This is an optimization exercise on Yosys and OpenROAD, whose aim is small area, a short achievable clock period and few clock cycles, not a production implementation. RTL that was checked went through simulation tests only; none was proved equivalent to the original. Some runs may be left out. An edit can pass the tests and still lose a function that they never use. No functional check of the RTL was part of runs 8 to 11.

## design/flow/flow/run.sh

```bash
#!/bin/bash
# The standard ORFS layout (standard.sh) with two changes:
#  - the port buffers are sky130_fd_sc_hd__buf_2 cells instead of the
#    cell buffer_ports picks by itself (a slow clkdlybuf4s50);
#  - clock tree synthesis adds no dummy loads.
# make's full output goes to standard.log; ORFS keeps each step's log under
# orfs/logs.
set -euo pipefail
export BUFFER_PORTS_ARGS="-buffer_cell sky130_fd_sc_hd__buf_2"
export CTS_ARGS="-sink_clustering_enable -repair_clock_nets -dont_use_dummy_load -root_buf sky130_fd_sc_hd__clkbuf_16 -buf_list sky130_fd_sc_hd__clkbuf_4"
bash standard.sh finish > standard.log 2>&1
```

## design/flow/standard.sh

```bash
#!/bin/bash
# synth_recipe.tcl (not shown) runs the flow's synth.tcl, then flattens the netlist and writes it again
# the make line also repeats each setting of config.mk as NAME=value (left out here)
make -C /OpenROAD-flow-scripts/flow DESIGN_CONFIG=/design/flow/config.mk WORK_HOME=/design/flow/orfs CLKGATE_MAP_FILE= SYNTH_SCRIPT=/design/flow/synth_recipe.tcl "${@:-finish}"
```

## design/flow/config.mk

```make
export PLATFORM = sky130hd
export DESIGN_NAME = interpolation
export DESIGN_NICKNAME = interpolation
export VERILOG_FILES = /design/flow/design.v
export SDC_FILE = /design/flow/constraint.sdc
export NUM_CORES = 4
export LEC_CHECK = 0
export CAP_MARGIN = 20
export CORE_MARGIN = 2
export CORE_UTILIZATION = 60
export SLEW_MARGIN = 20
```

## design/flow/constraint.sdc

```tcl
create_clock -name core_clock -period 30.0 [get_ports {clk}]
set_input_delay 6.0000 -clock core_clock [delete_from_list [all_inputs] [get_ports {clk}]]
set_output_delay 6.0000 -clock core_clock [all_outputs]
set_load 0.01 [all_outputs]
```

## design/flow/design.v

```verilog
module interpolation (
    input           clk,
    input           RST,
    input           START,
    input   [5:0]   H0,
    input   [5:0]   V0,
    input   [3:0]   SW,
    input   [3:0]   SH,
    output          REN,
    input   [7:0]   R_DATA,
    output  [11:0]  ADDR,
    output  [7:0]   O_DATA,
    output          O_VALID
);
function [11:0] add12;
    input [11:0] x;
    input [11:0] y;
    reg c;
    integer k;
    begin
        c = 1'b0;
        for (k = 0; k < 12; k = k + 1) begin
            add12[k] = x[k] ^ y[k] ^ c;
            c = (x[k] & y[k]) | (x[k] & c) | (y[k] & c);
        end
    end
endfunction
function [7:0] lerp;
    input [7:0] a;
    input [7:0] b;
    input [3:0] w;
    reg [11:0] s;
    begin
        s = add12({4'b0, a}, {4'b0, w[0] ? b : a});
        s = add12(s, {3'b0, w[1] ? b : a, 1'b0});
        s = add12(s, {2'b0, w[2] ? b : a, 2'b0});
        s = add12(s, {1'b0, w[3] ? b : a, 3'b0});
        lerp = s[11:4];
    end
endfunction
reg [5:0] h0r;
reg [3:0] swm1, shm1;
reg        r_act;            
reg        r_low;            
reg [3:0]  r_c;              
reg [4:0]  r_j;              
reg [3:0]  r_y;              
reg [11:0] addr_q;
reg        ren_q;
reg        start_q;          
reg        v1, u1, v2, u2;
reg [3:0]  y1, y2;
reg [7:0]  rd, hold;
reg [7:0]  q0, q1, q2, q3;
reg [2:0]  cnt;              
reg [2:0]  alloc;            
reg [4:0]  c_i;
reg [3:0]  c_x;              
reg [7:0]  o_data;
reg        o_valid;
assign REN = ren_q;
assign ADDR = addr_q;
assign O_DATA = o_data;
assign O_VALID = o_valid;
wire       c_last_i = c_i[4];
wire       c_go = (cnt != 3'd0) && (c_x == 4'd0 || cnt[2:1] != 2'b00);
wire [4:0] cx_sum = {1'b0, c_x} + {1'b0, swm1};
wire       pop = c_go && (c_last_i || cx_sum[4]);
reg        n_low, n_more;
reg [3:0]  n_c;
reg [4:0]  n_j;
reg [3:0]  n_y;
reg [5:0]  n_col;
reg [5:0]  n_dr;             
reg [4:0]  ysum;
always @(*) begin
    n_c = r_c;
    n_j = r_j;
    n_y = r_y;
    n_col = addr_q[5:0];
    n_low = 1'b0;
    n_more = 1'b1;
    n_dr = 6'd0;
    ysum = {1'b0, r_y} + {1'b0, shm1};
    if (r_low) begin
        n_dr = 6'h3f;
    end else if (r_c != swm1) begin
        n_c = r_c + 4'd1;
        n_col = addr_q[5:0] + 6'd1;
        n_low = (r_y != 4'd0);
        n_dr = {5'd0, n_low};
    end else begin
        n_c = 4'd0;
        n_j = r_j + 5'd1;
        n_y = ysum[3:0];
        n_col = h0r;
        n_low = (ysum[3:0] != 4'd0);
        n_dr = {4'd0, ysum[4] & n_low, ysum[4] ^ n_low};
        n_more = !r_j[4];
    end
end
wire credit = (alloc != 3'd4) || pop;
wire issue = r_act && !start_q && n_more && (r_low || credit);
wire       push = v2 && u2;
wire [7:0] kv = lerp(rd, hold, y2);
reg [7:0] s0, s1, s2, s3;
reg [2:0] wi;
always @(*) begin
    s0 = pop ? q1 : q0;
    s1 = pop ? q2 : q1;
    s2 = pop ? q3 : q2;
    s3 = q3;
    wi = cnt - {2'b0, pop};
    if (push) begin
        case (wi[1:0])
            2'd0: s0 = kv;
            2'd1: s1 = kv;
            2'd2: s2 = kv;
            2'd3: s3 = kv;
        endcase
    end
end
always @(posedge clk) begin
    rd <= R_DATA;
    hold <= rd;
    y1 <= start_q ? 4'd0 : r_y;
    u1 <= start_q || !r_low;
    y2 <= y1;
    u2 <= u1;
    q0 <= s0;
    q1 <= s1;
    q2 <= s2;
    q3 <= s3;
    o_data <= lerp(q0, q1, c_x);
    ren_q <= !(START || issue);
    if (START) begin
        h0r <= H0;
        swm1 <= SW - 4'd1;
        shm1 <= SH - 4'd1;
    end
    if (START)
        addr_q <= {V0, H0};
    else if (issue)
        addr_q <= {addr_q[11:6] + n_dr, n_col};
    if (start_q) begin
        r_low <= 1'b0;
        r_c <= 4'd0;
        r_j <= 5'd0;
        r_y <= 4'd0;
        c_i <= 5'd0;
        c_x <= 4'd0;
    end else begin
        if (issue) begin
            r_low <= n_low;
            r_c <= n_c;
            r_j <= n_j;
            r_y <= n_y;
        end
        if (c_go) begin
            if (c_last_i) begin
                c_i <= 5'd0;
                c_x <= 4'd0;
            end else begin
                c_i <= c_i + 5'd1;
                c_x <= cx_sum[3:0];
            end
        end
    end
end
always @(posedge clk or posedge RST) begin
    if (RST) begin
        r_act <= 1'b0;
        start_q <= 1'b0;
        v1 <= 1'b0;
        v2 <= 1'b0;
        cnt <= 3'd0;
        alloc <= 3'd0;
        o_valid <= 1'b0;
    end else begin
        v1 <= !ren_q;
        v2 <= v1;
        o_valid <= c_go;
        start_q <= START;
        if (start_q) begin
            r_act <= 1'b1;
            cnt <= 3'd0;
            alloc <= 3'd1;
        end else begin
            if (!n_more)
                r_act <= 1'b0;
            cnt <= cnt + {2'b0, push} - {2'b0, pop};
            alloc <= alloc + {2'b0, issue && !r_low} - {2'b0, pop};
        end
    end
end
endmodule
```

==> metrics.md, run 1 <==
| Metric | Value |
|---|---|
| Run status | finished clean |
| Hold path endpoint | y2[3] |
| Dpl ws | about 23000 ps |
| Sum of negative setup slack | 0 ps |
| Wire length on met3 | ~460 µm |
| PortBufs | 52 |
| Slew @ Worst Pin | approximately 1100 ps |
| Post-synthesis cell type count | 61 |
| Async SR Flop Fraction | 0.0866 |
| Number of global-route vias before repair | between 4000 and 5000 |
| Most Crowded Layer GR | met2 |
| Synthesized area | between 7000 and 8000 µm² |
| Main synth FF type | dfxtp_1 |
| CP Launch Type | register |
| Setup crit end | ADDR[7] |
| ANT cells | 0 |
| Placed Area | around 7600 µm² |
| Worst-skew pair later-pin latency | 350 ps |
| Max Cap Viol | 0 |
| Syn Inst Count | roughly 630 |
| Cts repair resizes | 0 |
| Die area | around 13000 µm² |
| Register bit total from synthesis | about 130 |
| Rows | 40 |
| GRT Residual Overflow | 0 |
| HP Start | y1[3] |
| Most common cell after layout, fill and taps aside | mux2i_1 |
| Largest area contributor in the netlist | dfxtp_1 |
| Clock tree buffer depth | 2 |
| First-pass GRT wire length | 21.1 mm |
| Post-synth EDFFs | 34 |
| Hold depth | 0 |
| Area of the multi-input gates | 4000 µm² |
| Most frequent cells in the layout | 85 x mux2i_1, 82 x dfxtp_1, 64 x inv_1, 61 x fa_1, 52 x buf_2 |
| Post-detail-place hpwl | 9.09 mm |
| DR WL/cell | 14.4 µm |
| Nets@finish | 794 |
| Cell family with most CP delay | flip-flops |
| Nature of the critical path endpoint | output pin |
| DRC Markers | 0 |
| Max Clock Skew | about 26 ps |
| Crit. path cell count | 1 |
| Worst r2r dst | q0[6] |
| Non-Filler Instances | ~820 |
| Register area | roughly 2900 µm² |
| CTS root buffer | clkbuf_16 |
| Yosys warns | 1 |
| Met1 GRT Util | 0.272 |
| Syn_nets | around 740 |
| 1st-iter DRT viols | 234 |
| Min setup slack post-route | approximately 23000 ps |
| Total track usage | 0.203 |
| Post-placement cell count | about 800 |
| Relative slew slack | 0.289 |
| Final core occ | 0.651 |
| Largest cells by area after synthesis | dfxtp_1 22%, fa_1 17%, edfxtp_1 14% |
| Fin Hold WS | about 340 ps |
| Initial antenna violation count | 0 |
| CP Class | reg -> out |
| Met2 usage | 0.322 |
| I/O pins | 53 |
| CTS buffer count | 17 |
| Final instance area | ~8000 µm² |
| Fill count | approximately 960 |
| Met3 global-route usage | 0.0561 |
| Max Fclk | ~140 MHz |
| Die Height | between 100 and 150 µm |
| Worst-path fanout max | 3 |
| Largest net degree at the start of global routing | between 40 and 50 |
| # clock sinks | 127 |
| Endpoints failing setup | 0 |
| Slew Viols, Final | 0 |
| Worst r2r src | y2[0] |
| Hold Fails Final Rpt | 0 |
| Critical path required time | 24000 ps |
| Antenna-violating nets left | 0 |
| RePlAce Congestion | between 0.7 and 0.8 |
| Layout cells sized above 1 | 0.163 |
| Die W | 114 µm |
| Initial Util | 0.612 |
Testbench counts for the RTL of run 1, summed over its fixed seeds: cycles 21,452.
## run 1: registers in the layout (all words and copies together) (netlist names), 5 cells and up
signal / cells
c_i: 5
r_j: 5
q1: 8
rd: 8
h0r: 6
q2: 8
hold: 8
q3: 8
q0: 8
o_data: 8
addr_q: 12
## run 1: area by class of cell
type	instances	area share
multi-input combinational	410	0.513
sequential	127	0.377
timing repair buffer	54	0.0353
clock buffer	17	0.0186
tap	147	0.0236
inverter	66	0.0321
## run 1: kinds of logic after synthesis
family / Yosys count / synth area share
simple gates: 115 / 0.0847
flops: 127 / 0.401
mux: 106 / 0.148
fa+ha+maj: 87 / 0.211
compound gates: 77 / 0.0707
xor+xnor: 25 / 0.0299
buf+inv: 89 / 0.0540
## run 1: synthesized netlist by cell type (all sizes together) (3+ instances only)
master,count
fa,61
or4,3
o21ai,27
xnor2,11
nand2b,4
mux2,21
nand3,9
nand2,30
xor2,14
nor3,8
nor4,3
mux2i,85
dfxtp,82
inv,65
ha,26
dfrtp,11
nor3b,4
nor2b,16
or2,5
a21oi,20
a32o,3
clkbuf,13
nor2,22
a21o,9
edfxtp,34
buf,10
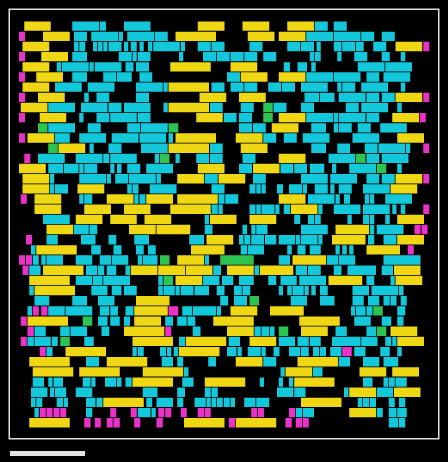
Figure 1: run 1, placement by cell class.
Scale bar: 20 µm.
other buffers and delay cells -> magenta  # cells 54, share of their area 3.6%
all other logic -> cyan  # cells 476, share of their area 56%
cells driving clock nets -> green  # cells 17, share of their area 1.9%
flip-flops -> yellow  # cells 127, share of their area 39%

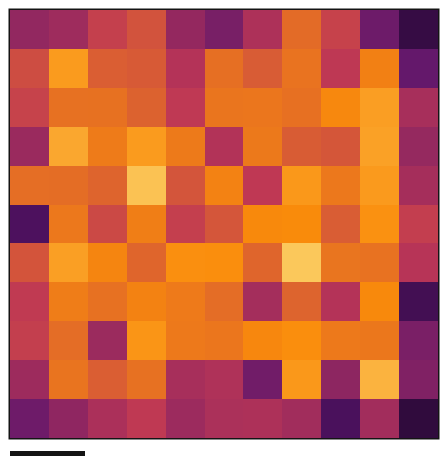
Figure 2: run 1, placement density heat map.
Scale bar: 20 µm. The die is cut into 11 by 11 equal tiles; black is low, pale yellow is high, 0 to 100% covered.
fullest tile = 88%
mean over tiles = 58%
tiles over 75% full = 14%

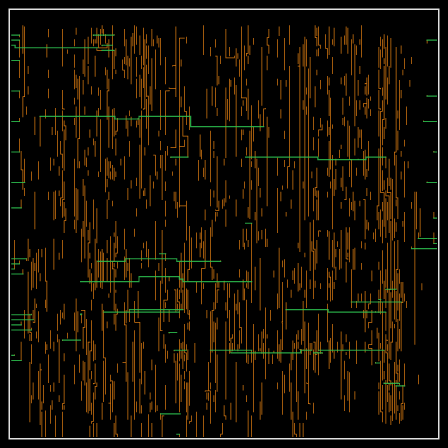
Figure 3: run 1, wiring by layer.
Two of the layers only.
met3 -> green  # wire length 459 µm
met2 -> orange  # wire length 5670 µm

==> run 1 -> run 2 <==
--- a/design/flow/config.mk
+++ b/design/flow/config.mk
@@ -8,4 +8,4 @@
 export CAP_MARGIN = 20
 export CORE_MARGIN = 2
 export CORE_UTILIZATION = 60
-export SLEW_MARGIN = 20
+export SLEW_MARGIN = 70
==> run 2 against run 1 <==
Largest cell class unchanged. Non-clock buffer count increased by 6. Critical path type unchanged. Synthesized cell count unchanged. Still clean. Critical endpoint unchanged.
==> metrics.md, run 2 <==
| Metric | Value |
|---|---|
| Fin Hold WS | 325 ps (-9.77 ps) |
| Largest register FFs | 12 (unchanged) |
| Most frequent cell after synthesis | mux2i_1 |
| Final instance area | 7900 µm² (+1.3%) |
| Most flop-heavy register | addr_q |
| DR WL/cell | 14.5 µm (+0.25%) |
| Post-synthesis cell type count | 61 (unchanged) |
| Die Height | 114 µm (unchanged) |
| Post-detail-place hpwl | 9.19 mm (+1.0%) |
| Die W | 114 µm (unchanged) |
| Post-synth EDFFs | 34 (unchanged) |
| Wire length on met3 | 379 µm (-17%) |
| # H-tree levels | 4 |
| Synth cell count leaders | 85 x mux2i_1, 82 x dfxtp_1, 64 x inv_1 |
| Rows | 40 (unchanged) |
| Fin crit period | ~7000 ps |
| Min setup slack post-route | 23000 ps (-2.80 ps) |
| Worst-path fanout max | 3 (unchanged) |
| Hold Fails Final Rpt | 0 (unchanged) |
| Crit. path cell count | 1 (unchanged) |
| Async SR Flop Fraction | 0.0866 (unchanged) |
| Syn Inst Count | 626 (unchanged) |
| Largest cells by area after synthesis | dfxtp_1 22%, fa_1 17%, edfxtp_1 14% |
| Non-Filler Instances | 827 (+0.73%) |
| Register bit total from synthesis | 127 (unchanged) |
| Max Cap Viol | 0 (unchanged) |
| Slew @ Worst Pin | 389 ps (-669 ps) |
| CP Launch Type | register |
| Initial antenna violation count | 0 (unchanged) |
| Nature of the critical path endpoint | output pin |
| TritonCTS clock tree | built |
| PortBufs | 52 (unchanged) |
| Yosys warns | 1 (unchanged) |
| Max Fclk | 143 MHz (about the same) |
| Placed Area | 7710 µm² (+0.82%) |
| Detailed-route via count | 4534 |
| Reg2reg setup slack | 23250 ps |
| Most common cell after layout, fill and taps aside | mux2i_1 |
| Setup crit end | ADDR[7] |
| Syn_nets | 744 (unchanged) |
| DRC Markers | 0 (unchanged) |
| Fin crit share | 0.233 |
| Fill count | 967 (+0.83%) |
| I/O pins | 53 (unchanged) |
| Met1 wire length | 5.68 mm |
| CP Class | reg -> out |
| Run status | finished clean |
| Cell family with most CP delay | flip-flops |
| Dpl ws | 22890 ps (+180 ps) |
| Antenna-violating nets left | 0 (unchanged) |
| Nets@finish | 800 (+0.76%) |
| Routed wl met2 | approximately 5.7 mm |
| Number of hold buffers added after cts | 0 |
| Final core occ | 0.660 (+0.00868) |
| Initial Util | 0.612 (unchanged) |
| Largest net degree at the start of global routing | 42 (unchanged) |
| Worst-path cell chain | buf_2 |
| Area Growth Syn to Fin | 7.81% |
| Crit. Startpoint | addr_q[7] |
| CTS root buffer | clkbuf_16 |
| Synthesized area | 7320 µm² (unchanged) |
| GRT Residual Overflow | 0 (unchanged) |
| Clock tree buffer depth | 2 (unchanged) |
| Die area | 13100 µm² (unchanged) |
| 1st-iter DRT viols | 223 (-4.7%) |
| ANT cells | 0 (unchanged) |
| Reg2Reg Depth | 21 |
| Main synth FF type | dfxtp_1 |
| Slowest CP cell | edfxtp_1 |
| Post-placement cell count | 809 (+0.62%) |
| Post-CTS setup buffers | 0 |
| Sum of negative setup slack | 0 ps (unchanged) |
| HP Start | y1[3] |
| First-pass GRT wire length | 21.1 mm (about the same) |
| Worst r2r src | y2[0] |
| Relative slew slack | 0.741 (+0.451) |
| Critical path required time | 24000 ps (about the same) |
| Most frequent cells in the layout | 85 x mux2i_1, 74 x dfxtp_1, 63 x inv_1, 61 x fa_1, 55 x buf_2 |
| Slew Viols, Final | 0 (unchanged) |
| Worst r2r dst | q0[6] |
| Total track usage | 0.205 (+0.00175) |
| Number of global-route vias before repair | 4618 (-0.41%) |
| Endpoints failing setup | 0 (unchanged) |
| Largest area contributor in the netlist | dfxtp_1 |
| Register area share after synthesis | 0.401 |
| RePlAce Congestion | 0.756 (unchanged) |
| Cts repair resizes | 0 (unchanged) |
| Worst-path clk slew | 100 ps |
| WP buf/inv | 1 |
| Layout cells sized above 1 | 0.190 (+0.0265) |
## run 2: cell types whose count changed in the layout (fill, tap and decap cells not counted), moves of 2 or more
cell     previous run  this run
nor2_4              0         2
nor2_1             22        20
dfxtp_1            82        74
buf_2              52        55
dfxtp_2             0         8
## run 2: cells by family after synthesis
family / Yosys count / share of synthesized area
flops: 127 / 0.401
simple gates: 115 / 0.0847
mux: 106 / 0.148
buf+inv: 89 / 0.0540
fa+ha+maj: 87 / 0.211
compound gates: 77 / 0.0707
xor+xnor: 25 / 0.0299
## run 2: worst min-delay path by stage
stage | end | slack, ps | cells past startpoint
after global routing | y2[3] | 340 | 0
after detailed placement | y2[3] | 310 | 0
final | y2[3] | 330 | 0
after CTS | y2[3] | 340 | 0
after global placement | y2[3] | 310 | 0
after floorplan | u2 | 310 | 0
## run 2: layout make-up
cell class	instances	area, µm²	share of cell area
clock buffer	17	145	0.0184
timing repair buffer	60	333	0.0421
sequential	127	2950	0.373
inverter	66	250	0.0317
multi-input combinational	410	4040	0.511
tap	147	184	0.0233
## run 2: routing by layer
layer	vias up	global-route usage
met1	2216	0.275
met2	60	0.323
met3	13	0.0588
li1	2245	-
met4	0	0.0650
met5	-	0
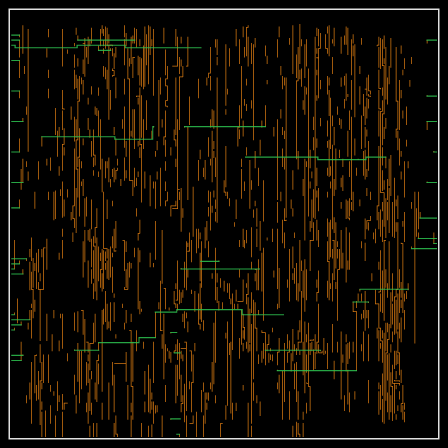
Figure 4: run 2, wiring by layer.
Two of the layers only.
met2 -> orange  # wire length 5750 µm
met3 -> green  # wire length 380 µm

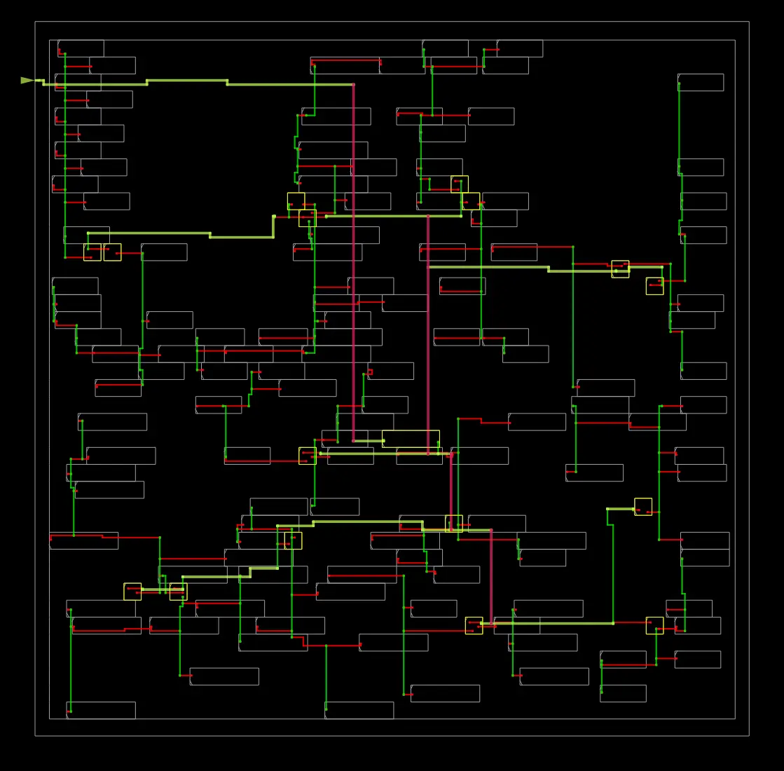
Figure 5: run 2, clock wiring as the flow saved it.
# clock sinks: 127
Max Clock Skew: 28.6 ps
worst-skew pair later-pin latency: 350 ps
CTS buffer count: 17
CLK BUF: 17

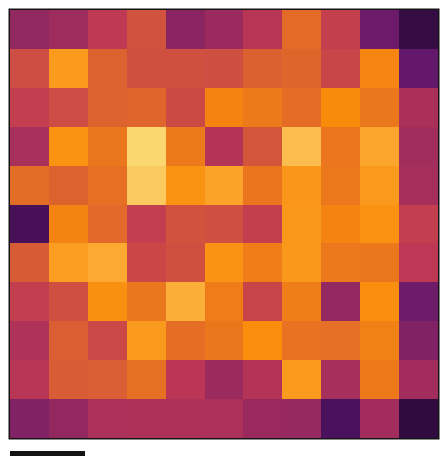
Figure 6: run 2, placement density heat map.
Scale bar: 20 µm. The die is cut into 11 by 11 equal tiles; black is low, pale yellow is high, 0 to 100% covered.
fullest tile = 91%
mean over tiles = 59%
tiles over 75% full = 18%

==> run 2 -> run 3 <==
--- a/design/flow/config.mk
+++ b/design/flow/config.mk
@@ -7,5 +7,6 @@
 export LEC_CHECK = 0
 export CAP_MARGIN = 20
 export CORE_MARGIN = 2
-export CORE_UTILIZATION = 60
-export SLEW_MARGIN = 70
+export CORE_UTILIZATION = 75
+export PLACE_DENSITY = 0.8
+export SLEW_MARGIN = 20
==> run 3 against run 2 <==
Still clean. Setup slack lost 11 ps. Count of clock-buffer cells in the layout is the same. Register-to-register slack lost 60 ps. Sequential share of layout area grew 0.47 points. Via count grew 1.4%. Final cell count shrank 2.5%. First-iteration DRC count shrank 17%.
==> metrics.md, run 3 <==
| Metric | Value |
|---|---|
| Met2 usage | 0.424 (+0.101) |
| Largest register FFs | 12 (unchanged) |
| Met3 global-route usage | 0.0725 (+0.0138) |
| Tap cells | 133 (-9.5%) |
| Fraction of area in multi-input gates | 0.515 (+0.00412) |
| Fill count | 634 (-34%) |
| Non-clk bufs | 53 (-12%) |
| TritonCTS clock tree | built |
| Layout cells sized above 1 | 0.163 (-0.0263) |
| Die Height | 103 µm (-10%) |
| Main synth FF type | dfxtp_1 |
| Fin Hold WS | 320 ps (-5.69 ps) |
| Most Crowded Layer GR | met2 |
| Register bit total from synthesis | 127 (unchanged) |
| WP buf/inv | 1 (unchanged) |
| CTS buffer count | 17 (unchanged) |
| Met1 GRT Util | 0.332 (+0.0570) |
| Post-synthesis cell type count | 61 (unchanged) |
| Total track usage | 0.260 (+0.0548) |
| RePlAce Congestion | 0.807 (+6.8%) |
| Area of the multi-input gates | 4010 µm² (-0.77%) |
| CLK BUF | 17 (unchanged) |
| Initial Util | 0.760 (+0.148) |
| Crit. path cell count | 1 (unchanged) |
| Number of hold buffers added after cts | 0 (unchanged) |
| Most common cell after layout, fill and taps aside | mux2i_1 |
| Initial antenna violation count | 0 (unchanged) |
| Yosys warns | 1 (unchanged) |
| CTS root buffer | clkbuf_16 |
| Syn_nets | 744 (unchanged) |
| Endpoints failing setup | 0 (unchanged) |
| Cell family with most CP delay | flip-flops |
| Clock tree buffer depth | 2 (unchanged) |
| Hold Fails Final Rpt | 0 (unchanged) |
| ANT cells | 0 (unchanged) |
| First-pass GRT wire length | 20.9 mm (-1.2%) |
| Logic inverters | 66 (unchanged) |
| Async SR Flop Fraction | 0.0866 (unchanged) |
| Slew Viols, Final | 0 (unchanged) |
| Most frequent cell after synthesis | mux2i_1 |
| Wire length on met3 | 484 µm (+28%) |
| Worst-path fanout max | 3 (unchanged) |
| PortBufs | 52 (unchanged) |
| DRC Markers | 0 (unchanged) |
| Largest cells by area after synthesis | dfxtp_1 22%, fa_1 17%, edfxtp_1 14% |
| Max Fclk | 143 MHz (-0.16%) |
| Min setup slack post-route | 22990 ps (-11.0 ps) |
| Met1 wire length | 5.52 mm (-2.9%) |
| Reg2Reg Depth | 21 (unchanged) |
| Largest area contributor in the netlist | dfxtp_1 |
| Detailed-route via count | 4599 (+1.4%) |
| # H-tree levels | 4 (unchanged) |
| Max Cap Viol | 0 (unchanged) |
| Dominant kind of cell by area | multi-input combinational cells |
| Die area | 10600 µm² (-19%) |
| Area Growth Syn to Fin | 6.12% |
| Dpl ws | 22730 ps (-165 ps) |
| Placed Area | 7620 µm² (-1.1%) |
| Hold depth | 0 (unchanged) |
| DR WL/cell | 15.5 µm (+7.1%) |
| Final instance area | 7770 µm² (-1.6%) |
| Cts repair resizes | 0 (unchanged) |
| Run status | finished clean |
| 1st-iter DRT viols | 185 (-17%) |
| Post-CTS setup buffers | 0 (unchanged) |
## run 3: kinds of logic (layout without fill, tap and decap cells)
logic type | after synthesis | in the layout | synth area share
XOR/XNOR | 25 | 25 | 0.0299
buffers and inverters | 89 | 136 | 0.0540
flip-flops | 127 | 127 | 0.401
adder cells (fa/ha/maj) | 87 | 87 | 0.211
AO/OA/AOI/OAI | 77 | 77 | 0.0707
AND/OR/NAND/NOR | 115 | 115 | 0.0847
multiplexers | 106 | 106 | 0.148
## run 3: path summary, 6_finish.rpt
path / slack [ps] / endpoint / startpoint
hold reg to reg: 320 / y2[3] / y1[3]
setup / recovery: 22990 / ADDR[7] / addr_q[7]
max in group asynchronous: 24030 / alloc[0] / RST
min in group asynchronous: 5610 / v1 / RST
setup reg to reg: 23190 / q2[6] / y2[0]
hold / removal: 320 / y2[3] / y1[3]
## run 3: stage by stage
| stage | cells | util |
|---|---|---|
| finish | 806 | 0.806 |
| global route | 806 | 0.806 |
| CTS | 806 | 0.806 |
| detailed placement | 789 | 0.791 |
| global placement | 789 | 0.791 |
| floorplan | 626 | - |
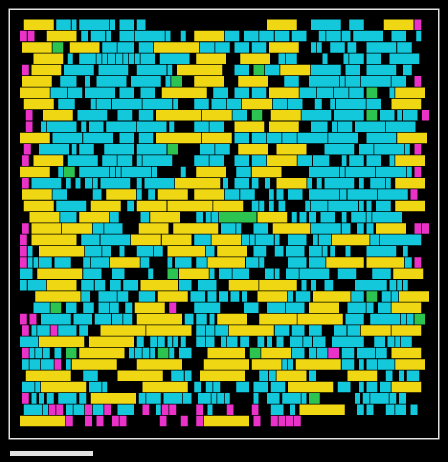
Figure 7: run 3, placement by cell class.
Scale bar: 20 µm.
other buffers and delay cells -> magenta  # cells 53, share of their area 3.5%
all other logic -> cyan  # cells 476, share of their area 56%
flip-flops -> yellow  # cells 127, share of their area 39%
cells driving clock nets -> green  # cells 17, share of their area 1.9%

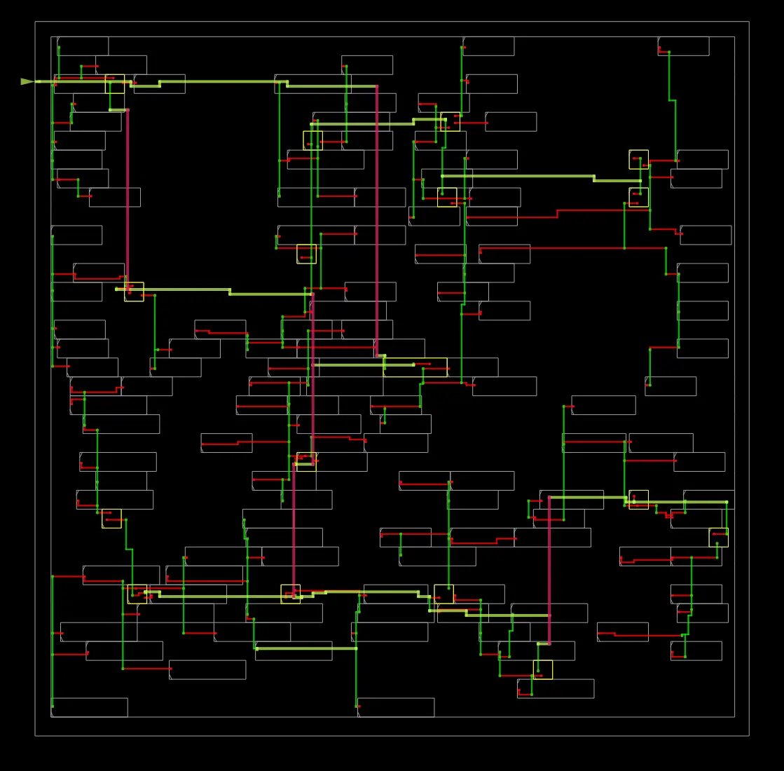
Figure 8: run 3, clock wiring as the flow saved it.
worst-skew pair later-pin latency: 380 ps
FFs & Latches: 127
Max Clock Skew: 33.4 ps

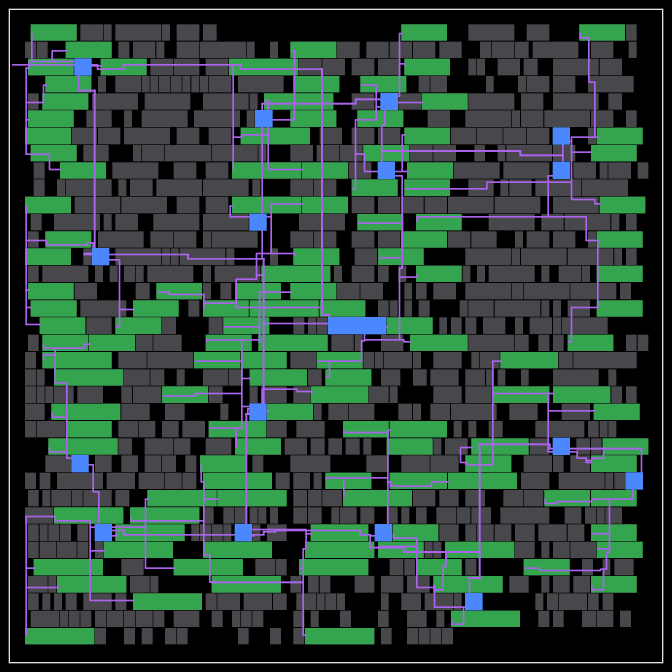
Figure 9: run 3, routed clock nets over the placement.
flip-flops -> green  # count 127
cells driving clock nets -> blue  # count 17
clock wires -> purple  # length 1440 µm
routed clock nets = 18
flops lie = widely spread

==> run 3 -> run 4 <==
--- a/design/flow/flow/run.sh
+++ b/design/flow/flow/run.sh
@@ -7,5 +7,5 @@
 # orfs/logs.
 set -euo pipefail
 export BUFFER_PORTS_ARGS="-buffer_cell sky130_fd_sc_hd__buf_2"
-export CTS_ARGS="-sink_clustering_enable -repair_clock_nets -dont_use_dummy_load -root_buf sky130_fd_sc_hd__clkbuf_16 -buf_list sky130_fd_sc_hd__clkbuf_4"
+export CTS_ARGS="-sink_clustering_enable -repair_clock_nets -dont_use_dummy_load"
 bash standard.sh finish > standard.log 2>&1
--- a/design/flow/config.mk
+++ b/design/flow/config.mk
@@ -7,6 +7,5 @@
 export LEC_CHECK = 0
 export CAP_MARGIN = 20
 export CORE_MARGIN = 2
-export CORE_UTILIZATION = 75
-export PLACE_DENSITY = 0.8
+export CORE_UTILIZATION = 60
 export SLEW_MARGIN = 20
==> run 4 against run 3 <==
Critical endpoint unchanged. Register-to-register slack gained 60 ps. Sequential share of layout area shrank 1.4 points. Via count shrank 1.3%. Utilization shrank 13 points. Setup slack lost 23 ps. Wire length shrank 3.3%. Fmax shrank 0.33%.
==> metrics.md, run 4 <==
| Metric | Value |
|---|---|
| Run status | finished clean |
| Clk tree area frac | 0.0527 |
| Die Height | 114 µm (+11%) |
| DRC Markers | 0 (unchanged) |
| Nature of the critical path endpoint | output pin |
| Cts repair resizes | 0 (unchanged) |
| Non-clk bufs | 54 (+1.9%) |
| Logic inverters | 66 (unchanged) |
| Met3 global-route usage | 0.0572 (-0.0154) |
| Largest area contributor in the netlist | dfxtp_1 |
| Largest cells by area after synthesis | dfxtp_1 22%, fa_1 17%, edfxtp_1 14% |
| # H-tree levels | 4 (unchanged) |
| Die area | 13100 µm² (+24%) |
| Crit. path cell count | 1 (unchanged) |
| ANT cells | 0 (unchanged) |
| Final core occ | 0.675 (-0.131) |
| Via/cell ratio | ~5.5 |
| Max Fclk | 142 MHz (-0.33%) |
| Synthesized area | 7320 µm² |
| Yosys warns | 1 (unchanged) |
| GRT Residual Overflow | 0 |
| Setup crit end | ADDR[7] |
| Met1 GRT Util | 0.278 (-0.0540) |
| Largest net degree at the start of global routing | 42 |
| Placed Area | 7650 µm² (+0.33%) |
| CLK BUF | 17 (unchanged) |
| Detailed-route via count | 4537 (-1.3%) |
| Critical path required time | about 24000 ps |
| Hold/Removal Path Class | reg -> reg |
| Slew Viols, Final | 0 (unchanged) |
| PortBufs | 52 (unchanged) |
| Reg2reg setup slack | 23250 ps (+60 ps) |
| Post-CTS setup buffers | 0 (unchanged) |
| Total track usage | 0.207 (-0.0526) |
| Rows | 40 |
| CP Class | reg -> out |
| RePlAce Congestion | 0.756 (-6.3%) |
| Largest register FFs | 12 (unchanged) |
| DR WL/cell | 14.7 µm (-5.0%) |
| Non-clock buffering overhead in the final layout | 0.0341 |
| Register area | 2940 µm² |
| Slew @ Worst Pin | approximately 1100 ps |
| Async SR Flop Fraction | 0.0866 (unchanged) |
| Layout cells sized above 1 | 0.163 (-0.000243) |
| Met2 usage | 0.325 (-0.0989) |
| Placeable Area | about 12000 µm² |
| Fin crit period | ~7000 ps |
| TritonCTS clock tree | built |
| Post-synth top area share | 0.224 |
| Syn_nets | 744 (unchanged) |
| CTS root buffer | clkbuf_16 |
| Syn Inst Count | between 600 and 700 |
| Worst r2r src | y2[0] |
| Initial Util | 0.612 (-0.148) |
| Most Crowded Layer GR | met2 |
| 1st-iter DRT viols | 242 (+31%) |
| Wire length on met3 | 396 µm (-18%) |
| Die W | 114 µm |
| Post-synth EDFFs | 34 |
| Most frequent cell after synthesis | mux2i_1 |
| Worst r2r dst | q0[6] |
| First-pass GRT wire length | 21.3 mm (+2.3%) |
| Dominant kind of cell by area | multi-input combinational cells |
| Worst-path clk slew | about 50 ps |
| CP Launch Type | register |
| Sum of negative setup slack | 0 ps |
| Most common cell after layout, fill and taps aside | mux2i_1 |
| Met1 wire length | 5.78 mm (+4.7%) |
| Post-synthesis cell type count | 61 (unchanged) |
| Number of hold buffers added after cts | 0 (unchanged) |
| Synth cell count leaders | 85 x mux2i_1, 82 x dfxtp_1, 64 x inv_1 |
| Main synth FF type | dfxtp_1 |
| Post-placement cell count | 804 (+1.9%) |
| Top Layer Used | met4 |
| Register bit total from synthesis | 127 (unchanged) |
| Non-Filler Instances | 821 (+1.9%) |
| Reg2Reg Depth | 21 (unchanged) |
| Initial antenna violation count | 0 (unchanged) |
| Worst-path fanout max | 3 (unchanged) |
| Worst-path cell chain | buf_2 |
| Final instance area | 8070 µm² (+3.9%) |
| Area Growth Syn to Fin | 10.2% |
| Antenna-violating nets left | 0 |
| Fraction of area in multi-input gates | 0.496 (-0.0198) |
| Cell family with most CP delay | flip-flops |
| Nets@finish | ~790 |
| CTS buffer count | 17 (unchanged) |
| Post-detail-place hpwl | 9.09 mm |
| WP buf/inv | 1 (unchanged) |
| Fin Hold WS | 326 ps (+6.11 ps) |
| Clock tree buffer depth | 2 (unchanged) |
| RSZ-0062 raised after global routing | no |
| Hold Fails Final Rpt | 0 (unchanged) |
| Multi-In Gates | 410 |
| Max Cap Viol | 0 (unchanged) |
| Fill count | 925 (+46%) |
| Tap cells | 147 (+11%) |
| FFs & Latches | 127 (unchanged) |
| Endpoints failing setup | 0 (unchanged) |
| Area of the multi-input gates | 4000 µm² (-0.12%) |
| Crit. Startpoint | addr_q[7] |
| HP Start | y1[1] |
| Most frequent cells in the layout | 85 x mux2i_1, 82 x dfxtp_1, 64 x inv_1, 61 x fa_1, 52 x buf_2 |
| Routed wl met2 | just under 6 mm |
[run 4: cells by family (layout without fill, tap and decap cells)]
group / Yosys count / count (layout) / share of synthesized area
flops: 127 / 127 / 0.401
simple gates: 115 / 115 / 0.0847
mux: 106 / 106 / 0.148
buf+inv: 89 / 137 / 0.0540
fa+ha+maj: 87 / 87 / 0.211
compound gates: 77 / 77 / 0.0707
xor+xnor: 25 / 25 / 0.0299
[run 4: how the worst min path moves through the flow]
stage,end,slack (ps),cells past startpoint
after floorplan,u2,310,0
after global placement,y2[3],310,0
after detailed placement,y2[3],310,0
after CTS,y2[1],330,0
after global routing,y2[1],330,0
final,y2[1],330,0
[run 4: stage by stage]
step	setup slack, ps
global placement	22760
CTS	22940
detailed placement	22710
global route	22920
floorplan	22970
finish	22960
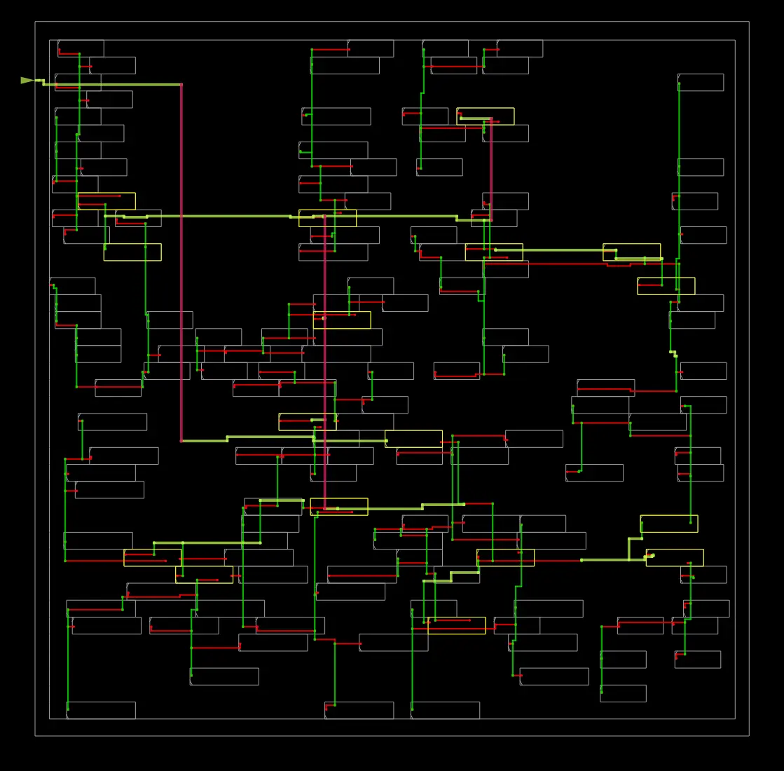
Figure 10: run 4, clock wiring as the flow saved it.
worst-skew pair later-pin latency: 420 ps
Max Clock Skew: 14.3 ps

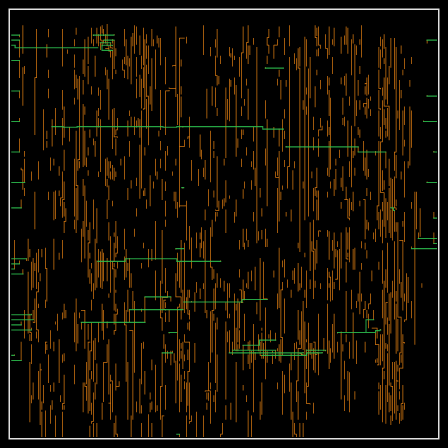
Figure 11: run 4, wiring by layer.
Two of the layers only.
met2 -> orange  # wire length 5780 µm
met3 -> green  # wire length 397 µm

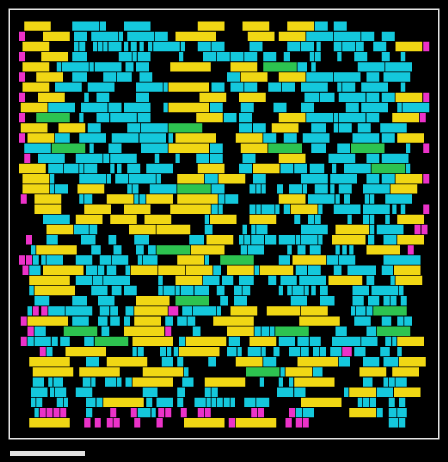
Figure 12: run 4, placement by cell class.
Scale bar: 20 µm.
flip-flops -> yellow  # cells 127, share of their area 37%
cells driving clock nets -> green  # cells 17, share of their area 5.4%
all other logic -> cyan  # cells 476, share of their area 54%
other buffers and delay cells -> magenta  # cells 54, share of their area 3.5%

==> run 4 -> run 5 <==
--- a/design/flow/flow/run.sh
+++ b/design/flow/flow/run.sh
@@ -7,5 +7,5 @@
 # orfs/logs.
 set -euo pipefail
 export BUFFER_PORTS_ARGS="-buffer_cell sky130_fd_sc_hd__buf_2"
-export CTS_ARGS="-sink_clustering_enable -repair_clock_nets -dont_use_dummy_load"
+export CTS_ARGS="-sink_clustering_enable -repair_clock_nets -dont_use_dummy_load -sink_clustering_size 30 -sink_clustering_max_diameter 100"
 bash standard.sh finish > standard.log 2>&1
==> run 5 against run 4 <==
Critical path depth unchanged. Still clean on timing, DRC and antenna. Setup slack unchanged. Global-route usage unchanged. Flip-flop and latch count unchanged. Fmax unchanged. Worst hold slack unchanged. Count of clock-buffer cells in the layout unchanged. First-iteration DRC count unchanged. Via count unchanged. Synthesized area unchanged.
==> metrics.md, run 5 <==
| Metric | Value |
|---|---|
| Run status | finished clean |
| Syn_nets | 744 (unchanged) |
| DR WL/cell | 14.7 µm (unchanged) |
| Largest family of logic cells by synthesized area | adder cells |
| GRT Residual Overflow | 0 (unchanged) |
| Largest net degree at the start of global routing | 42 (unchanged) |
| Routed wl met2 | 5.78 mm (unchanged) |
| Final instance area | 8070 µm² (unchanged) |
| Register bit total from synthesis | 127 (unchanged) |
| Slew @ Worst Pin | 1070 ps (unchanged) |
| Antenna-violating nets left | 0 (unchanged) |
| Wire length on met3 | 396 µm (unchanged) |
| Yosys warns | 1 (unchanged) |
| Detailed-route via count | 4537 (unchanged) |
| CP Class | reg -> out |
| Via/cell ratio | 5.53 (unchanged) |
| Cts repair resizes | 0 (unchanged) |
| Worst r2r dst | q0[6] |
| RePlAce Congestion | 0.756 (unchanged) |
| Worst-path fanout max | 3 (unchanged) |
| Met3 global-route usage | 0.0572 (unchanged) |
| Synthesized area | 7320 µm² (unchanged) |
| Most common cell after layout, fill and taps aside | mux2i_1 |
| Die area | 13100 µm² (unchanged) |
| Max Cap Viol | 0 (unchanged) |
| Crit. Startpoint | addr_q[7] |
| Most Crowded Layer GR | met2 |
| Largest register FFs | 12 (unchanged) |
| Worst-path clk slew | 50 ps (about the same) |
| Post-detail-place hpwl | 9.09 mm (unchanged) |
| CLK BUF | 17 (unchanged) |
| Nature of the critical path endpoint | output pin |
| Fin Hold WS | 326 ps (unchanged) |
| Max Clock Skew | 14.3 ps (unchanged) |
| Met1 GRT Util | 0.278 (unchanged) |
| Dominant kind of cell by area | multi-input combinational cells |
| Largest cells by area after synthesis | dfxtp_1 22%, fa_1 17%, edfxtp_1 14% |
| Die W | 114 µm (unchanged) |
| CP Launch Type | register |
| Largest area contributor in the netlist | dfxtp_1 |
| Most frequent cells in the layout | 85 x mux2i_1, 82 x dfxtp_1, 64 x inv_1, 61 x fa_1, 52 x buf_2 |
| Worst-skew pair later-pin latency | 420 ps (about the same) |
| Multi-In Gates | 410 (unchanged) |
| Complex-gate fraction of the synthesized area | 0.0707 (unchanged) |
| Initial antenna violation count | 0 (unchanged) |
[run 5: cell counts after synthesis]
No cell type changed its count.
[run 5: through the flow]
| stage | utilization | worst slack (ps) | instances |
|---|---|---|---|
| after floorplan | - | 22970 | 626 |
| after global placement | 0.639 | 22760 | 804 |
| after detailed placement | 0.639 | 22710 | 804 |
| after CTS | 0.675 | 22940 | 821 |
| after global routing | 0.675 | 22920 | 821 |
| final | 0.675 | 22960 | 821 |
[run 5: worst min-delay path by stage]
stage	slack (ps)	to	cells after the start
5_1_grt	330	y2[1]	0
2_1_floorplan	310	u2	0
4_1_cts	330	y2[1]	0
3_5_place_dp	310	y2[3]	0
3_3_place_gp	310	y2[3]	0
6_report	330	y2[1]	0
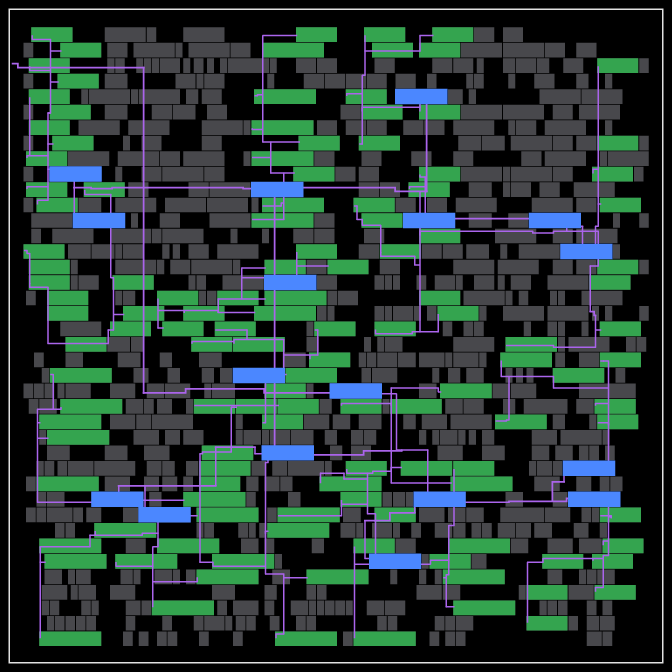
Figure 13: run 5, routed clock nets over the placement.
clock wires -> purple  # length 1540 µm
flip-flops -> green  # count 127
cells driving clock nets -> blue  # count 17
routed clock nets = 18

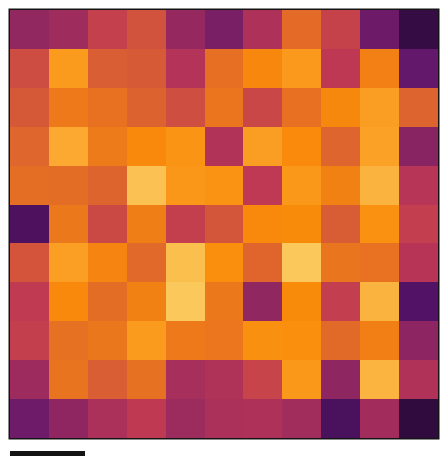
Figure 14: run 5, placement density heat map.
Scale bar: 20 µm. The die is cut into 11 by 11 equal tiles; black is low, pale yellow is high, 0 to 100% covered.
Placeable Area: 12000 µm²
Initial Util: 0.612
final core occ: 0.675

==> run 5 -> run 6 <==
--- a/design/flow/flow/run.sh
+++ b/design/flow/flow/run.sh
@@ -7,5 +7,5 @@
 # orfs/logs.
 set -euo pipefail
 export BUFFER_PORTS_ARGS="-buffer_cell sky130_fd_sc_hd__buf_2"
-export CTS_ARGS="-sink_clustering_enable -repair_clock_nets -dont_use_dummy_load -sink_clustering_size 30 -sink_clustering_max_diameter 100"
+export CTS_ARGS="-sink_clustering_enable -repair_clock_nets -dont_use_dummy_load -sink_clustering_size 30 -sink_clustering_max_diameter 100 -buf_list sky130_fd_sc_hd__clkbuf_8"
 bash standard.sh finish > standard.log 2>&1
==> run 6 against run 5 <==
Critical path depth unchanged. Critical endpoint unchanged. Final area decreased by 2.4%. Synthesized area unchanged. Still clean. Utilization decreased by 1.6 points. Highest routed layer unchanged.
==> metrics.md, run 6 <==
| Metric | Value |
|---|---|
| Antenna-violating nets left | 0 (unchanged) |
| Die Height | between 100 and 150 µm |
| Nature of the critical path endpoint | output pin |
| Slew Viols, Final | 0 |
| Dpl ws | 22710 ps (unchanged) |
| Largest cells by area after synthesis | dfxtp_1 22%, fa_1 17%, edfxtp_1 14% |
| Non-Filler Instances | 821 (unchanged) |
| Yosys warns | 1 (unchanged) |
| Most frequent cells in the layout | 85 x mux2i_1, 82 x dfxtp_1, 64 x inv_1, 61 x fa_1, 52 x buf_2 |
| Endpoints failing setup | 0 |
| Fin Hold WS | 327 ps (+0.655 ps) |
| Largest family of logic cells by synthesized area | adder cells |
| Critical path required time | about 24000 ps |
| Cts repair resizes | 0 (unchanged) |
| # clock sinks | 127 |
| Syn_nets | 744 (unchanged) |
| Async SR Flop Fraction | 0.0866 |
| Initial Util | 0.612 (unchanged) |
| Largest net degree at the start of global routing | 42 (unchanged) |
| CP Class | reg -> out |
| Post-CTS setup buffers | 0 |
| Most common cell after layout, fill and taps aside | mux2i_1 |
| Number of hold buffers added after cts | 0 |
| Fin crit period | 7070 ps |
| Post-synth EDFFs | 34 |
| Post-synth top area share | 0.224 |
| Run status | finished clean |
| Die area | 13100 µm² (unchanged) |
| Reg2reg setup slack | roughly 23000 ps |
| DR WL/cell | 14.5 µm (-1.3%) |
| Register area share after synthesis | 0.401 |
| Die W | 114 µm (unchanged) |
| Complex-gate fraction of the synthesized area | 0.0707 (unchanged) |
| Worst-path clk slew | 70 ps (+20 ps) |
| Detailed-route via count | 4518 (-0.42%) |
| Placeable Area | 12000 µm² (unchanged) |
| Post-detail-place hpwl | 9.09 mm (unchanged) |
| Final core occ | 0.659 (-0.0160) |
| GRT Residual Overflow | 0 (unchanged) |
| Slowest stage delay, CP | approximately 450 ps |
| Syn Area/Cell | between 10 and 15 µm² |
| TritonCTS clock tree | built |
| ANT cells | 0 |
| Largest register FFs | 12 (unchanged) |
| Via/cell ratio | 5.50 (-0.42%) |
| CTS buffer count | 17 |
| RePlAce Congestion | 0.756 (unchanged) |
| Post-synthesis cell type count | 61 |
| Initial antenna violation count | 0 (unchanged) |
| Post-placement cell count | 804 (unchanged) |
| Worst-path fanout max | 3 (unchanged) |
| Fill count | 950 |
| Total track usage | 0.205 |
| # H-tree levels | 4 |
| Slowest CP cell | edfxtp_1 |
| Most frequent cell after synthesis | mux2i_1 |
| Max Cap Viol | 0 (unchanged) |
| Final instance area | 7880 µm² (-2.4%) |
| CTS root buffer | clkbuf_8 |
| Min setup slack post-route | 22930 ps (-29.5 ps) |
| 1st-iter DRT viols | around 170 |
| Clock tree buffer depth | 2 |
| Number of global-route vias before repair | approximately 4600 |
| CP arrival | 1070 ps |
| Post-synthesis xor/xnor area fraction | 0.0299 |
| Hold Fails Final Rpt | 0 |
| Slew @ Worst Pin | 1090 ps (+19.8 ps) |
| Register bit total from synthesis | 127 (unchanged) |
| Sum of negative setup slack | 0 ps |
| Largest area contributor in the netlist | dfxtp_1 |
| CP Launch Type | register |
| Synthesized area | 7320 µm² (unchanged) |
## run 6: per-layer routing
| metal | vias up | share of wire | wire length (µm) | global-route usage |
|---|---|---|---|---|
| li1 | 2230 | - | - | - |
| met1 | 2191 | 0.47 | 5650 | 0.271 |
| met2 | 85 | 0.48 | 5700 | 0.325 |
| met3 | 12 | 0.038 | 450 | 0.0588 |
| met4 | 0 | 0.012 | 143 | 0.0683 |
| met5 | - | 0 | 0 | 0 |
## run 6: path summary, 6_finish.rpt
check / endpoint / cells past startpoint / from
max: ADDR[7] / 1 / addr_q[7]
min: y2[3] / 0 / y1[3]
min reg2reg: y2[3] / 0 / y1[3]
min in group asynchronous: alloc[2] / 2 / RST
max in group asynchronous: cnt[1] / 2 / RST
max reg2reg: q0[6] / 21 / y2[0]
## run 6: area by class of cell
class	count	area, µm²	share of cell area
clock buffers	17	234	0.0297
flip-flops and latches	127	2940	0.373
repair buffers	54	275	0.0349
multi-input cells	410	4000	0.508
inverters	66	250	0.0318
well taps	147	184	0.0233
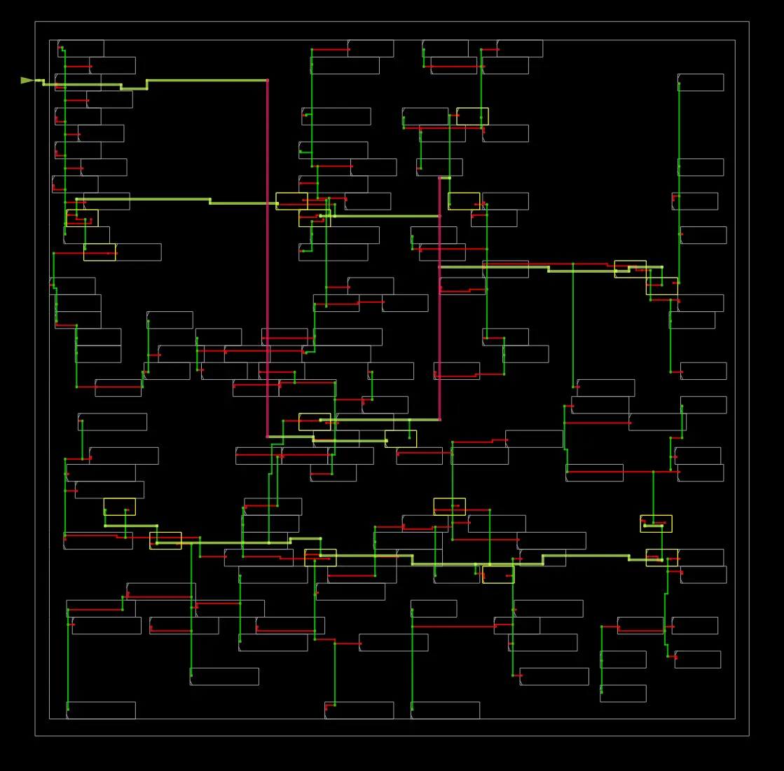
Figure 15: run 6, clock wiring as the flow saved it.
worst-skew pair later-pin latency: 430 ps
Max Clock Skew: 19.4 ps

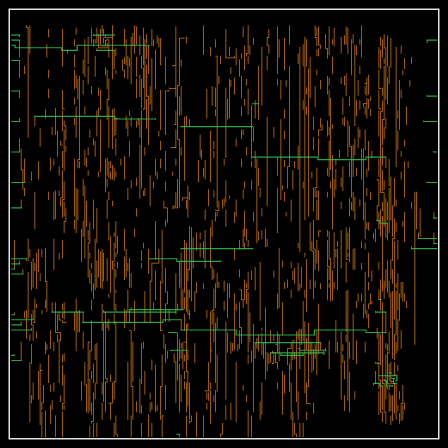
Figure 16: run 6, wiring by layer.
Two of the layers only.
met2 -> orange  # wire length 5700 µm
met3 -> green  # wire length 451 µm

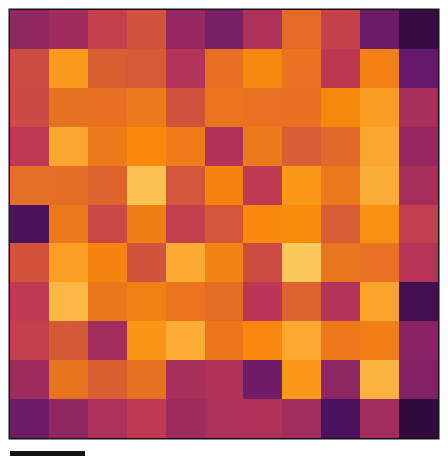
Figure 17: run 6, placement density heat map.
Scale bar: 20 µm. The die is cut into 11 by 11 equal tiles; black is low, pale yellow is high, 0 to 100% covered.
mean over tiles = 59%
fullest tile = 88%
tiles over 75% full = 15%

==> run 6 -> run 7 <==
--- a/design/flow/flow/run.sh
+++ b/design/flow/flow/run.sh
@@ -7,5 +7,5 @@
 # orfs/logs.
 set -euo pipefail
 export BUFFER_PORTS_ARGS="-buffer_cell sky130_fd_sc_hd__buf_2"
-export CTS_ARGS="-sink_clustering_enable -repair_clock_nets -dont_use_dummy_load -sink_clustering_size 30 -sink_clustering_max_diameter 100 -buf_list sky130_fd_sc_hd__clkbuf_8"
+export CTS_ARGS="-sink_clustering_enable -repair_clock_nets -dont_use_dummy_load -root_buf sky130_fd_sc_hd__clkbuf_16 -buf_list sky130_fd_sc_hd__clkbuf_8"
 bash standard.sh finish > standard.log 2>&1
==> run 7 against run 6 <==
Critical endpoint unchanged. Non-clock buffer count unchanged. Register-to-register slack about the same. Final area increased by 0.14%. Fmax increased by 1.1%. Synthesized area unchanged. Sequential share of layout area decreased by 0.053 points. Utilization increased by 0.094 points.
==> metrics.md, run 7 <==
| Metric | Value |
|---|---|
| Detailed-route via count | 4524 (+0.13%) |
| Post-synth EDFFs | 34 (unchanged) |
| Post-detail-place hpwl | 9.09 mm (unchanged) |
| Register area share after synthesis | 0.401 (unchanged) |
| HP Start | y1[3] |
| Reg2Reg Depth | 21 (unchanged) |
| Final instance area | 7890 µm² (+0.14%) |
| Largest register FFs | 12 (unchanged) |
| Fin Hold WS | 326 ps (-0.448 ps) |
| Slowest stage delay, CP | 450 ps (about the same) |
| Async SR Flop Fraction | 0.0866 (unchanged) |
| Syn_nets | 744 (unchanged) |
| Via/cell ratio | 5.51 (+0.13%) |
| Die W | 114 µm (unchanged) |
| # clock sinks | 127 (unchanged) |
| Cts repair resizes | 0 (unchanged) |
| Initial antenna violation count | 0 (unchanged) |
| Hold path endpoint | y2[3] |
| Min setup slack post-route | 23010 ps (+79.2 ps) |
| CP Launch Type | register |
| Nature of the critical path endpoint | output pin |
| GRT Residual Overflow | 0 (unchanged) |
| Worst r2r src | y2[0] |
| Slew Viols, Final | 0 (unchanged) |
| 1st-iter DRT viols | 233 (+38%) |
| Register bit total from synthesis | 127 (unchanged) |
| Slew @ Worst Pin | 1090 ps (+1.01 ps) |
| Total track usage | 0.205 (+0.000343) |
| Run status | finished clean |
| Slowest CP cell | edfxtp_1 |
| Critical path required time | 24000 ps (about the same) |
| Worst-path fanout max | 3 (unchanged) |
| Endpoints failing setup | 0 (unchanged) |
| Met2 usage | 0.324 (-0.000789) |
| Most frequent cells in the layout | 85 x mux2i_1, 82 x dfxtp_1, 64 x inv_1, 61 x fa_1, 52 x buf_2 |
| Hold Fails Final Rpt | 0 (unchanged) |
| ANT cells | 0 (unchanged) |
| Worst-path clk slew | 70 ps (about the same) |
| Die Height | 114 µm (unchanged) |
| TritonCTS clock tree | built |
| DR WL/cell | 14.6 µm (about the same) |
| Met1 GRT Util | 0.271 (unchanged) |
| # H-tree levels | 4 (unchanged) |
| Synthesized area | 7320 µm² (unchanged) |
| Syn Area/Cell | 11.7 µm² (unchanged) |
| Initial Util | 0.612 (unchanged) |
| Placeable Area | 12000 µm² (unchanged) |
| CP arrival | 990 ps (-80 ps) |
| Antenna-violating nets left | 0 (unchanged) |
| Post-synthesis cell type count | 61 (unchanged) |
[run 7: cell counts after synthesis]
Identical to the previous run, type by type.
[run 7: layout make-up]
class | instances | area (µm²)
Tap cell | 147 | 184
Clock buffer | 17 | 245
Multi-Input combinational cell | 410 | 4000
Sequential cell | 127 | 2940
Fill cell | 949 | 4070
Inverter | 66 | 250
Timing Repair Buffer | 54 | 275
[run 7: logic make-up (layout without fill, tap and decap cells)]
family | Yosys count | in the layout | share of synthesized area
mux | 106 | 106 | 0.148
xor+xnor | 25 | 25 | 0.0299
simple gates | 115 | 115 | 0.0847
buf+inv | 89 | 137 | 0.0540
compound gates | 77 | 77 | 0.0707
fa+ha+maj | 87 | 87 | 0.211
flops | 127 | 127 | 0.401
[run 7: metal layers]
layer	part of all wire	wire, µm
met1	0.47	5590
met2	0.48	5740
met3	0.040	478
met4	0.011	135
met5	0	0
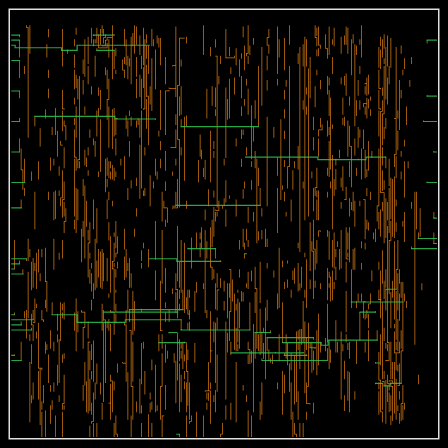
Figure 18: run 7, wiring by layer.
Two of the layers only.
met3 -> green  # wire length 479 µm
met2 -> orange  # wire length 5740 µm

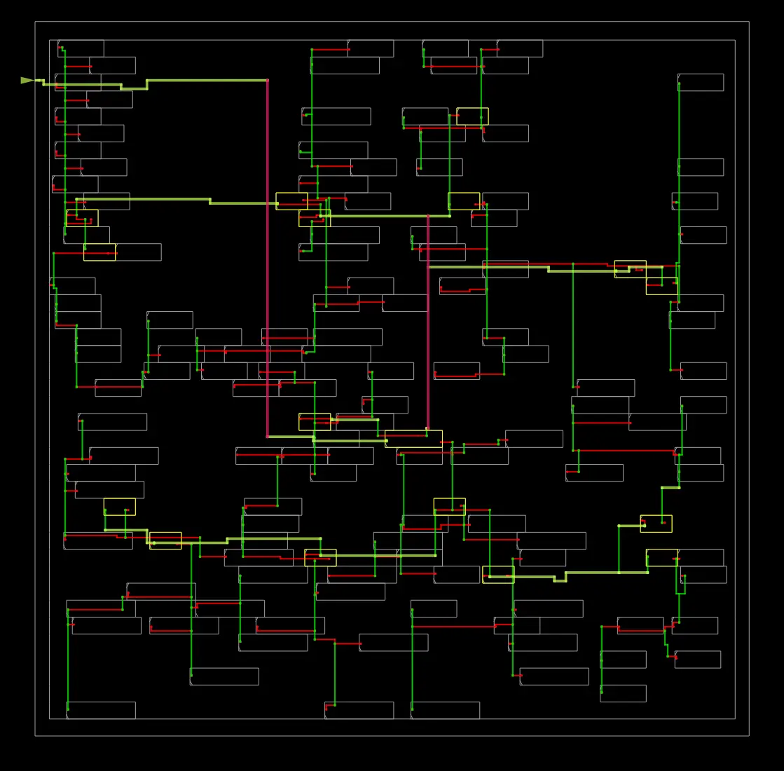
Figure 19: run 7, clock wiring as the flow saved it.
worst-skew pair later-pin latency: 350 ps
Max Clock Skew: 19.0 ps

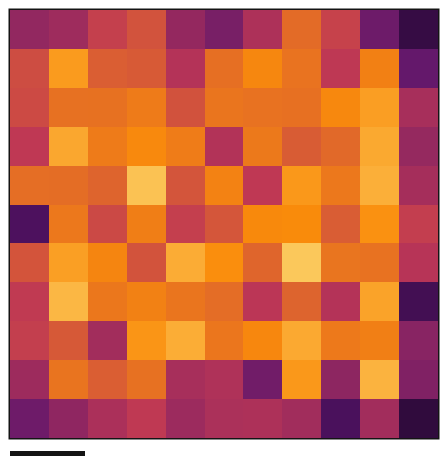
Figure 20: run 7, placement density heat map.
Scale bar: 20 µm. The die is cut into 11 by 11 equal tiles; black is low, pale yellow is high, 0 to 100% covered.
mean over tiles = 59%
tiles over 75% full = 16%
fullest tile = 88%

==> run 7 -> run 8 <==
--- a/design/flow/design.v
+++ b/design/flow/design.v
@@ -47,7 +47,6 @@
 reg [3:0]  r_y;              
 reg [11:0] addr_q;
 reg        ren_q;
-reg        start_q;          
 reg        v1, u1, v2, u2;
 reg [3:0]  y1, y2;
 reg [7:0]  rd, hold;
@@ -100,7 +99,7 @@
     end
 end
 wire credit = (alloc != 3'd4) || pop;
-wire issue = r_act && !start_q && n_more && (r_low || credit);
+wire issue = r_act && n_more && (r_low || credit);
 wire       push = v2 && u2;
 wire [7:0] kv = lerp(rd, hold, y2);
 reg [7:0] s0, s1, s2, s3;
@@ -123,8 +122,8 @@
 always @(posedge clk) begin
     rd <= R_DATA;
     hold <= rd;
-    y1 <= start_q ? 4'd0 : r_y;
-    u1 <= start_q || !r_low;
+    y1 <= r_y;
+    u1 <= !r_low;
     y2 <= y1;
     u2 <= u1;
     q0 <= s0;
@@ -137,12 +136,7 @@
         h0r <= H0;
         swm1 <= SW - 4'd1;
         shm1 <= SH - 4'd1;
-    end
-    if (START)
         addr_q <= {V0, H0};
-    else if (issue)
-        addr_q <= {addr_q[11:6] + n_dr, n_col};
-    if (start_q) begin
         r_low <= 1'b0;
         r_c <= 4'd0;
         r_j <= 5'd0;
@@ -151,6 +145,7 @@
         c_x <= 4'd0;
     end else begin
         if (issue) begin
+            addr_q <= {addr_q[11:6] + n_dr, n_col};
             r_low <= n_low;
             r_c <= n_c;
             r_j <= n_j;
@@ -170,7 +165,6 @@
 always @(posedge clk or posedge RST) begin
     if (RST) begin
         r_act <= 1'b0;
-        start_q <= 1'b0;
         v1 <= 1'b0;
         v2 <= 1'b0;
         cnt <= 3'd0;
@@ -180,8 +174,7 @@
         v1 <= !ren_q;
         v2 <= v1;
         o_valid <= c_go;
-        start_q <= START;
-        if (start_q) begin
+        if (START) begin
             r_act <= 1'b1;
             cnt <= 3'd0;
             alloc <= 3'd1;
--- a/design/flow/flow/run.sh
+++ b/design/flow/flow/run.sh
@@ -7,5 +7,5 @@
 # orfs/logs.
 set -euo pipefail
 export BUFFER_PORTS_ARGS="-buffer_cell sky130_fd_sc_hd__buf_2"
-export CTS_ARGS="-sink_clustering_enable -repair_clock_nets -dont_use_dummy_load -root_buf sky130_fd_sc_hd__clkbuf_16 -buf_list sky130_fd_sc_hd__clkbuf_8"
+export CTS_ARGS="-sink_clustering_enable -repair_clock_nets -dont_use_dummy_load"
 bash standard.sh finish > standard.log 2>&1
==> run 8 against run 7 <==
Clock skew fell by 4.2 ps. Synthesized cell count up 1.1%. Setup slack worse by 450 ps. First-iteration DRC count rose by 2.6%. Worst hold slack hardly changed. Flip-flop and latch count decreased by 1. Highest routed layer unchanged. Wire length grew 0.38%. Sequential share of layout area shrank 0.76 points. Register-to-register slack about the same. Critical endpoint is now addr_q[10].
==> metrics.md, run 8 <==
| Metric | Value |
|---|---|
| Antenna-violating nets left | 0 (unchanged) |
| Critical path required time | 30020 ps (+6020 ps) |
| Slew @ Worst Pin | 1030 ps (-62.0 ps) |
| TritonCTS clock tree | built |
| Dominant kind of cell by area | multi-input combinational cells |
| Worst-path clk slew | 50 ps (-20 ps) |
| Tap cells | 147 (unchanged) |
| Area of the multi-input gates | 3930 µm² (-1.7%) |
| Non-clk bufs | 55 (+1.9%) |
| Run status | finished clean |
| CP Launch Type | primary input |
| Post-synthesis cell type count | 55 (-9.8%) |
| FFs & Latches | 126 (-0.79%) |
| Synthesized area | 7210 µm² (-1.6%) |
| Final instance area | 7990 µm² (+1.2%) |
| Fill count | 917 (-3.4%) |
| Post-placement cell count | between 800 and 900 |
| Hold Fails Final Rpt | 0 (unchanged) |
| Reg2Reg Depth | 21 (unchanged) |
| Worst-path fanout max | 66 (+63) |
| Slowest CP cell | buf_4 |
| Nature of the critical path endpoint | register |
| Non-clock buffering overhead in the final layout | 0.0354 (+0.000519) |
| GRT Residual Overflow | 0 (unchanged) |
| Slowest stage delay, CP | 540 ps (+90 ps) |
| Seq/total area | 0.365 (-0.00762) |
| Die W | 114 µm (-0.78%) |
| Worst-skew pair later-pin latency | 410 ps (+60 ps) |
| Multi-In Gates | 417 (+1.7%) |
| Initial antenna violation count | 0 (unchanged) |
| Register bit total from synthesis | 126 (-0.79%) |
| Register area | 2910 µm² (-0.85%) |
| Cts repair resizes | 0 (unchanged) |
| Async SR Flop Fraction | 0.0794 (-0.00725) |
| Die Height | 114 µm (-0.78%) |
| Fin Hold WS | 326 ps (-0.493 ps) |
| Endpoints failing setup | 0 (unchanged) |
| # H-tree levels | 4 (unchanged) |
| Largest register FFs | 12 (unchanged) |
| DR WL/cell | 14.5 µm (-0.59%) |
| Fraction of area in multi-input gates | 0.492 (-0.0146) |
| Total track usage | 0.206 (+0.000748) |
| CP arrival | 7460 ps (+6470 ps) |
| Register area share after synthesis | 0.404 (+0.00307) |
| # clock sinks | 126 (-0.79%) |
| Syn Area/Cell | 11.4 µm² (-2.7%) |
| 1st-iter DRT viols | 239 (+2.6%) |
| Max Cap Viol | 0 |
| ANT cells | 0 (unchanged) |
| Post-detail-place hpwl | 8.93 mm (-1.8%) |
| Detailed-route via count | 4531 (+0.15%) |
| Post-synth EDFFs | 34 (unchanged) |
| Min setup slack post-route | 22560 ps (-448 ps) |
| Via/cell ratio | 5.47 (-0.81%) |
-- run 8: cell count changes in the layout (fill, tap and decap cells not counted), moves of 5 or more --
cell	delta
mux2_2	-6
o21ai_0	+8
nand3_1	+5
clkbuf_8	-16
nor2b_1	-9
clkbuf_16	+16
nand2_1	+6
-- run 8: final timing paths --
kind | startpoint | to
setup / recovery | START | addr_q[10]
hold / removal | y1[3] | y2[3]
setup reg to reg | y2[0] | q2[6]
hold reg to reg | y1[3] | y2[3]
max in group asynchronous | RST | v1
min in group asynchronous | RST | r_act
-- run 8: metal layers --
| layer | vias up | track usage | routed length (µm) |
|---|---|---|---|
| met5 | - | 0 | 0 |
| met3 | 20 | 0.0478 | 319 |
| met4 | 0 | 0.0854 | 213 |
| met2 | 62 | 0.315 | 5560 |
| met1 | 2200 | 0.285 | 5900 |
| li1 | 2249 | - | - |
-- run 8: logic make-up after synthesis --
family | share of synthesized area
AO/OA/AOI/OAI | 0.0693
XOR/XNOR | 0.0304
adder cells (fa/ha/maj) | 0.215
buffers and inverters | 0.0517
flip-flops | 0.404
multiplexers | 0.146
AND/OR/NAND/NOR | 0.0837
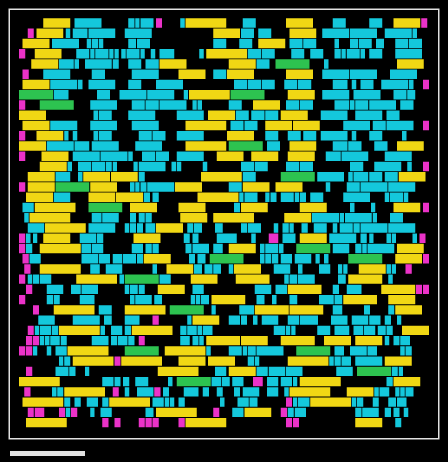
Figure 21: run 8, placement by cell class.
Scale bar: 20 µm.
cells driving clock nets -> green  # cells 17, share of their area 5.5%
all other logic -> cyan  # cells 484, share of their area 54%
flip-flops -> yellow  # cells 126, share of their area 37%
other buffers and delay cells -> magenta  # cells 55, share of their area 3.6%

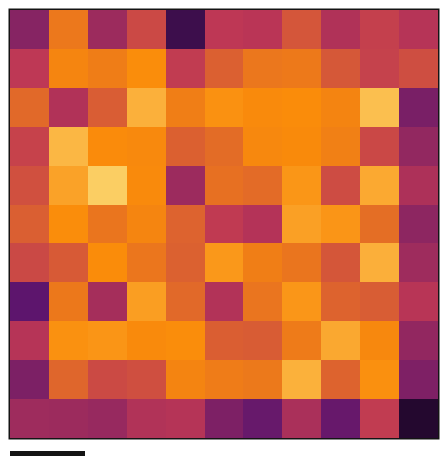
Figure 22: run 8, placement density heat map.
Scale bar: 20 µm. The die is cut into 11 by 11 equal tiles; black is low, pale yellow is high, 0 to 100% covered.
Placeable Area: 11900 µm²
Initial Util: 0.608

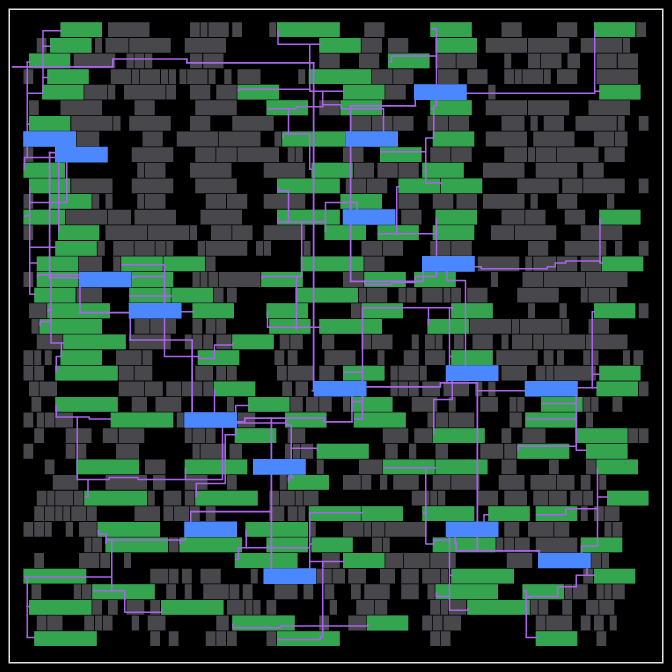
Figure 23: run 8, routed clock nets over the placement.
flip-flops -> green  # count 126
cells driving clock nets -> blue  # count 17
clock wires -> purple  # length 1520 µm
flops lie = widely spread

==> run 8 -> run 9 <==
==> design/flow/run.sh (new file) <==
#!/bin/bash
# synth_recipe.tcl (not shown) runs the flow's synth.tcl, then flattens the netlist and writes it again
# the make line also repeats each setting of config.mk as NAME=value (left out here)
make -C /OpenROAD-flow-scripts/flow DESIGN_CONFIG=/design/flow/config.mk WORK_HOME=/design/flow/orfs CLKGATE_MAP_FILE= SYNTH_SCRIPT=/design/flow/synth_recipe.tcl finish
--- a/design/flow/config.mk
+++ b/design/flow/config.mk
@@ -8,4 +8,5 @@
 export CAP_MARGIN = 20
 export CORE_MARGIN = 2
 export CORE_UTILIZATION = 60
+export CTS_BUF_LIST = sky130_fd_sc_hd__clkbuf_8
 export SLEW_MARGIN = 20
removed: design/flow/flow/run.sh
removed: design/flow/standard.sh
==> run 9 against run 8 <==
Non-clock buffer count unchanged. Via count increased by 0.73%. Critical path type is now reg -> out. Highest routed layer unchanged. Worst hold slack got worse by 5.4 ps. Sequential share of layout area decreased by 0.90 points. Synthesized area unchanged. Still clean on timing, DRC and antenna.
==> metrics.md, run 9 <==
| Metric | Value |
|---|---|
| Run status | finished clean |
| Initial Util | 0.608 (unchanged) |
| Worst r2r src | y2[0] |
| PortBufs | between 50 and 60 |
| Routed wl met2 | 5.82 mm (+4.5%) |
| Most flop-heavy register | addr_q |
| RSZ-0062 raised after global routing | no |
| Register area share after synthesis | 0.404 (unchanged) |
| CP Launch Type | register |
| Met1 GRT Util | 0.287 (+0.00182) |
| Post-CTS setup buffers | 0 |
| Die area | 12900 µm² |
| Slew @ Worst Pin | 999 ps (-31.9 ps) |
| Number of global-route vias before repair | 4691 |
| Main synth FF type | dfxtp_1 |
| Die Height | 114 µm (unchanged) |
| Nature of the critical path endpoint | output pin |
| Critical path required time | 24000 ps (-6020 ps) |
| Met3 global-route usage | 0.0574 (+0.00956) |
| # H-tree levels | 4 (unchanged) |
| Post-synth EDFFs | 34 (unchanged) |
| Relative slew slack | 0.334 |
| Largest area contributor in the netlist | dfxtp_1 |
| Antenna-violating nets left | 0 (unchanged) |
| Slowest stage delay, CP | 570 ps (+30 ps) |
| Total track usage | 0.212 (+0.00654) |
| Post-detail-place hpwl | 9.34 mm (+4.6%) |
| Min setup slack post-route | 22570 ps (+2.90 ps) |
| Placeable Area | 11900 µm² (unchanged) |
| Drt total wl | approximately 12 mm |
| Final instance area | 8190 µm² (+2.5%) |
| Sum of negative setup slack | 0 ps |
| Post-synthesis cell type count | 55 (unchanged) |
| CTS buffer count | 17 |
| Largest register FFs | 12 (unchanged) |
| Detailed-route via count | 4564 (+0.73%) |
| Worst-path fanout max | 3 (-95%) |
| Worst-path clk slew | 70 ps (+20 ps) |
| Slowest CP cell | clkdlybuf4s50_1 |
| TritonCTS clock tree | built |
| Worst-skew pair later-pin latency | 450 ps (+40 ps) |
| Die W | 114 µm (unchanged) |
| Hold Fails Final Rpt | 0 (unchanged) |
| Async SR Flop Fraction | 0.0794 (unchanged) |
| CTS root buffer | clkbuf_8 |
| Fin Hold WS | 320 ps (-5.43 ps) |
| Top Layer Used | met4 |
| Met1 wire length | 5.88 mm (-0.27%) |
| CP arrival | 1430 ps (-6030 ps) |
| Max Fclk | around 130 MHz |
| Synthesized area | 7210 µm² (unchanged) |
| Yosys warns | 1 |
| Most Crowded Layer GR | met2 |
| Post-placement cell count | 812 (unchanged) |
| # clock sinks | 126 (unchanged) |
| DR WL/cell | 14.6 µm (+1.1%) |
| 1st-iter DRT viols | 216 (-9.6%) |
| GRT Residual Overflow | 0 (unchanged) |
| Slew Viols, Final | 0 |
| Max Cap Viol | 0 (unchanged) |
| Crit. Startpoint | addr_q[7] |
| I/O pins | 53 |
| Cts repair resizes | 0 (unchanged) |
| HP Start | y1[2] |
| Area Growth Syn to Fin | 13.7% |
| Met2 usage | 0.328 (+0.0132) |
| Wire length on met3 | 423 µm (+33%) |
| Register bit total from synthesis | 126 (unchanged) |
| Fill count | 953 (+3.9%) |
| Endpoints failing setup | 0 (unchanged) |
| Initial antenna violation count | 0 (unchanged) |
| Via/cell ratio | 5.41 (-1.1%) |
| ANT cells | 0 (unchanged) |
| Syn Area/Cell | 11.4 µm² (unchanged) |
run 9: cell count changes in the layout (fill, tap and decap cells not counted), sizes merged:
| cell | change |
|---|---|
| buf | -51 |
| bufinv | +2 |
| clkbuf | +1 |
| clkdlybuf4s50 | +51 |
| clkinv | +7 |
| clkinvlp | +1 |
| inv | +4 |
run 9: final cells by class:
| cell class | instances | area [µm²] | share of cell area |
|---|---|---|---|
| Clock buffer | 18 | 248 | 0.0302 |
| Multi-Input combinational cell | 417 | 3930 | 0.480 |
| Sequential cell | 126 | 2910 | 0.356 |
| Clock inverter | 14 | 125 | 0.0153 |
| Tap cell | 147 | 184 | 0.0225 |
| Timing Repair Buffer | 55 | 538 | 0.0657 |
| Inverter | 67 | 251 | 0.0307 |
run 9: kinds of logic after synthesis:
logic type,synth area share
compound gates,0.0693
xor+xnor,0.0304
fa+ha+maj,0.215
buf+inv,0.0517
flops,0.404
mux,0.146
simple gates,0.0837
run 9: worst paths after layout:
path | endpoint | cells past startpoint
setup / recovery | ADDR[7] | 1
hold / removal | y2[2] | 0
setup reg to reg | q2[6] | 21
hold reg to reg | y2[2] | 0
max in group asynchronous | r_act | 2
min in group asynchronous | o_valid | 2
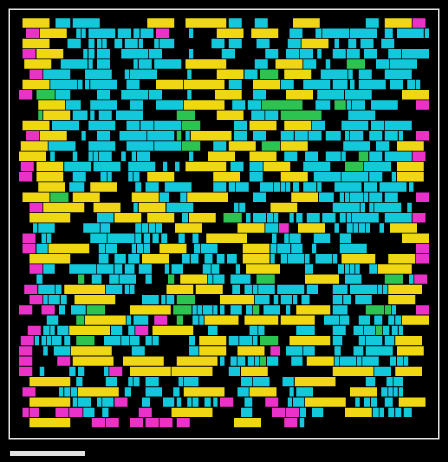
Figure 24: run 9, placement by cell class.
Scale bar: 20 µm.
clock drivers and dummy loads -> green  # cells 32, share of their area 4.7%
all other logic -> cyan  # cells 484, share of their area 52%
other buffers and delay cells -> magenta  # cells 55, share of their area 6.7%
flip-flops -> yellow  # cells 126, share of their area 36%

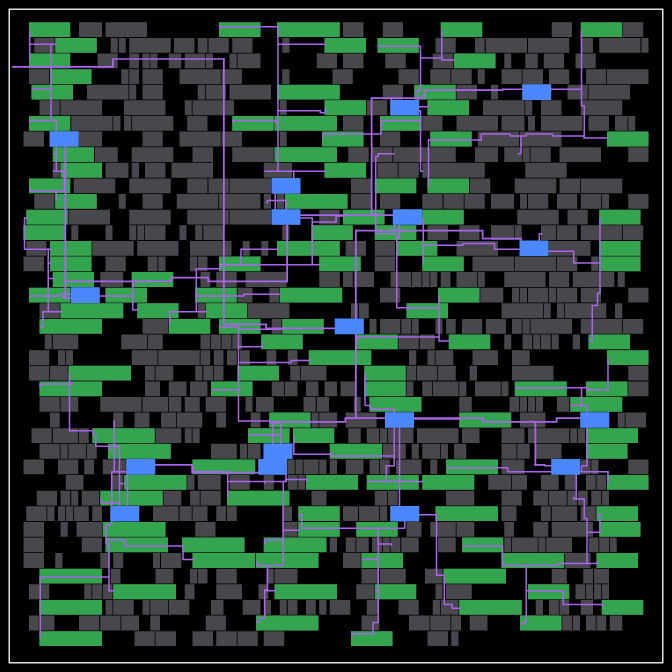
Figure 25: run 9, routed clock nets over the placement.
cells driving clock nets -> blue  # count 17
flip-flops -> green  # count 126
clock wires -> purple  # length 1590 µm
routed clock nets = 18

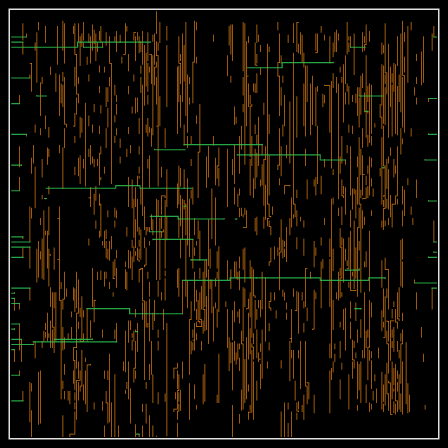
Figure 26: run 9, wiring by layer.
Two of the layers only.
met2 -> orange  # wire length 5820 µm
met3 -> green  # wire length 423 µm

==> run 9 -> run 10 <==
--- a/design/flow/design.v
+++ b/design/flow/design.v
@@ -99,7 +99,7 @@
     end
 end
 wire credit = (alloc != 3'd4) || pop;
-wire issue = r_act && n_more && (r_low || credit);
+wire issue = r_act && n_more && (n_low || credit);
 wire       push = v2 && u2;
 wire [7:0] kv = lerp(rd, hold, y2);
 reg [7:0] s0, s1, s2, s3;
@@ -121,7 +121,8 @@
 end
 always @(posedge clk) begin
     rd <= R_DATA;
-    hold <= rd;
+    if (v2 && !u2)
+        hold <= rd;
     y1 <= r_y;
     u1 <= !r_low;
     y2 <= y1;
@@ -131,7 +132,6 @@
     q2 <= s2;
     q3 <= s3;
     o_data <= lerp(q0, q1, c_x);
-    ren_q <= !(START || issue);
     if (START) begin
         h0r <= H0;
         swm1 <= SW - 4'd1;
@@ -164,6 +164,7 @@
 end
 always @(posedge clk or posedge RST) begin
     if (RST) begin
+        ren_q <= 1'b1;
         r_act <= 1'b0;
         v1 <= 1'b0;
         v2 <= 1'b0;
@@ -175,14 +176,16 @@
         v2 <= v1;
         o_valid <= c_go;
         if (START) begin
+            ren_q <= 1'b0;
             r_act <= 1'b1;
             cnt <= 3'd0;
             alloc <= 3'd1;
         end else begin
+            ren_q <= !issue;
             if (!n_more)
                 r_act <= 1'b0;
             cnt <= cnt + {2'b0, push} - {2'b0, pop};
-            alloc <= alloc + {2'b0, issue && !r_low} - {2'b0, pop};
+            alloc <= alloc + {2'b0, issue && !n_low} - {2'b0, pop};
         end
     end
 end
--- a/design/flow/config.mk
+++ b/design/flow/config.mk
@@ -8,5 +8,5 @@
 export CAP_MARGIN = 20
 export CORE_MARGIN = 2
 export CORE_UTILIZATION = 60
-export CTS_BUF_LIST = sky130_fd_sc_hd__clkbuf_8
+export CTS_BUF_LIST = sky130_fd_sc_hd__clkbuf_4
 export SLEW_MARGIN = 20
==> run 10 against run 9 <==
Still clean. Count of clock-buffer cells in the layout rose by 1. Global-route usage shrank 0.58 points.
==> metrics.md, run 10 <==
| Metric | Value |
|---|---|
| Run status | finished clean |
| TritonCTS clock tree | built |
| Post-synth EDFFs | 42 (+24%) |
| Mux contribution to synthesized area | 0.125 (-0.0207) |
| Register area share after synthesis | 0.408 (+0.00390) |
| Met2 usage | 0.324 (-0.00428) |
| Max Fclk | 131 MHz (-2.9%) |
| CTS buffer count | 17 (unchanged) |
| Simple-gate area share of the yosys netlist | 0.0868 (+0.00314) |
| Hold Fails Final Rpt | 0 (unchanged) |
| PortBufs | 52 (unchanged) |
| GRT Residual Overflow | 0 (unchanged) |
| Most flop-heavy register | addr_q |
| Slowest stage delay, CP | 590 ps (+20 ps) |
| Placeable Area | 12000 µm² (+0.84%) |
| # H-tree levels | 4 (unchanged) |
| Post-synthesis cell type count | 50 (-9.1%) |
| Slew Viols, Final | 0 (unchanged) |
| Drt total wl | 12.4 mm (+0.28%) |
| Antenna-violating nets left | 0 (unchanged) |
| Die W | 115 µm (+0.95%) |
| Initial antenna violation count | 0 (unchanged) |
| Fill count | 913 (-4.2%) |
| Number of global-route vias before repair | 4514 (-3.8%) |
| Endpoints failing setup | 0 (unchanged) |
| Met3 global-route usage | 0.0572 (-0.000213) |
| Largest family of logic cells by synthesized area | adder cells |
| Sum of negative setup slack | 0 ps (unchanged) |
| Largest register FFs | 12 (unchanged) |
| Worst-path fanout max | 2 (-1) |
| Nature of the critical path endpoint | output pin |
| Largest area contributor in the netlist | dfxtp_1 |
| Detailed-route via count | 4689 (+2.7%) |
| Met1 wire length | 5.89 mm (+0.12%) |
| Async SR Flop Fraction | 0.0873 (+0.00794) |
| RSZ-0062 raised after global routing | no |
| Area Growth Syn to Fin | 13.3% |
| Wire length on met3 | 519 µm (+23%) |
| Post-detail-place hpwl | 9.17 mm (-1.8%) |
| Slowest CP cell | dfstp_2 |
| Via/cell ratio | 5.39 (-0.33%) |
| Register area | 3000 µm² (+3.0%) |
| Register bit total from synthesis | 126 (unchanged) |
| Critical path required time | 24000 ps (about the same) |
| Routed wl met2 | 5.87 mm (+1.0%) |
| CTS root buffer | clkbuf_4 |
| Main synth FF type | dfxtp_1 |
| Die area | 13200 µm² (+1.9%) |
run 10: layout make-up:
class | count | share of cell area
clock inverter | 13 | 0.0265
inverter | 71 | 0.0320
clock buffer | 19 | 0.0171
tap | 147 | 0.0221
timing repair buffer | 55 | 0.0646
multi-input combinational | 439 | 0.477
sequential | 126 | 0.360
run 10: logic make-up after synthesis:
family          count (synthesis)
flops                         126
fa+ha+maj                      87
compound gates                 99
buf+inv                        95
simple gates                  138
xor+xnor                       27
mux                            88
run 10: worst paths after layout:
| check | startpoint | to | slack, ps | depth (start not counted) |
|---|---|---|---|---|
| max reg2reg | y2[0] | q0[6] | 23220 | 21 |
| max | ren_q | REN | 22340 | 1 |
| min reg2reg | u1 | u2 | 340 | 0 |
| max in group asynchronous | RST | ren_q | 23860 | 2 |
| min in group asynchronous | RST | cnt[0] | 5780 | 2 |
| min | u1 | u2 | 340 | 0 |
run 10: per-stage QoR:
stage	instance area, µm²	setup slack, ps
final	8320	22340
after global placement	7960	22280
after CTS	8320	22280
after detailed placement	7960	22230
after floorplan	7350	22900
after global routing	8320	22250
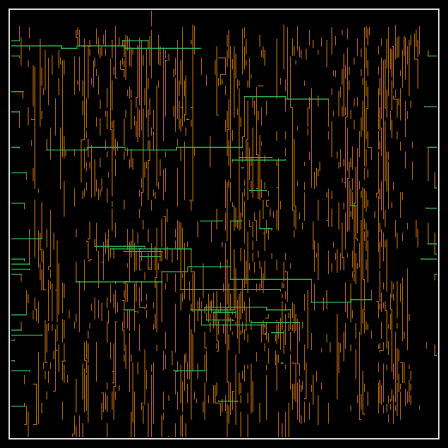
Figure 27: run 10, wiring by layer.
Two of the layers only.
met3 -> green  # wire length 519 µm
met2 -> orange  # wire length 5870 µm

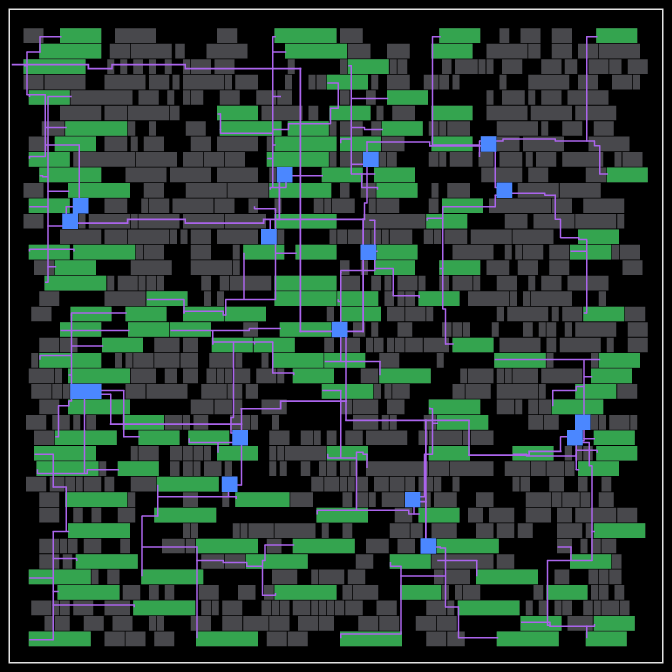
Figure 28: run 10, routed clock nets over the placement.
worst-skew pair later-pin latency: 520 ps

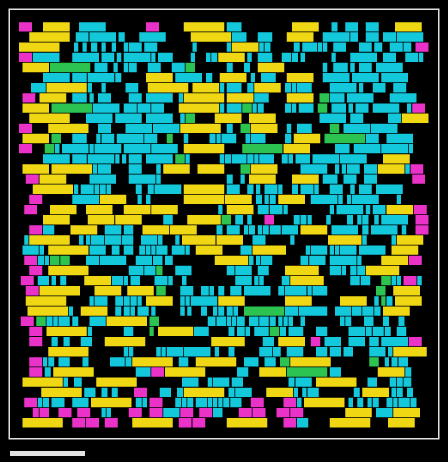
Figure 29: run 10, placement by cell class.
Scale bar: 20 µm.
Rows: 40
final instance area: 8320 µm²
final core occ: 0.696

==> run 10 -> run 11 <==
--- a/design/flow/design.v
+++ b/design/flow/design.v
@@ -12,29 +12,17 @@
     output  [7:0]   O_DATA,
     output          O_VALID
 );
-function [11:0] add12;
-    input [11:0] x;
-    input [11:0] y;
-    reg c;
-    integer k;
-    begin
-        c = 1'b0;
-        for (k = 0; k < 12; k = k + 1) begin
-            add12[k] = x[k] ^ y[k] ^ c;
-            c = (x[k] & y[k]) | (x[k] & c) | (y[k] & c);
-        end
-    end
-endfunction
 function [7:0] lerp;
     input [7:0] a;
     input [7:0] b;
     input [3:0] w;
     reg [11:0] s;
     begin
-        s = add12({4'b0, a}, {4'b0, w[0] ? b : a});
-        s = add12(s, {3'b0, w[1] ? b : a, 1'b0});
-        s = add12(s, {2'b0, w[2] ? b : a, 2'b0});
-        s = add12(s, {1'b0, w[3] ? b : a, 3'b0});
+        s = {4'b0, a}
+          + {4'b0, w[0] ? b : a}
+          + {3'b0, w[1] ? b : a, 1'b0}
+          + {2'b0, w[2] ? b : a, 2'b0}
+          + {1'b0, w[3] ? b : a, 3'b0};
         lerp = s[11:4];
     end
 endfunction
--- a/design/flow/config.mk
+++ b/design/flow/config.mk
@@ -7,6 +7,5 @@
 export LEC_CHECK = 0
 export CAP_MARGIN = 20
 export CORE_MARGIN = 2
-export CORE_UTILIZATION = 60
-export CTS_BUF_LIST = sky130_fd_sc_hd__clkbuf_4
+export CORE_UTILIZATION = 25
 export SLEW_MARGIN = 20
==> run 11 against run 10 <==
Clock skew shrank 5.2 ps. Critical path type unchanged. Synthesized area increased by 5.5%. Via count is 10% higher. Final area up 11%. Critical path depth unchanged. Sequential share of layout area decreased by 3.6 points. Fmax rose by 2.0%. Die area grew 150%. Non-clock buffer count rose by 1.
==> metrics.md, run 11 <==
| Metric | Value |
|---|---|
| Endpoints failing setup | 0 (unchanged) |
| Slowest stage delay, CP | 560 ps (-30 ps) |
| Via/cell ratio | 4.32 (-20%) |
| CTS buffer count | 17 (unchanged) |
| Worst-path fanout max | 2 (unchanged) |
| TritonRoute pass-1 iters | 4 |
| PortBufs | 52 (unchanged) |
| Nature of the critical path endpoint | output pin |
| Min setup slack post-route | 22500 ps (+154 ps) |
| Register area | 3000 µm² (unchanged) |
| RSZ-0062 raised after global routing | no |
| Met1 GRT Util | 0.120 |
| Fin crit share | 0.250 |
| Number of global-route vias before repair | 5274 (+17%) |
| Slew Viols, Final | 0 (unchanged) |
| Final instance area | 9250 µm² (+11%) |
| Reg2Reg Depth | 15 (-29%) |
| Die Height | 180 µm |
| Final core occ | 0.302 (-0.394) |
| # H-tree levels | 4 (unchanged) |
| Run status | finished clean |
| Initial Util | 0.254 |
| Critical path required time | 24000 ps (about the same) |
| Rows | 64 (+60%) |
| Main synth FF type | dfxtp_1 |
| Register area share after synthesis | 0.387 (-0.0215) |
| 1st-iter DRT viols | roughly 240 |
| Clock tree buffer depth | 2 |
| Most flop-heavy register | addr_q |
| Yosys warns | 1 |
| Sum of negative setup slack | 0 ps (unchanged) |
| Largest family of logic cells by synthesized area | adder cells |
| Fin Hold WS | 325 ps |
| Simple-gate area share of the yosys netlist | 0.0990 (+0.0122) |
| Register bit total from synthesis | 126 (unchanged) |
| Complex-gate fraction of the synthesized area | 0.110 |
| DR WL/cell | between 10 and 15 µm |
| Largest cells by area after synthesis | dfxtp_1 19%, edfxtp_1 16%, fa_1 12% |
| Most common cell after layout, fill and taps aside | inv_1 |
| I/O pins | 53 |
| Total track usage | 0.0929 |
| First-pass GRT wire length | around 25 mm |
| Area Growth Syn to Fin | 19.2% |
| Layout cells sized above 1 | 0.0813 |
| Slew @ Worst Pin | roughly 950 ps |
| Crit. path cell count | 1 (unchanged) |
| Async SR Flop Fraction | 0.0873 (unchanged) |
| Mux contribution to synthesized area | 0.0926 (-0.0329) |
| Die area | 32500 µm² (+150%) |
| Met2 usage | 0.151 (-0.173) |
| Post-placement cell count | roughly 1200 |
| Met3 global-route usage | 0.0275 (-0.0297) |
| Dpl ws | 22670 ps (+442 ps) |
| Synth cell count leaders | 94 x inv_1, 73 x dfxtp_1, 56 x mux2i_1 |
| Max Fclk | 133 MHz (+2.0%) |
| Post-synth EDFFs | 42 (unchanged) |
| Placeable Area | 30600 µm² (+160%) |
| Hold Fails Final Rpt | 0 (unchanged) |
| Largest register FFs | 12 (unchanged) |
| Worst r2r src | y2[0] |
| Initial antenna violation count | 0 (unchanged) |
| Slowest CP cell | clkdlybuf4s50_1 |
| Wire length on met3 | 509 µm (-1.9%) |
| Largest area contributor in the netlist | dfxtp_1 |
| Setup crit end | REN |
| TritonCTS clock tree | built |
| WP buf/inv | 1 |
| Crit. Startpoint | ren_q |
| CTS root buffer | clkbuf_16 |
| Worst r2r dst | q3[5] |
| Drt total wl | 14.2 mm (+15%) |
| Post-detail-place hpwl | 10.3 mm (+12%) |
| Post-CTS setup buffers | 0 |
| Routed wl met2 | 6.42 mm (+9.3%) |
| Non-Filler Instances | roughly 1200 |
| DRC Markers | 0 |
| Reg2reg setup slack | 25410 ps (+2190 ps) |
| Post-synthesis cell type count | 60 (+20%) |
| Syn_nets | ~870 |
| Placed Area | 8660 µm² (+8.9%) |
| Fill count | 3168 (+250%) |
| Met1 wire length | 7.15 mm (+21%) |
| CP Class | reg -> out |
| GRT Residual Overflow | 0 (unchanged) |
| Antenna-violating nets left | 0 (unchanged) |
| CP Launch Type | register |
| Die W | 180 µm (+57%) |
| Detailed-route via count | 5172 (+10%) |
| Cts repair resizes | 0 |
## run 11: cell count changes after synthesis, sizes merged, moves of 6 or more
cell    previous run  this run
inv               71        95
xnor2             12        22
and2               0        15
mux2              33        14
buf                6        12
nor2              52        26
nand2             38        47
nand2b             3         9
o21ai             31        39
a211oi             5        17
ha                26        50
fa                61        47
## run 11: how the worst min path moves through the flow
stage | slack [ps] | end | start | cells past startpoint
detailed placement | 310 | y2[0] | y1[0] | 0
global route | 330 | y2[1] | y1[1] | 0
CTS | 330 | y2[2] | y1[2] | 0
finish | 330 | y2[1] | y1[1] | 0
floorplan | 310 | u2 | u1 | 0
global placement | 310 | y2[0] | y1[0] | 0
## run 11: layout make-up
cell class	count	area share
multi-input cells	491	0.462
flip-flops and latches	126	0.324
repair buffers	56	0.0590
well taps	396	0.0536
clock buffers	21	0.0521
inverters	95	0.0385
clock inverters	11	0.0110
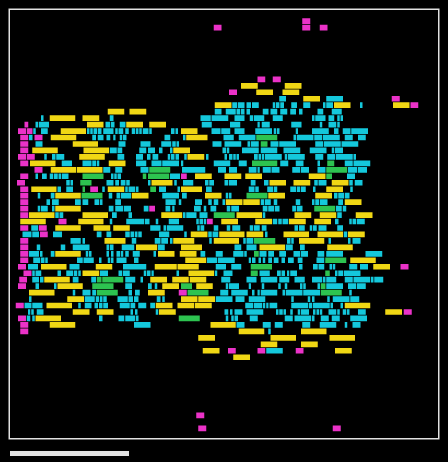
Figure 30: run 11, placement by cell class.
Scale bar: 50 µm.
clock drivers and dummy loads -> green  # cells 32, share of their area 6.7%
all other logic -> cyan  # cells 586, share of their area 53%
other buffers and delay cells -> magenta  # cells 56, share of their area 6.2%
flip-flops -> yellow  # cells 126, share of their area 34%

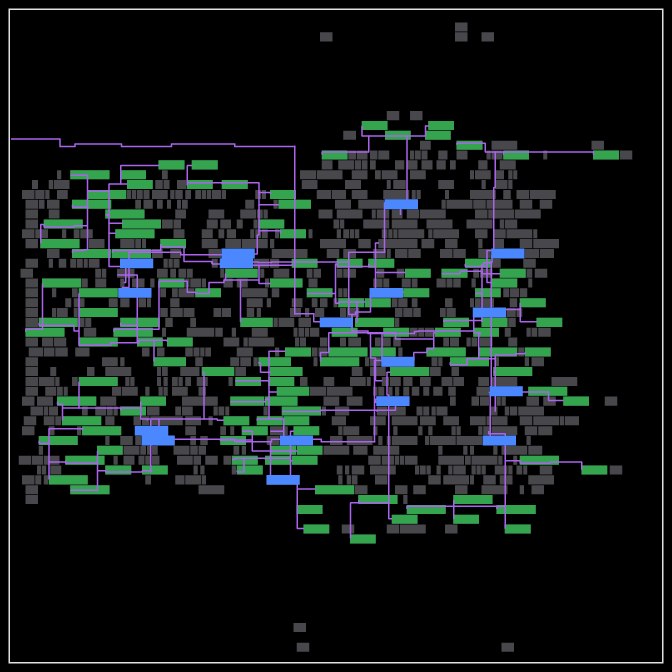
Figure 31: run 11, routed clock nets over the placement.
Max Clock Skew: 10.4 ps
worst-skew pair later-pin latency: 420 ps

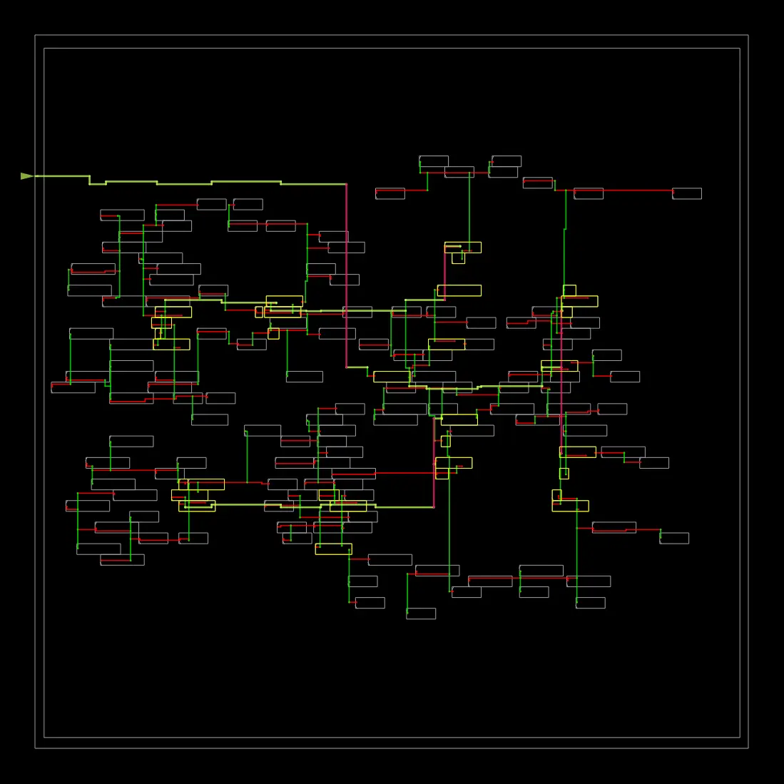
Figure 32: run 11, clock wiring as the flow saved it.
CLK BUF: 21
FFs & Latches: 126
# clock sinks: 126

==> run 12: a larger rewrite; changed files in full <==
removed: design/flow/run.sh
==> design/flow/design.v <==
module interpolation (
    input           clk,
    input           RST,
    input           START,
    input   [5:0]   H0,
    input   [5:0]   V0,
    input   [3:0]   SW,
    input   [3:0]   SH,
    output          REN,
    input   [7:0]   R_DATA,
    output  [11:0]  ADDR,
    output  [7:0]   O_DATA,
    output          O_VALID
);
function [11:0] add12;
    input [11:0] x;
    input [11:0] y;
    reg c;
    integer k;
    begin
        c = 1'b0;
        for (k = 0; k < 12; k = k + 1) begin
            add12[k] = x[k] ^ y[k] ^ c;
            c = (x[k] & y[k]) | (x[k] & c) | (y[k] & c);
        end
    end
endfunction
function [7:0] lerp;
    input [7:0] a;
    input [7:0] b;
    input [3:0] w;
    reg [11:0] s;
    begin
        s = add12({4'b0, a}, {4'b0, w[0] ? b : a});
        s = add12(s, {3'b0, w[1] ? b : a, 1'b0});
        s = add12(s, {2'b0, w[2] ? b : a, 2'b0});
        s = add12(s, {1'b0, w[3] ? b : a, 3'b0});
        lerp = s[11:4];
    end
endfunction
localparam [4:0] LFSR16 = 5'd24;
reg [5:0] h0r;
reg [3:0] swm1, shm1;
reg        r_act;            
reg        r_low;            
reg [3:0]  r_c;              
reg [4:0]  r_j;              
reg [3:0]  r_y;              
reg [11:0] addr_q;
reg        ren_q;
reg        start_q;          
reg        v1, u1, v2, u2;
reg [3:0]  y1, y2;
reg [7:0]  rd, hold;
reg [7:0]  q0, q1, q2, q3;
reg [2:0]  cnt;              
reg [2:0]  alloc;            
reg [4:0]  c_i;              
reg [3:0]  c_x;              
reg [7:0]  o_data;
reg        o_valid;
assign REN = ren_q;
assign ADDR = addr_q;
assign O_DATA = o_data;
assign O_VALID = o_valid;
wire       c_last_i = (c_i == LFSR16);
wire       c_go = (cnt != 3'd0) && (c_x == 4'd0 || cnt[2:1] != 2'b00);
wire [4:0] cx_sum = {1'b0, c_x} + {1'b0, swm1};
wire       pop = c_go && (c_last_i || cx_sum[4]);
reg        n_low, n_more;
reg [3:0]  n_c;
reg [4:0]  n_j;
reg [3:0]  n_y;
reg [5:0]  n_col;
reg [5:0]  n_dr;             
reg [4:0]  ysum;
always @(*) begin
    n_c = r_c;
    n_j = r_j;
    n_y = r_y;
    n_col = addr_q[5:0];
    n_low = 1'b0;
    n_more = 1'b1;
    n_dr = 6'd0;
    ysum = {1'b0, r_y} + {1'b0, shm1};
    if (r_low) begin
        n_dr = 6'h3f;
    end else if (r_c != swm1) begin
        n_c = r_c + 4'd1;
        n_col = addr_q[5:0] + 6'd1;
        n_low = (r_y != 4'd0);
        n_dr = {5'd0, n_low};
    end else begin
        n_c = 4'd0;
        n_j = {r_j[3:0], r_j[4] ^ r_j[2]};
        n_y = ysum[3:0];
        n_col = h0r;
        n_low = (ysum[3:0] != 4'd0);
        n_dr = {4'd0, ysum[4] & n_low, ysum[4] ^ n_low};
        n_more = (r_j != LFSR16);
    end
end
wire credit = (alloc != 3'd4) || pop;
wire issue = r_act && !start_q && n_more && (r_low || credit);
wire       push = v2 && u2;
wire [7:0] kv = lerp(rd, hold, y2);
reg [7:0] s0, s1, s2, s3;
reg [2:0] wi;
always @(*) begin
    s0 = pop ? q1 : q0;
    s1 = pop ? q2 : q1;
    s2 = pop ? q3 : q2;
    s3 = q3;
    wi = cnt - {2'b0, pop};
    if (push) begin
        case (wi[1:0])
            2'd0: s0 = kv;
            2'd1: s1 = kv;
            2'd2: s2 = kv;
            2'd3: s3 = kv;
        endcase
    end
end
always @(posedge clk) begin
    rd <= R_DATA;
    hold <= rd;
    y1 <= start_q ? 4'd0 : r_y;
    u1 <= start_q || !r_low;
    y2 <= y1;
    u2 <= u1;
    q0 <= s0;
    q1 <= s1;
    q2 <= s2;
    q3 <= s3;
    o_data <= lerp(q0, q1, c_x);
    ren_q <= !(START || issue);
    if (START) begin
        h0r <= H0;
        swm1 <= SW - 4'd1;
        shm1 <= SH - 4'd1;
    end
    if (START)
        addr_q <= {V0, H0};
    else if (issue)
        addr_q <= {addr_q[11:6] + n_dr, n_col};
    if (start_q) begin
        r_low <= 1'b0;
        r_c <= 4'd0;
        r_j <= 5'd1;
        r_y <= 4'd0;
        c_i <= 5'd1;
        c_x <= 4'd0;
    end else begin
        if (issue) begin
            r_low <= n_low;
            r_c <= n_c;
            r_j <= n_j;
            r_y <= n_y;
        end
        if (c_go) begin
            if (c_last_i) begin
                c_i <= 5'd1;
                c_x <= 4'd0;
            end else begin
                c_i <= {c_i[3:0], c_i[4] ^ c_i[2]};
                c_x <= cx_sum[3:0];
            end
        end
    end
end
always @(posedge clk or posedge RST) begin
    if (RST) begin
        r_act <= 1'b0;
        start_q <= 1'b0;
        v1 <= 1'b0;
        v2 <= 1'b0;
        cnt <= 3'd0;
        alloc <= 3'd0;
        o_valid <= 1'b0;
    end else begin
        v1 <= !ren_q;
        v2 <= v1;
        o_valid <= c_go;
        start_q <= START;
        if (start_q) begin
            r_act <= 1'b1;
            cnt <= 3'd0;
            alloc <= 3'd1;
        end else begin
            if (!n_more)
                r_act <= 1'b0;
            cnt <= cnt + {2'b0, push} - {2'b0, pop};
            alloc <= alloc + {2'b0, issue && !r_low} - {2'b0, pop};
        end
    end
end
endmodule
==> design/flow/flow/run.sh <==
#!/bin/bash
# The standard ORFS layout (standard.sh) with these changes:
#  - the port buffers are sky130_fd_sc_hd__buf_2 cells instead of the
#    cell buffer_ports picks by itself (a slow clkdlybuf4s50);
#  - before repair_design, an input port buffer that drives more than 16
#    pins becomes a sky130_fd_sc_hd__buf_8 (pre_resize.tcl);
#  - clock tree synthesis adds no dummy loads and uses a clkbuf_16 root
#    with clkbuf_4 buffers below it.
# make's full output goes to standard.log; ORFS keeps each step's log under
# orfs/logs.
set -euo pipefail
here="$(cd "$(dirname "${BASH_SOURCE[0]}")" && pwd)"
export BUFFER_PORTS_ARGS="-buffer_cell sky130_fd_sc_hd__buf_2"
export PRE_RESIZE_TCL="$here/pre_resize.tcl"
export CTS_ARGS="-sink_clustering_enable -repair_clock_nets -dont_use_dummy_load -root_buf sky130_fd_sc_hd__clkbuf_16 -buf_list sky130_fd_sc_hd__clkbuf_4"
bash standard.sh finish > standard.log 2>&1
==> design/flow/flow/pre_resize.tcl <==
# Input ports whose buffer drives many pins get a stronger buffer
# (START fans out to every register loaded at the start of a job).
foreach port [all_inputs] {
  set pname [get_full_name $port]
  if {$pname == "clk"} { continue }
  foreach pin [get_pins -quiet -of_objects [get_nets $pname]] {
    set inst [get_cells -of_objects $pin]
    if {![string match "*__buf_*" [get_property $inst ref_name]]} { continue }
    set out [get_pins -of_objects $inst -filter "direction == output"]
    set fanout [llength [get_pins -of_objects [get_nets -of_objects $out] -filter "direction == input"]]
    if {$fanout > 16} {
      puts "port $pname: buffer [get_full_name $inst] drives $fanout pins, now sky130_fd_sc_hd__buf_8"
      replace_cell $inst sky130_fd_sc_hd__buf_8
    }
  }
}
==> design/flow/standard.sh <==
#!/bin/bash
# synth_recipe.tcl (not shown) runs the flow's synth.tcl, then flattens the netlist and writes it again
# the make line also repeats each setting of config.mk as NAME=value (left out here)
make -C /OpenROAD-flow-scripts/flow DESIGN_CONFIG=/design/flow/config.mk WORK_HOME=/design/flow/orfs CLKGATE_MAP_FILE= SYNTH_SCRIPT=/design/flow/synth_recipe.tcl "${@:-finish}"
==> design/flow/config.mk <==
export PLATFORM = sky130hd
export DESIGN_NAME = interpolation
export DESIGN_NICKNAME = interpolation
export VERILOG_FILES = /design/flow/design.v
export SDC_FILE = /design/flow/constraint.sdc
export NUM_CORES = 4
export LEC_CHECK = 0
export CAP_MARGIN = 20
export CORE_MARGIN = 2
export CORE_UTILIZATION = 60
export SLEW_MARGIN = 20
==> run 12 against run 11 <==
Still clean on timing, DRC and antenna. Critical path depth stayed put. Sequential share of layout area is 5.7 points higher. Die area is 60% lower. First-iteration DRC count is 22% lower. Clock skew is 23 ps higher. Non-clock buffer count is 4 lower. Utilization is 35 points higher. Setup slack better by 520 ps. Largest cell class unchanged.
==> metrics.md, run 12 <==
| Metric | Value |
|---|---|
| Initial Util | 0.608 (+0.355) |
| Sum of negative setup slack | 0 ps (unchanged) |
| Fin Hold WS | 314 ps (-11.3 ps) |
| Die area | 12900 µm² (-60%) |
| Critical path required time | 24000 ps (about the same) |
| Min setup slack post-route | 23020 ps (+525 ps) |
| First-pass GRT wire length | 20.0 mm (-20%) |
| DRC Markers | 0 (unchanged) |
| Slowest stage delay, CP | 450 ps (-110 ps) |
| GRT Residual Overflow | 0 (unchanged) |
| Met1 wire length | 5.56 mm (-22%) |
| Post-detail-place hpwl | 8.77 mm (-14%) |
| Met1 GRT Util | 0.257 (+0.137) |
| Endpoints failing setup | 0 (unchanged) |
| Reg2Reg Depth | 21 (+6) |
| Reg2reg setup slack | 23200 ps (-2210 ps) |
| Fin crit share | 0.233 (-0.0175) |
| Worst-skew pair later-pin latency | 360 ps (-60 ps) |
| Worst r2r dst | q2[6] |
| Antenna-violating nets left | 0 (unchanged) |
| Met3 global-route usage | 0.0484 (+0.0209) |
| Post-placement cell count | 811 (-30%) |
| Max Fclk | 143 MHz (+7.5%) |
| Syn_nets | 751 (-13%) |
| Synth cell count leaders | 95 x mux2i_1, 82 x dfxtp_1, 70 x inv_1 |
| Crit. Startpoint | addr_q[0] |
| Crit. path cell count | 1 (unchanged) |
| Wire length on met3 | 279 µm (-45%) |
| # H-tree levels | 4 (unchanged) |
| RSZ-0062 raised after global routing | no |
| PortBufs | 52 (unchanged) |
| CP Class | reg -> out |
| Hold path endpoint | y2[0] |
| Register bit total from synthesis | 127 (+0.79%) |
| TritonCTS clock tree | built |
| Die Height | 114 µm (-37%) |
| Run status | finished clean |
| Initial antenna violation count | 0 (unchanged) |
| Area Growth Syn to Fin | 6.81% |
| Via/cell ratio | 5.35 (+24%) |
| Non-Filler Instances | 828 (-31%) |
| Hold depth | 0 (unchanged) |
| CTS root buffer | clkbuf_16 |
| Rows | 40 (-38%) |
| Register area | 2940 µm² (-2.0%) |
| Main synth FF type | dfxtp_1 |
| Most flop-heavy register | addr_q |
| Slowest CP cell | edfxtp_1 |
| Fill count | 987 (-69%) |
| Slew Viols, Final | 0 (unchanged) |
| Slew @ Worst Pin | 959 ps (+6.03 ps) |
| Hold Fails Final Rpt | 0 (unchanged) |
| Met2 usage | 0.311 (+0.160) |
| Clock tree buffer depth | 2 (unchanged) |
| Setup crit end | ADDR[0] |
| HP Start | y1[0] |
| DR WL/cell | 13.8 µm (+16%) |
| Worst r2r src | y2[0] |
| Routed wl met2 | 5.41 mm (-16%) |
| Largest area contributor in the netlist | dfxtp_1 |
| Register area share after synthesis | 0.407 (+0.0205) |
| CP Launch Type | register |
| Largest cells by area after synthesis | dfxtp_1 23%, fa_1 17%, edfxtp_1 14% |
| Post-synth EDFFs | 34 (-19%) |
Testbench counts for the RTL of run 12, summed over its fixed seeds: cycles 21,452.
-- run 12: changes by cell type in the layout (fill, tap and decap cells not counted), sizes merged, moves of 26 or more --
cell and delta:
ha -26, buf +47, a21oi -27, mux2i +39, inv -31, clkdlybuf4s50 -51
-- run 12: layout make-up --
cell class / count / area share
Multi-Input combinational cell: 414 / 0.507
Sequential cell: 127 / 0.381
Timing Repair Buffer: 52 / 0.0351
Inverter: 71 / 0.0346
Tap cell: 147 / 0.0239
Clock buffer: 17 / 0.0188
-- run 12: cell families (layout without fill, tap and decap cells) --
family / Yosys count / in the layout / share of synthesized area
multiplexers: 113 / 113 / 0.160
flip-flops: 127 / 127 / 0.407
AND/OR/NAND/NOR: 123 / 123 / 0.0813
adder cells (fa/ha/maj): 85 / 85 / 0.211
buffers and inverters: 94 / 140 / 0.0525
XOR/XNOR: 26 / 26 / 0.0316
AO/OA/AOI/OAI: 67 / 67 / 0.0569
-- run 12: stage by stage --
stage | area [µm²] | utilization
6_report | 7710 | 0.650
5_1_grt | 7710 | 0.650
4_1_cts | 7700 | 0.649
3_5_place_dp | 7560 | 0.637
3_3_place_gp | 7550 | 0.636
2_1_floorplan | 7220 | -
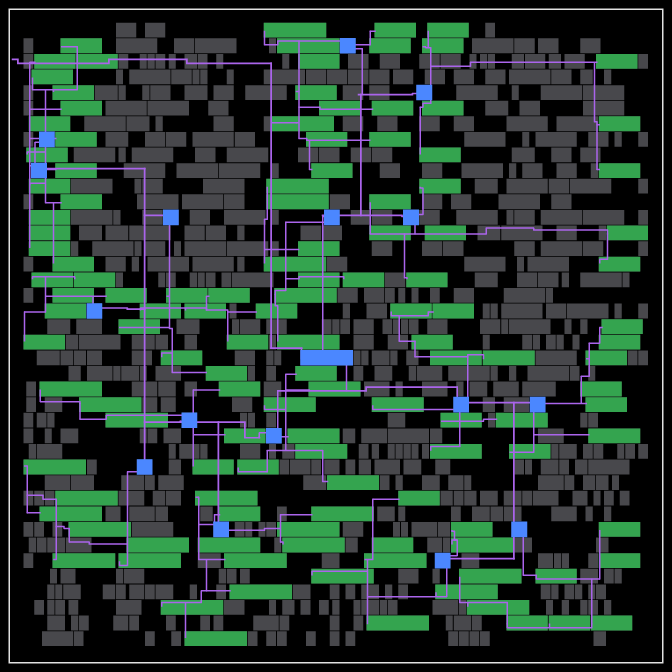
Figure 33: run 12, routed clock nets over the placement.
Max Clock Skew: 33.6 ps

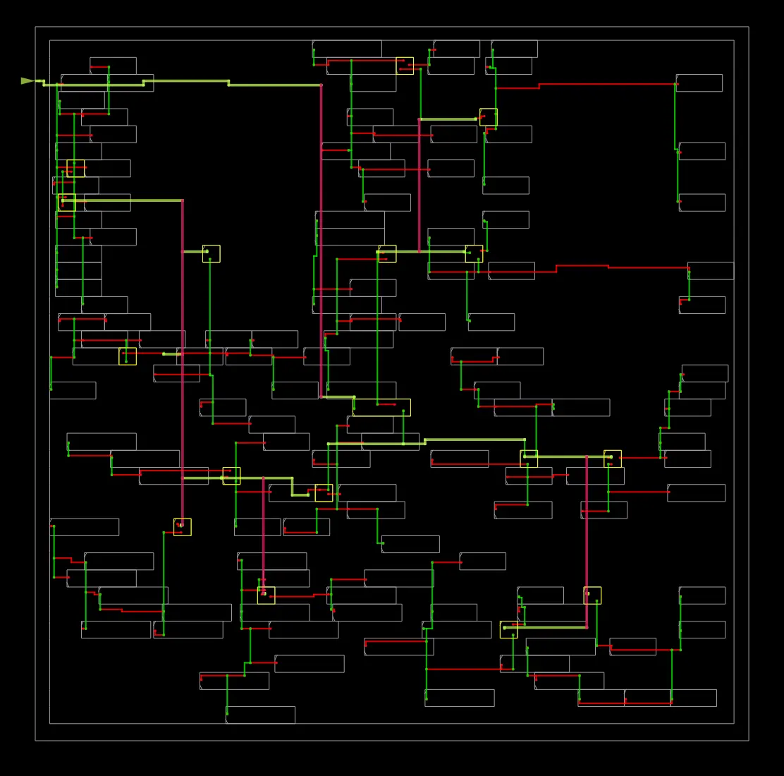
Figure 34: run 12, clock wiring as the flow saved it.
# clock sinks: 127
CLK BUF: 17

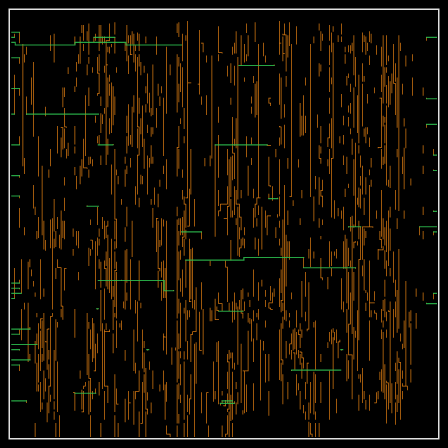
Figure 35: run 12, wiring by layer.
Two of the layers only.
detailed-route via count: 4430
total track usage: 0.194


==> notes/layouts.md <==
Pictures saved along the way, in no particular order.

Placement density heat map.
shot_01.png
Scale bar: 50 µm. The die is cut into 18 by 18 equal tiles; black is low, pale yellow is high, 0 to 100% covered.
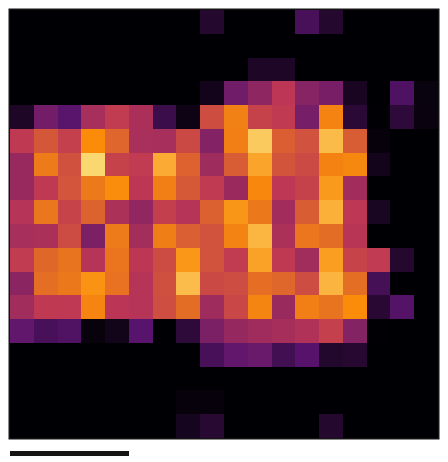
shot_02.png
Scale bar: 20 µm. The die is cut into 11 by 11 equal tiles; black is low, pale yellow is high, 0 to 100% covered.
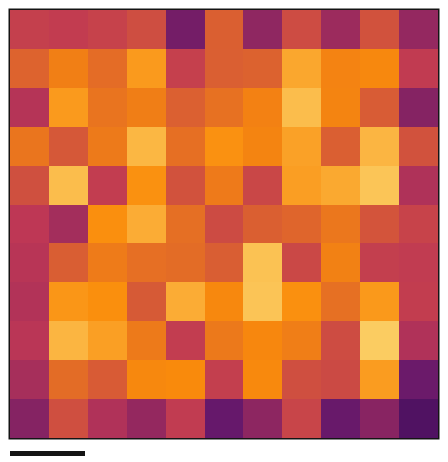
shot_03.png
Scale bar: 20 µm. The die is cut into 11 by 11 equal tiles; black is low, pale yellow is high, 0 to 100% covered.
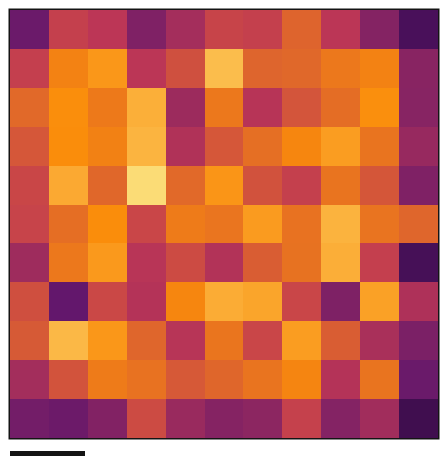
shot_04.png
Scale bar: 20 µm. The die is cut into 11 by 11 equal tiles; black is low, pale yellow is high, 0 to 100% covered.
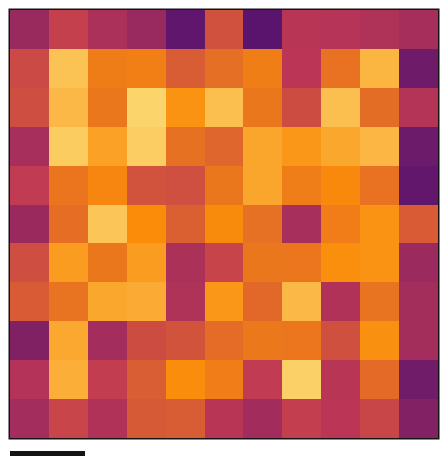
shot_05.png
Scale bar: 20 µm. The die is cut into 10 by 10 equal tiles; black is low, pale yellow is high, 0 to 100% covered.
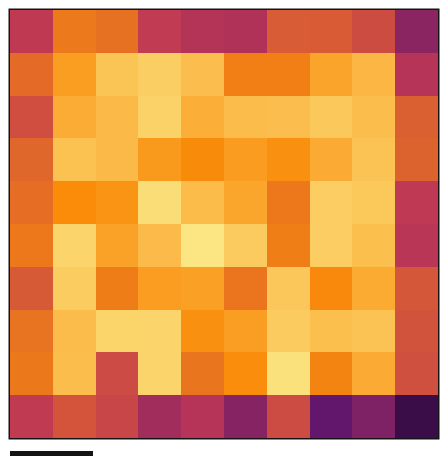
shot_04.png is run 10.
shot_03.png is run 12.
shot_05.png is run 3.
shot_01.png is run 11.
shot_02.png is run 9.
Of these, lowest utilization: shot_01.png
Of these, largest die: shot_01.png

Key to shot_01.png:
tiles over 75% full = 4.9%
nearly empty tiles = 44%
fullest tile = 91%
densest ninth of the die = middle
mean over tiles = 27%

[afterwards: timing with drivers on the ports]
The results above use ideal ports. As a check the final layouts listed here were re-extracted and re-timed, cells and wires unchanged.
Step 1, drivers: a clkbuf_16 drives clk and a buf_2 each remaining input, both assumed.
Step 2 also shifts input and output timing later by t, the mid clock arrival at the registers, as if the neighbouring blocks saw the same clock.
Three values: ideal, step 1, step 2; two values: the first two.
run | t, ns | setup slack, ns | worst setup path at the end | latest minus earliest clock arrival (ns)
run 1 | 0.383 | 23.000 / 22.958 / 22.736 | input to register | 0.041 / 0.041
run 2 | 0.383 | 22.997 / 22.956 / 22.989 | input to register | 0.041 / 0.041
run 3 | 0.400 | 22.986 / 22.947 / 22.730 | input to register | 0.033 / 0.034
run 4 | 0.449 | 22.963 / 22.921 / 22.717 | input to register | 0.020 / 0.020
run 5 | 0.449 | 22.963 / 22.921 / 22.717 | input to register | 0.020 / 0.020
run 6 | 0.464 | 22.934 / 22.895 / 22.727 | input to register | 0.030 / 0.030
run 7 | 0.392 | 23.013 / 22.970 / 22.721 | input to register | 0.029 / 0.029
run 8 | 0.445 | 22.565 / 22.582 / 22.137 | input to register | 0.015 / 0.014
run 9 | 0.478 | 22.567 / 22.530 / 22.182 | input to register | 0.010 / 0.009
run 10 | 0.544 | 22.345 / 22.313 / 22.240 | input to register | 0.019 / 0.019
run 11 | 0.459 | 22.498 / 22.457 / 22.670 | input to register | 0.010 / 0.011
run 12 | 0.386 | 23.023 / 22.982 / 22.996 | input to register | 0.033 / 0.034
After both steps every run listed still meets setup and hold. For run 8, which loses most, drivers alone change the setup slack by +0.017 ns; drivers and shift together by -0.428 ns.
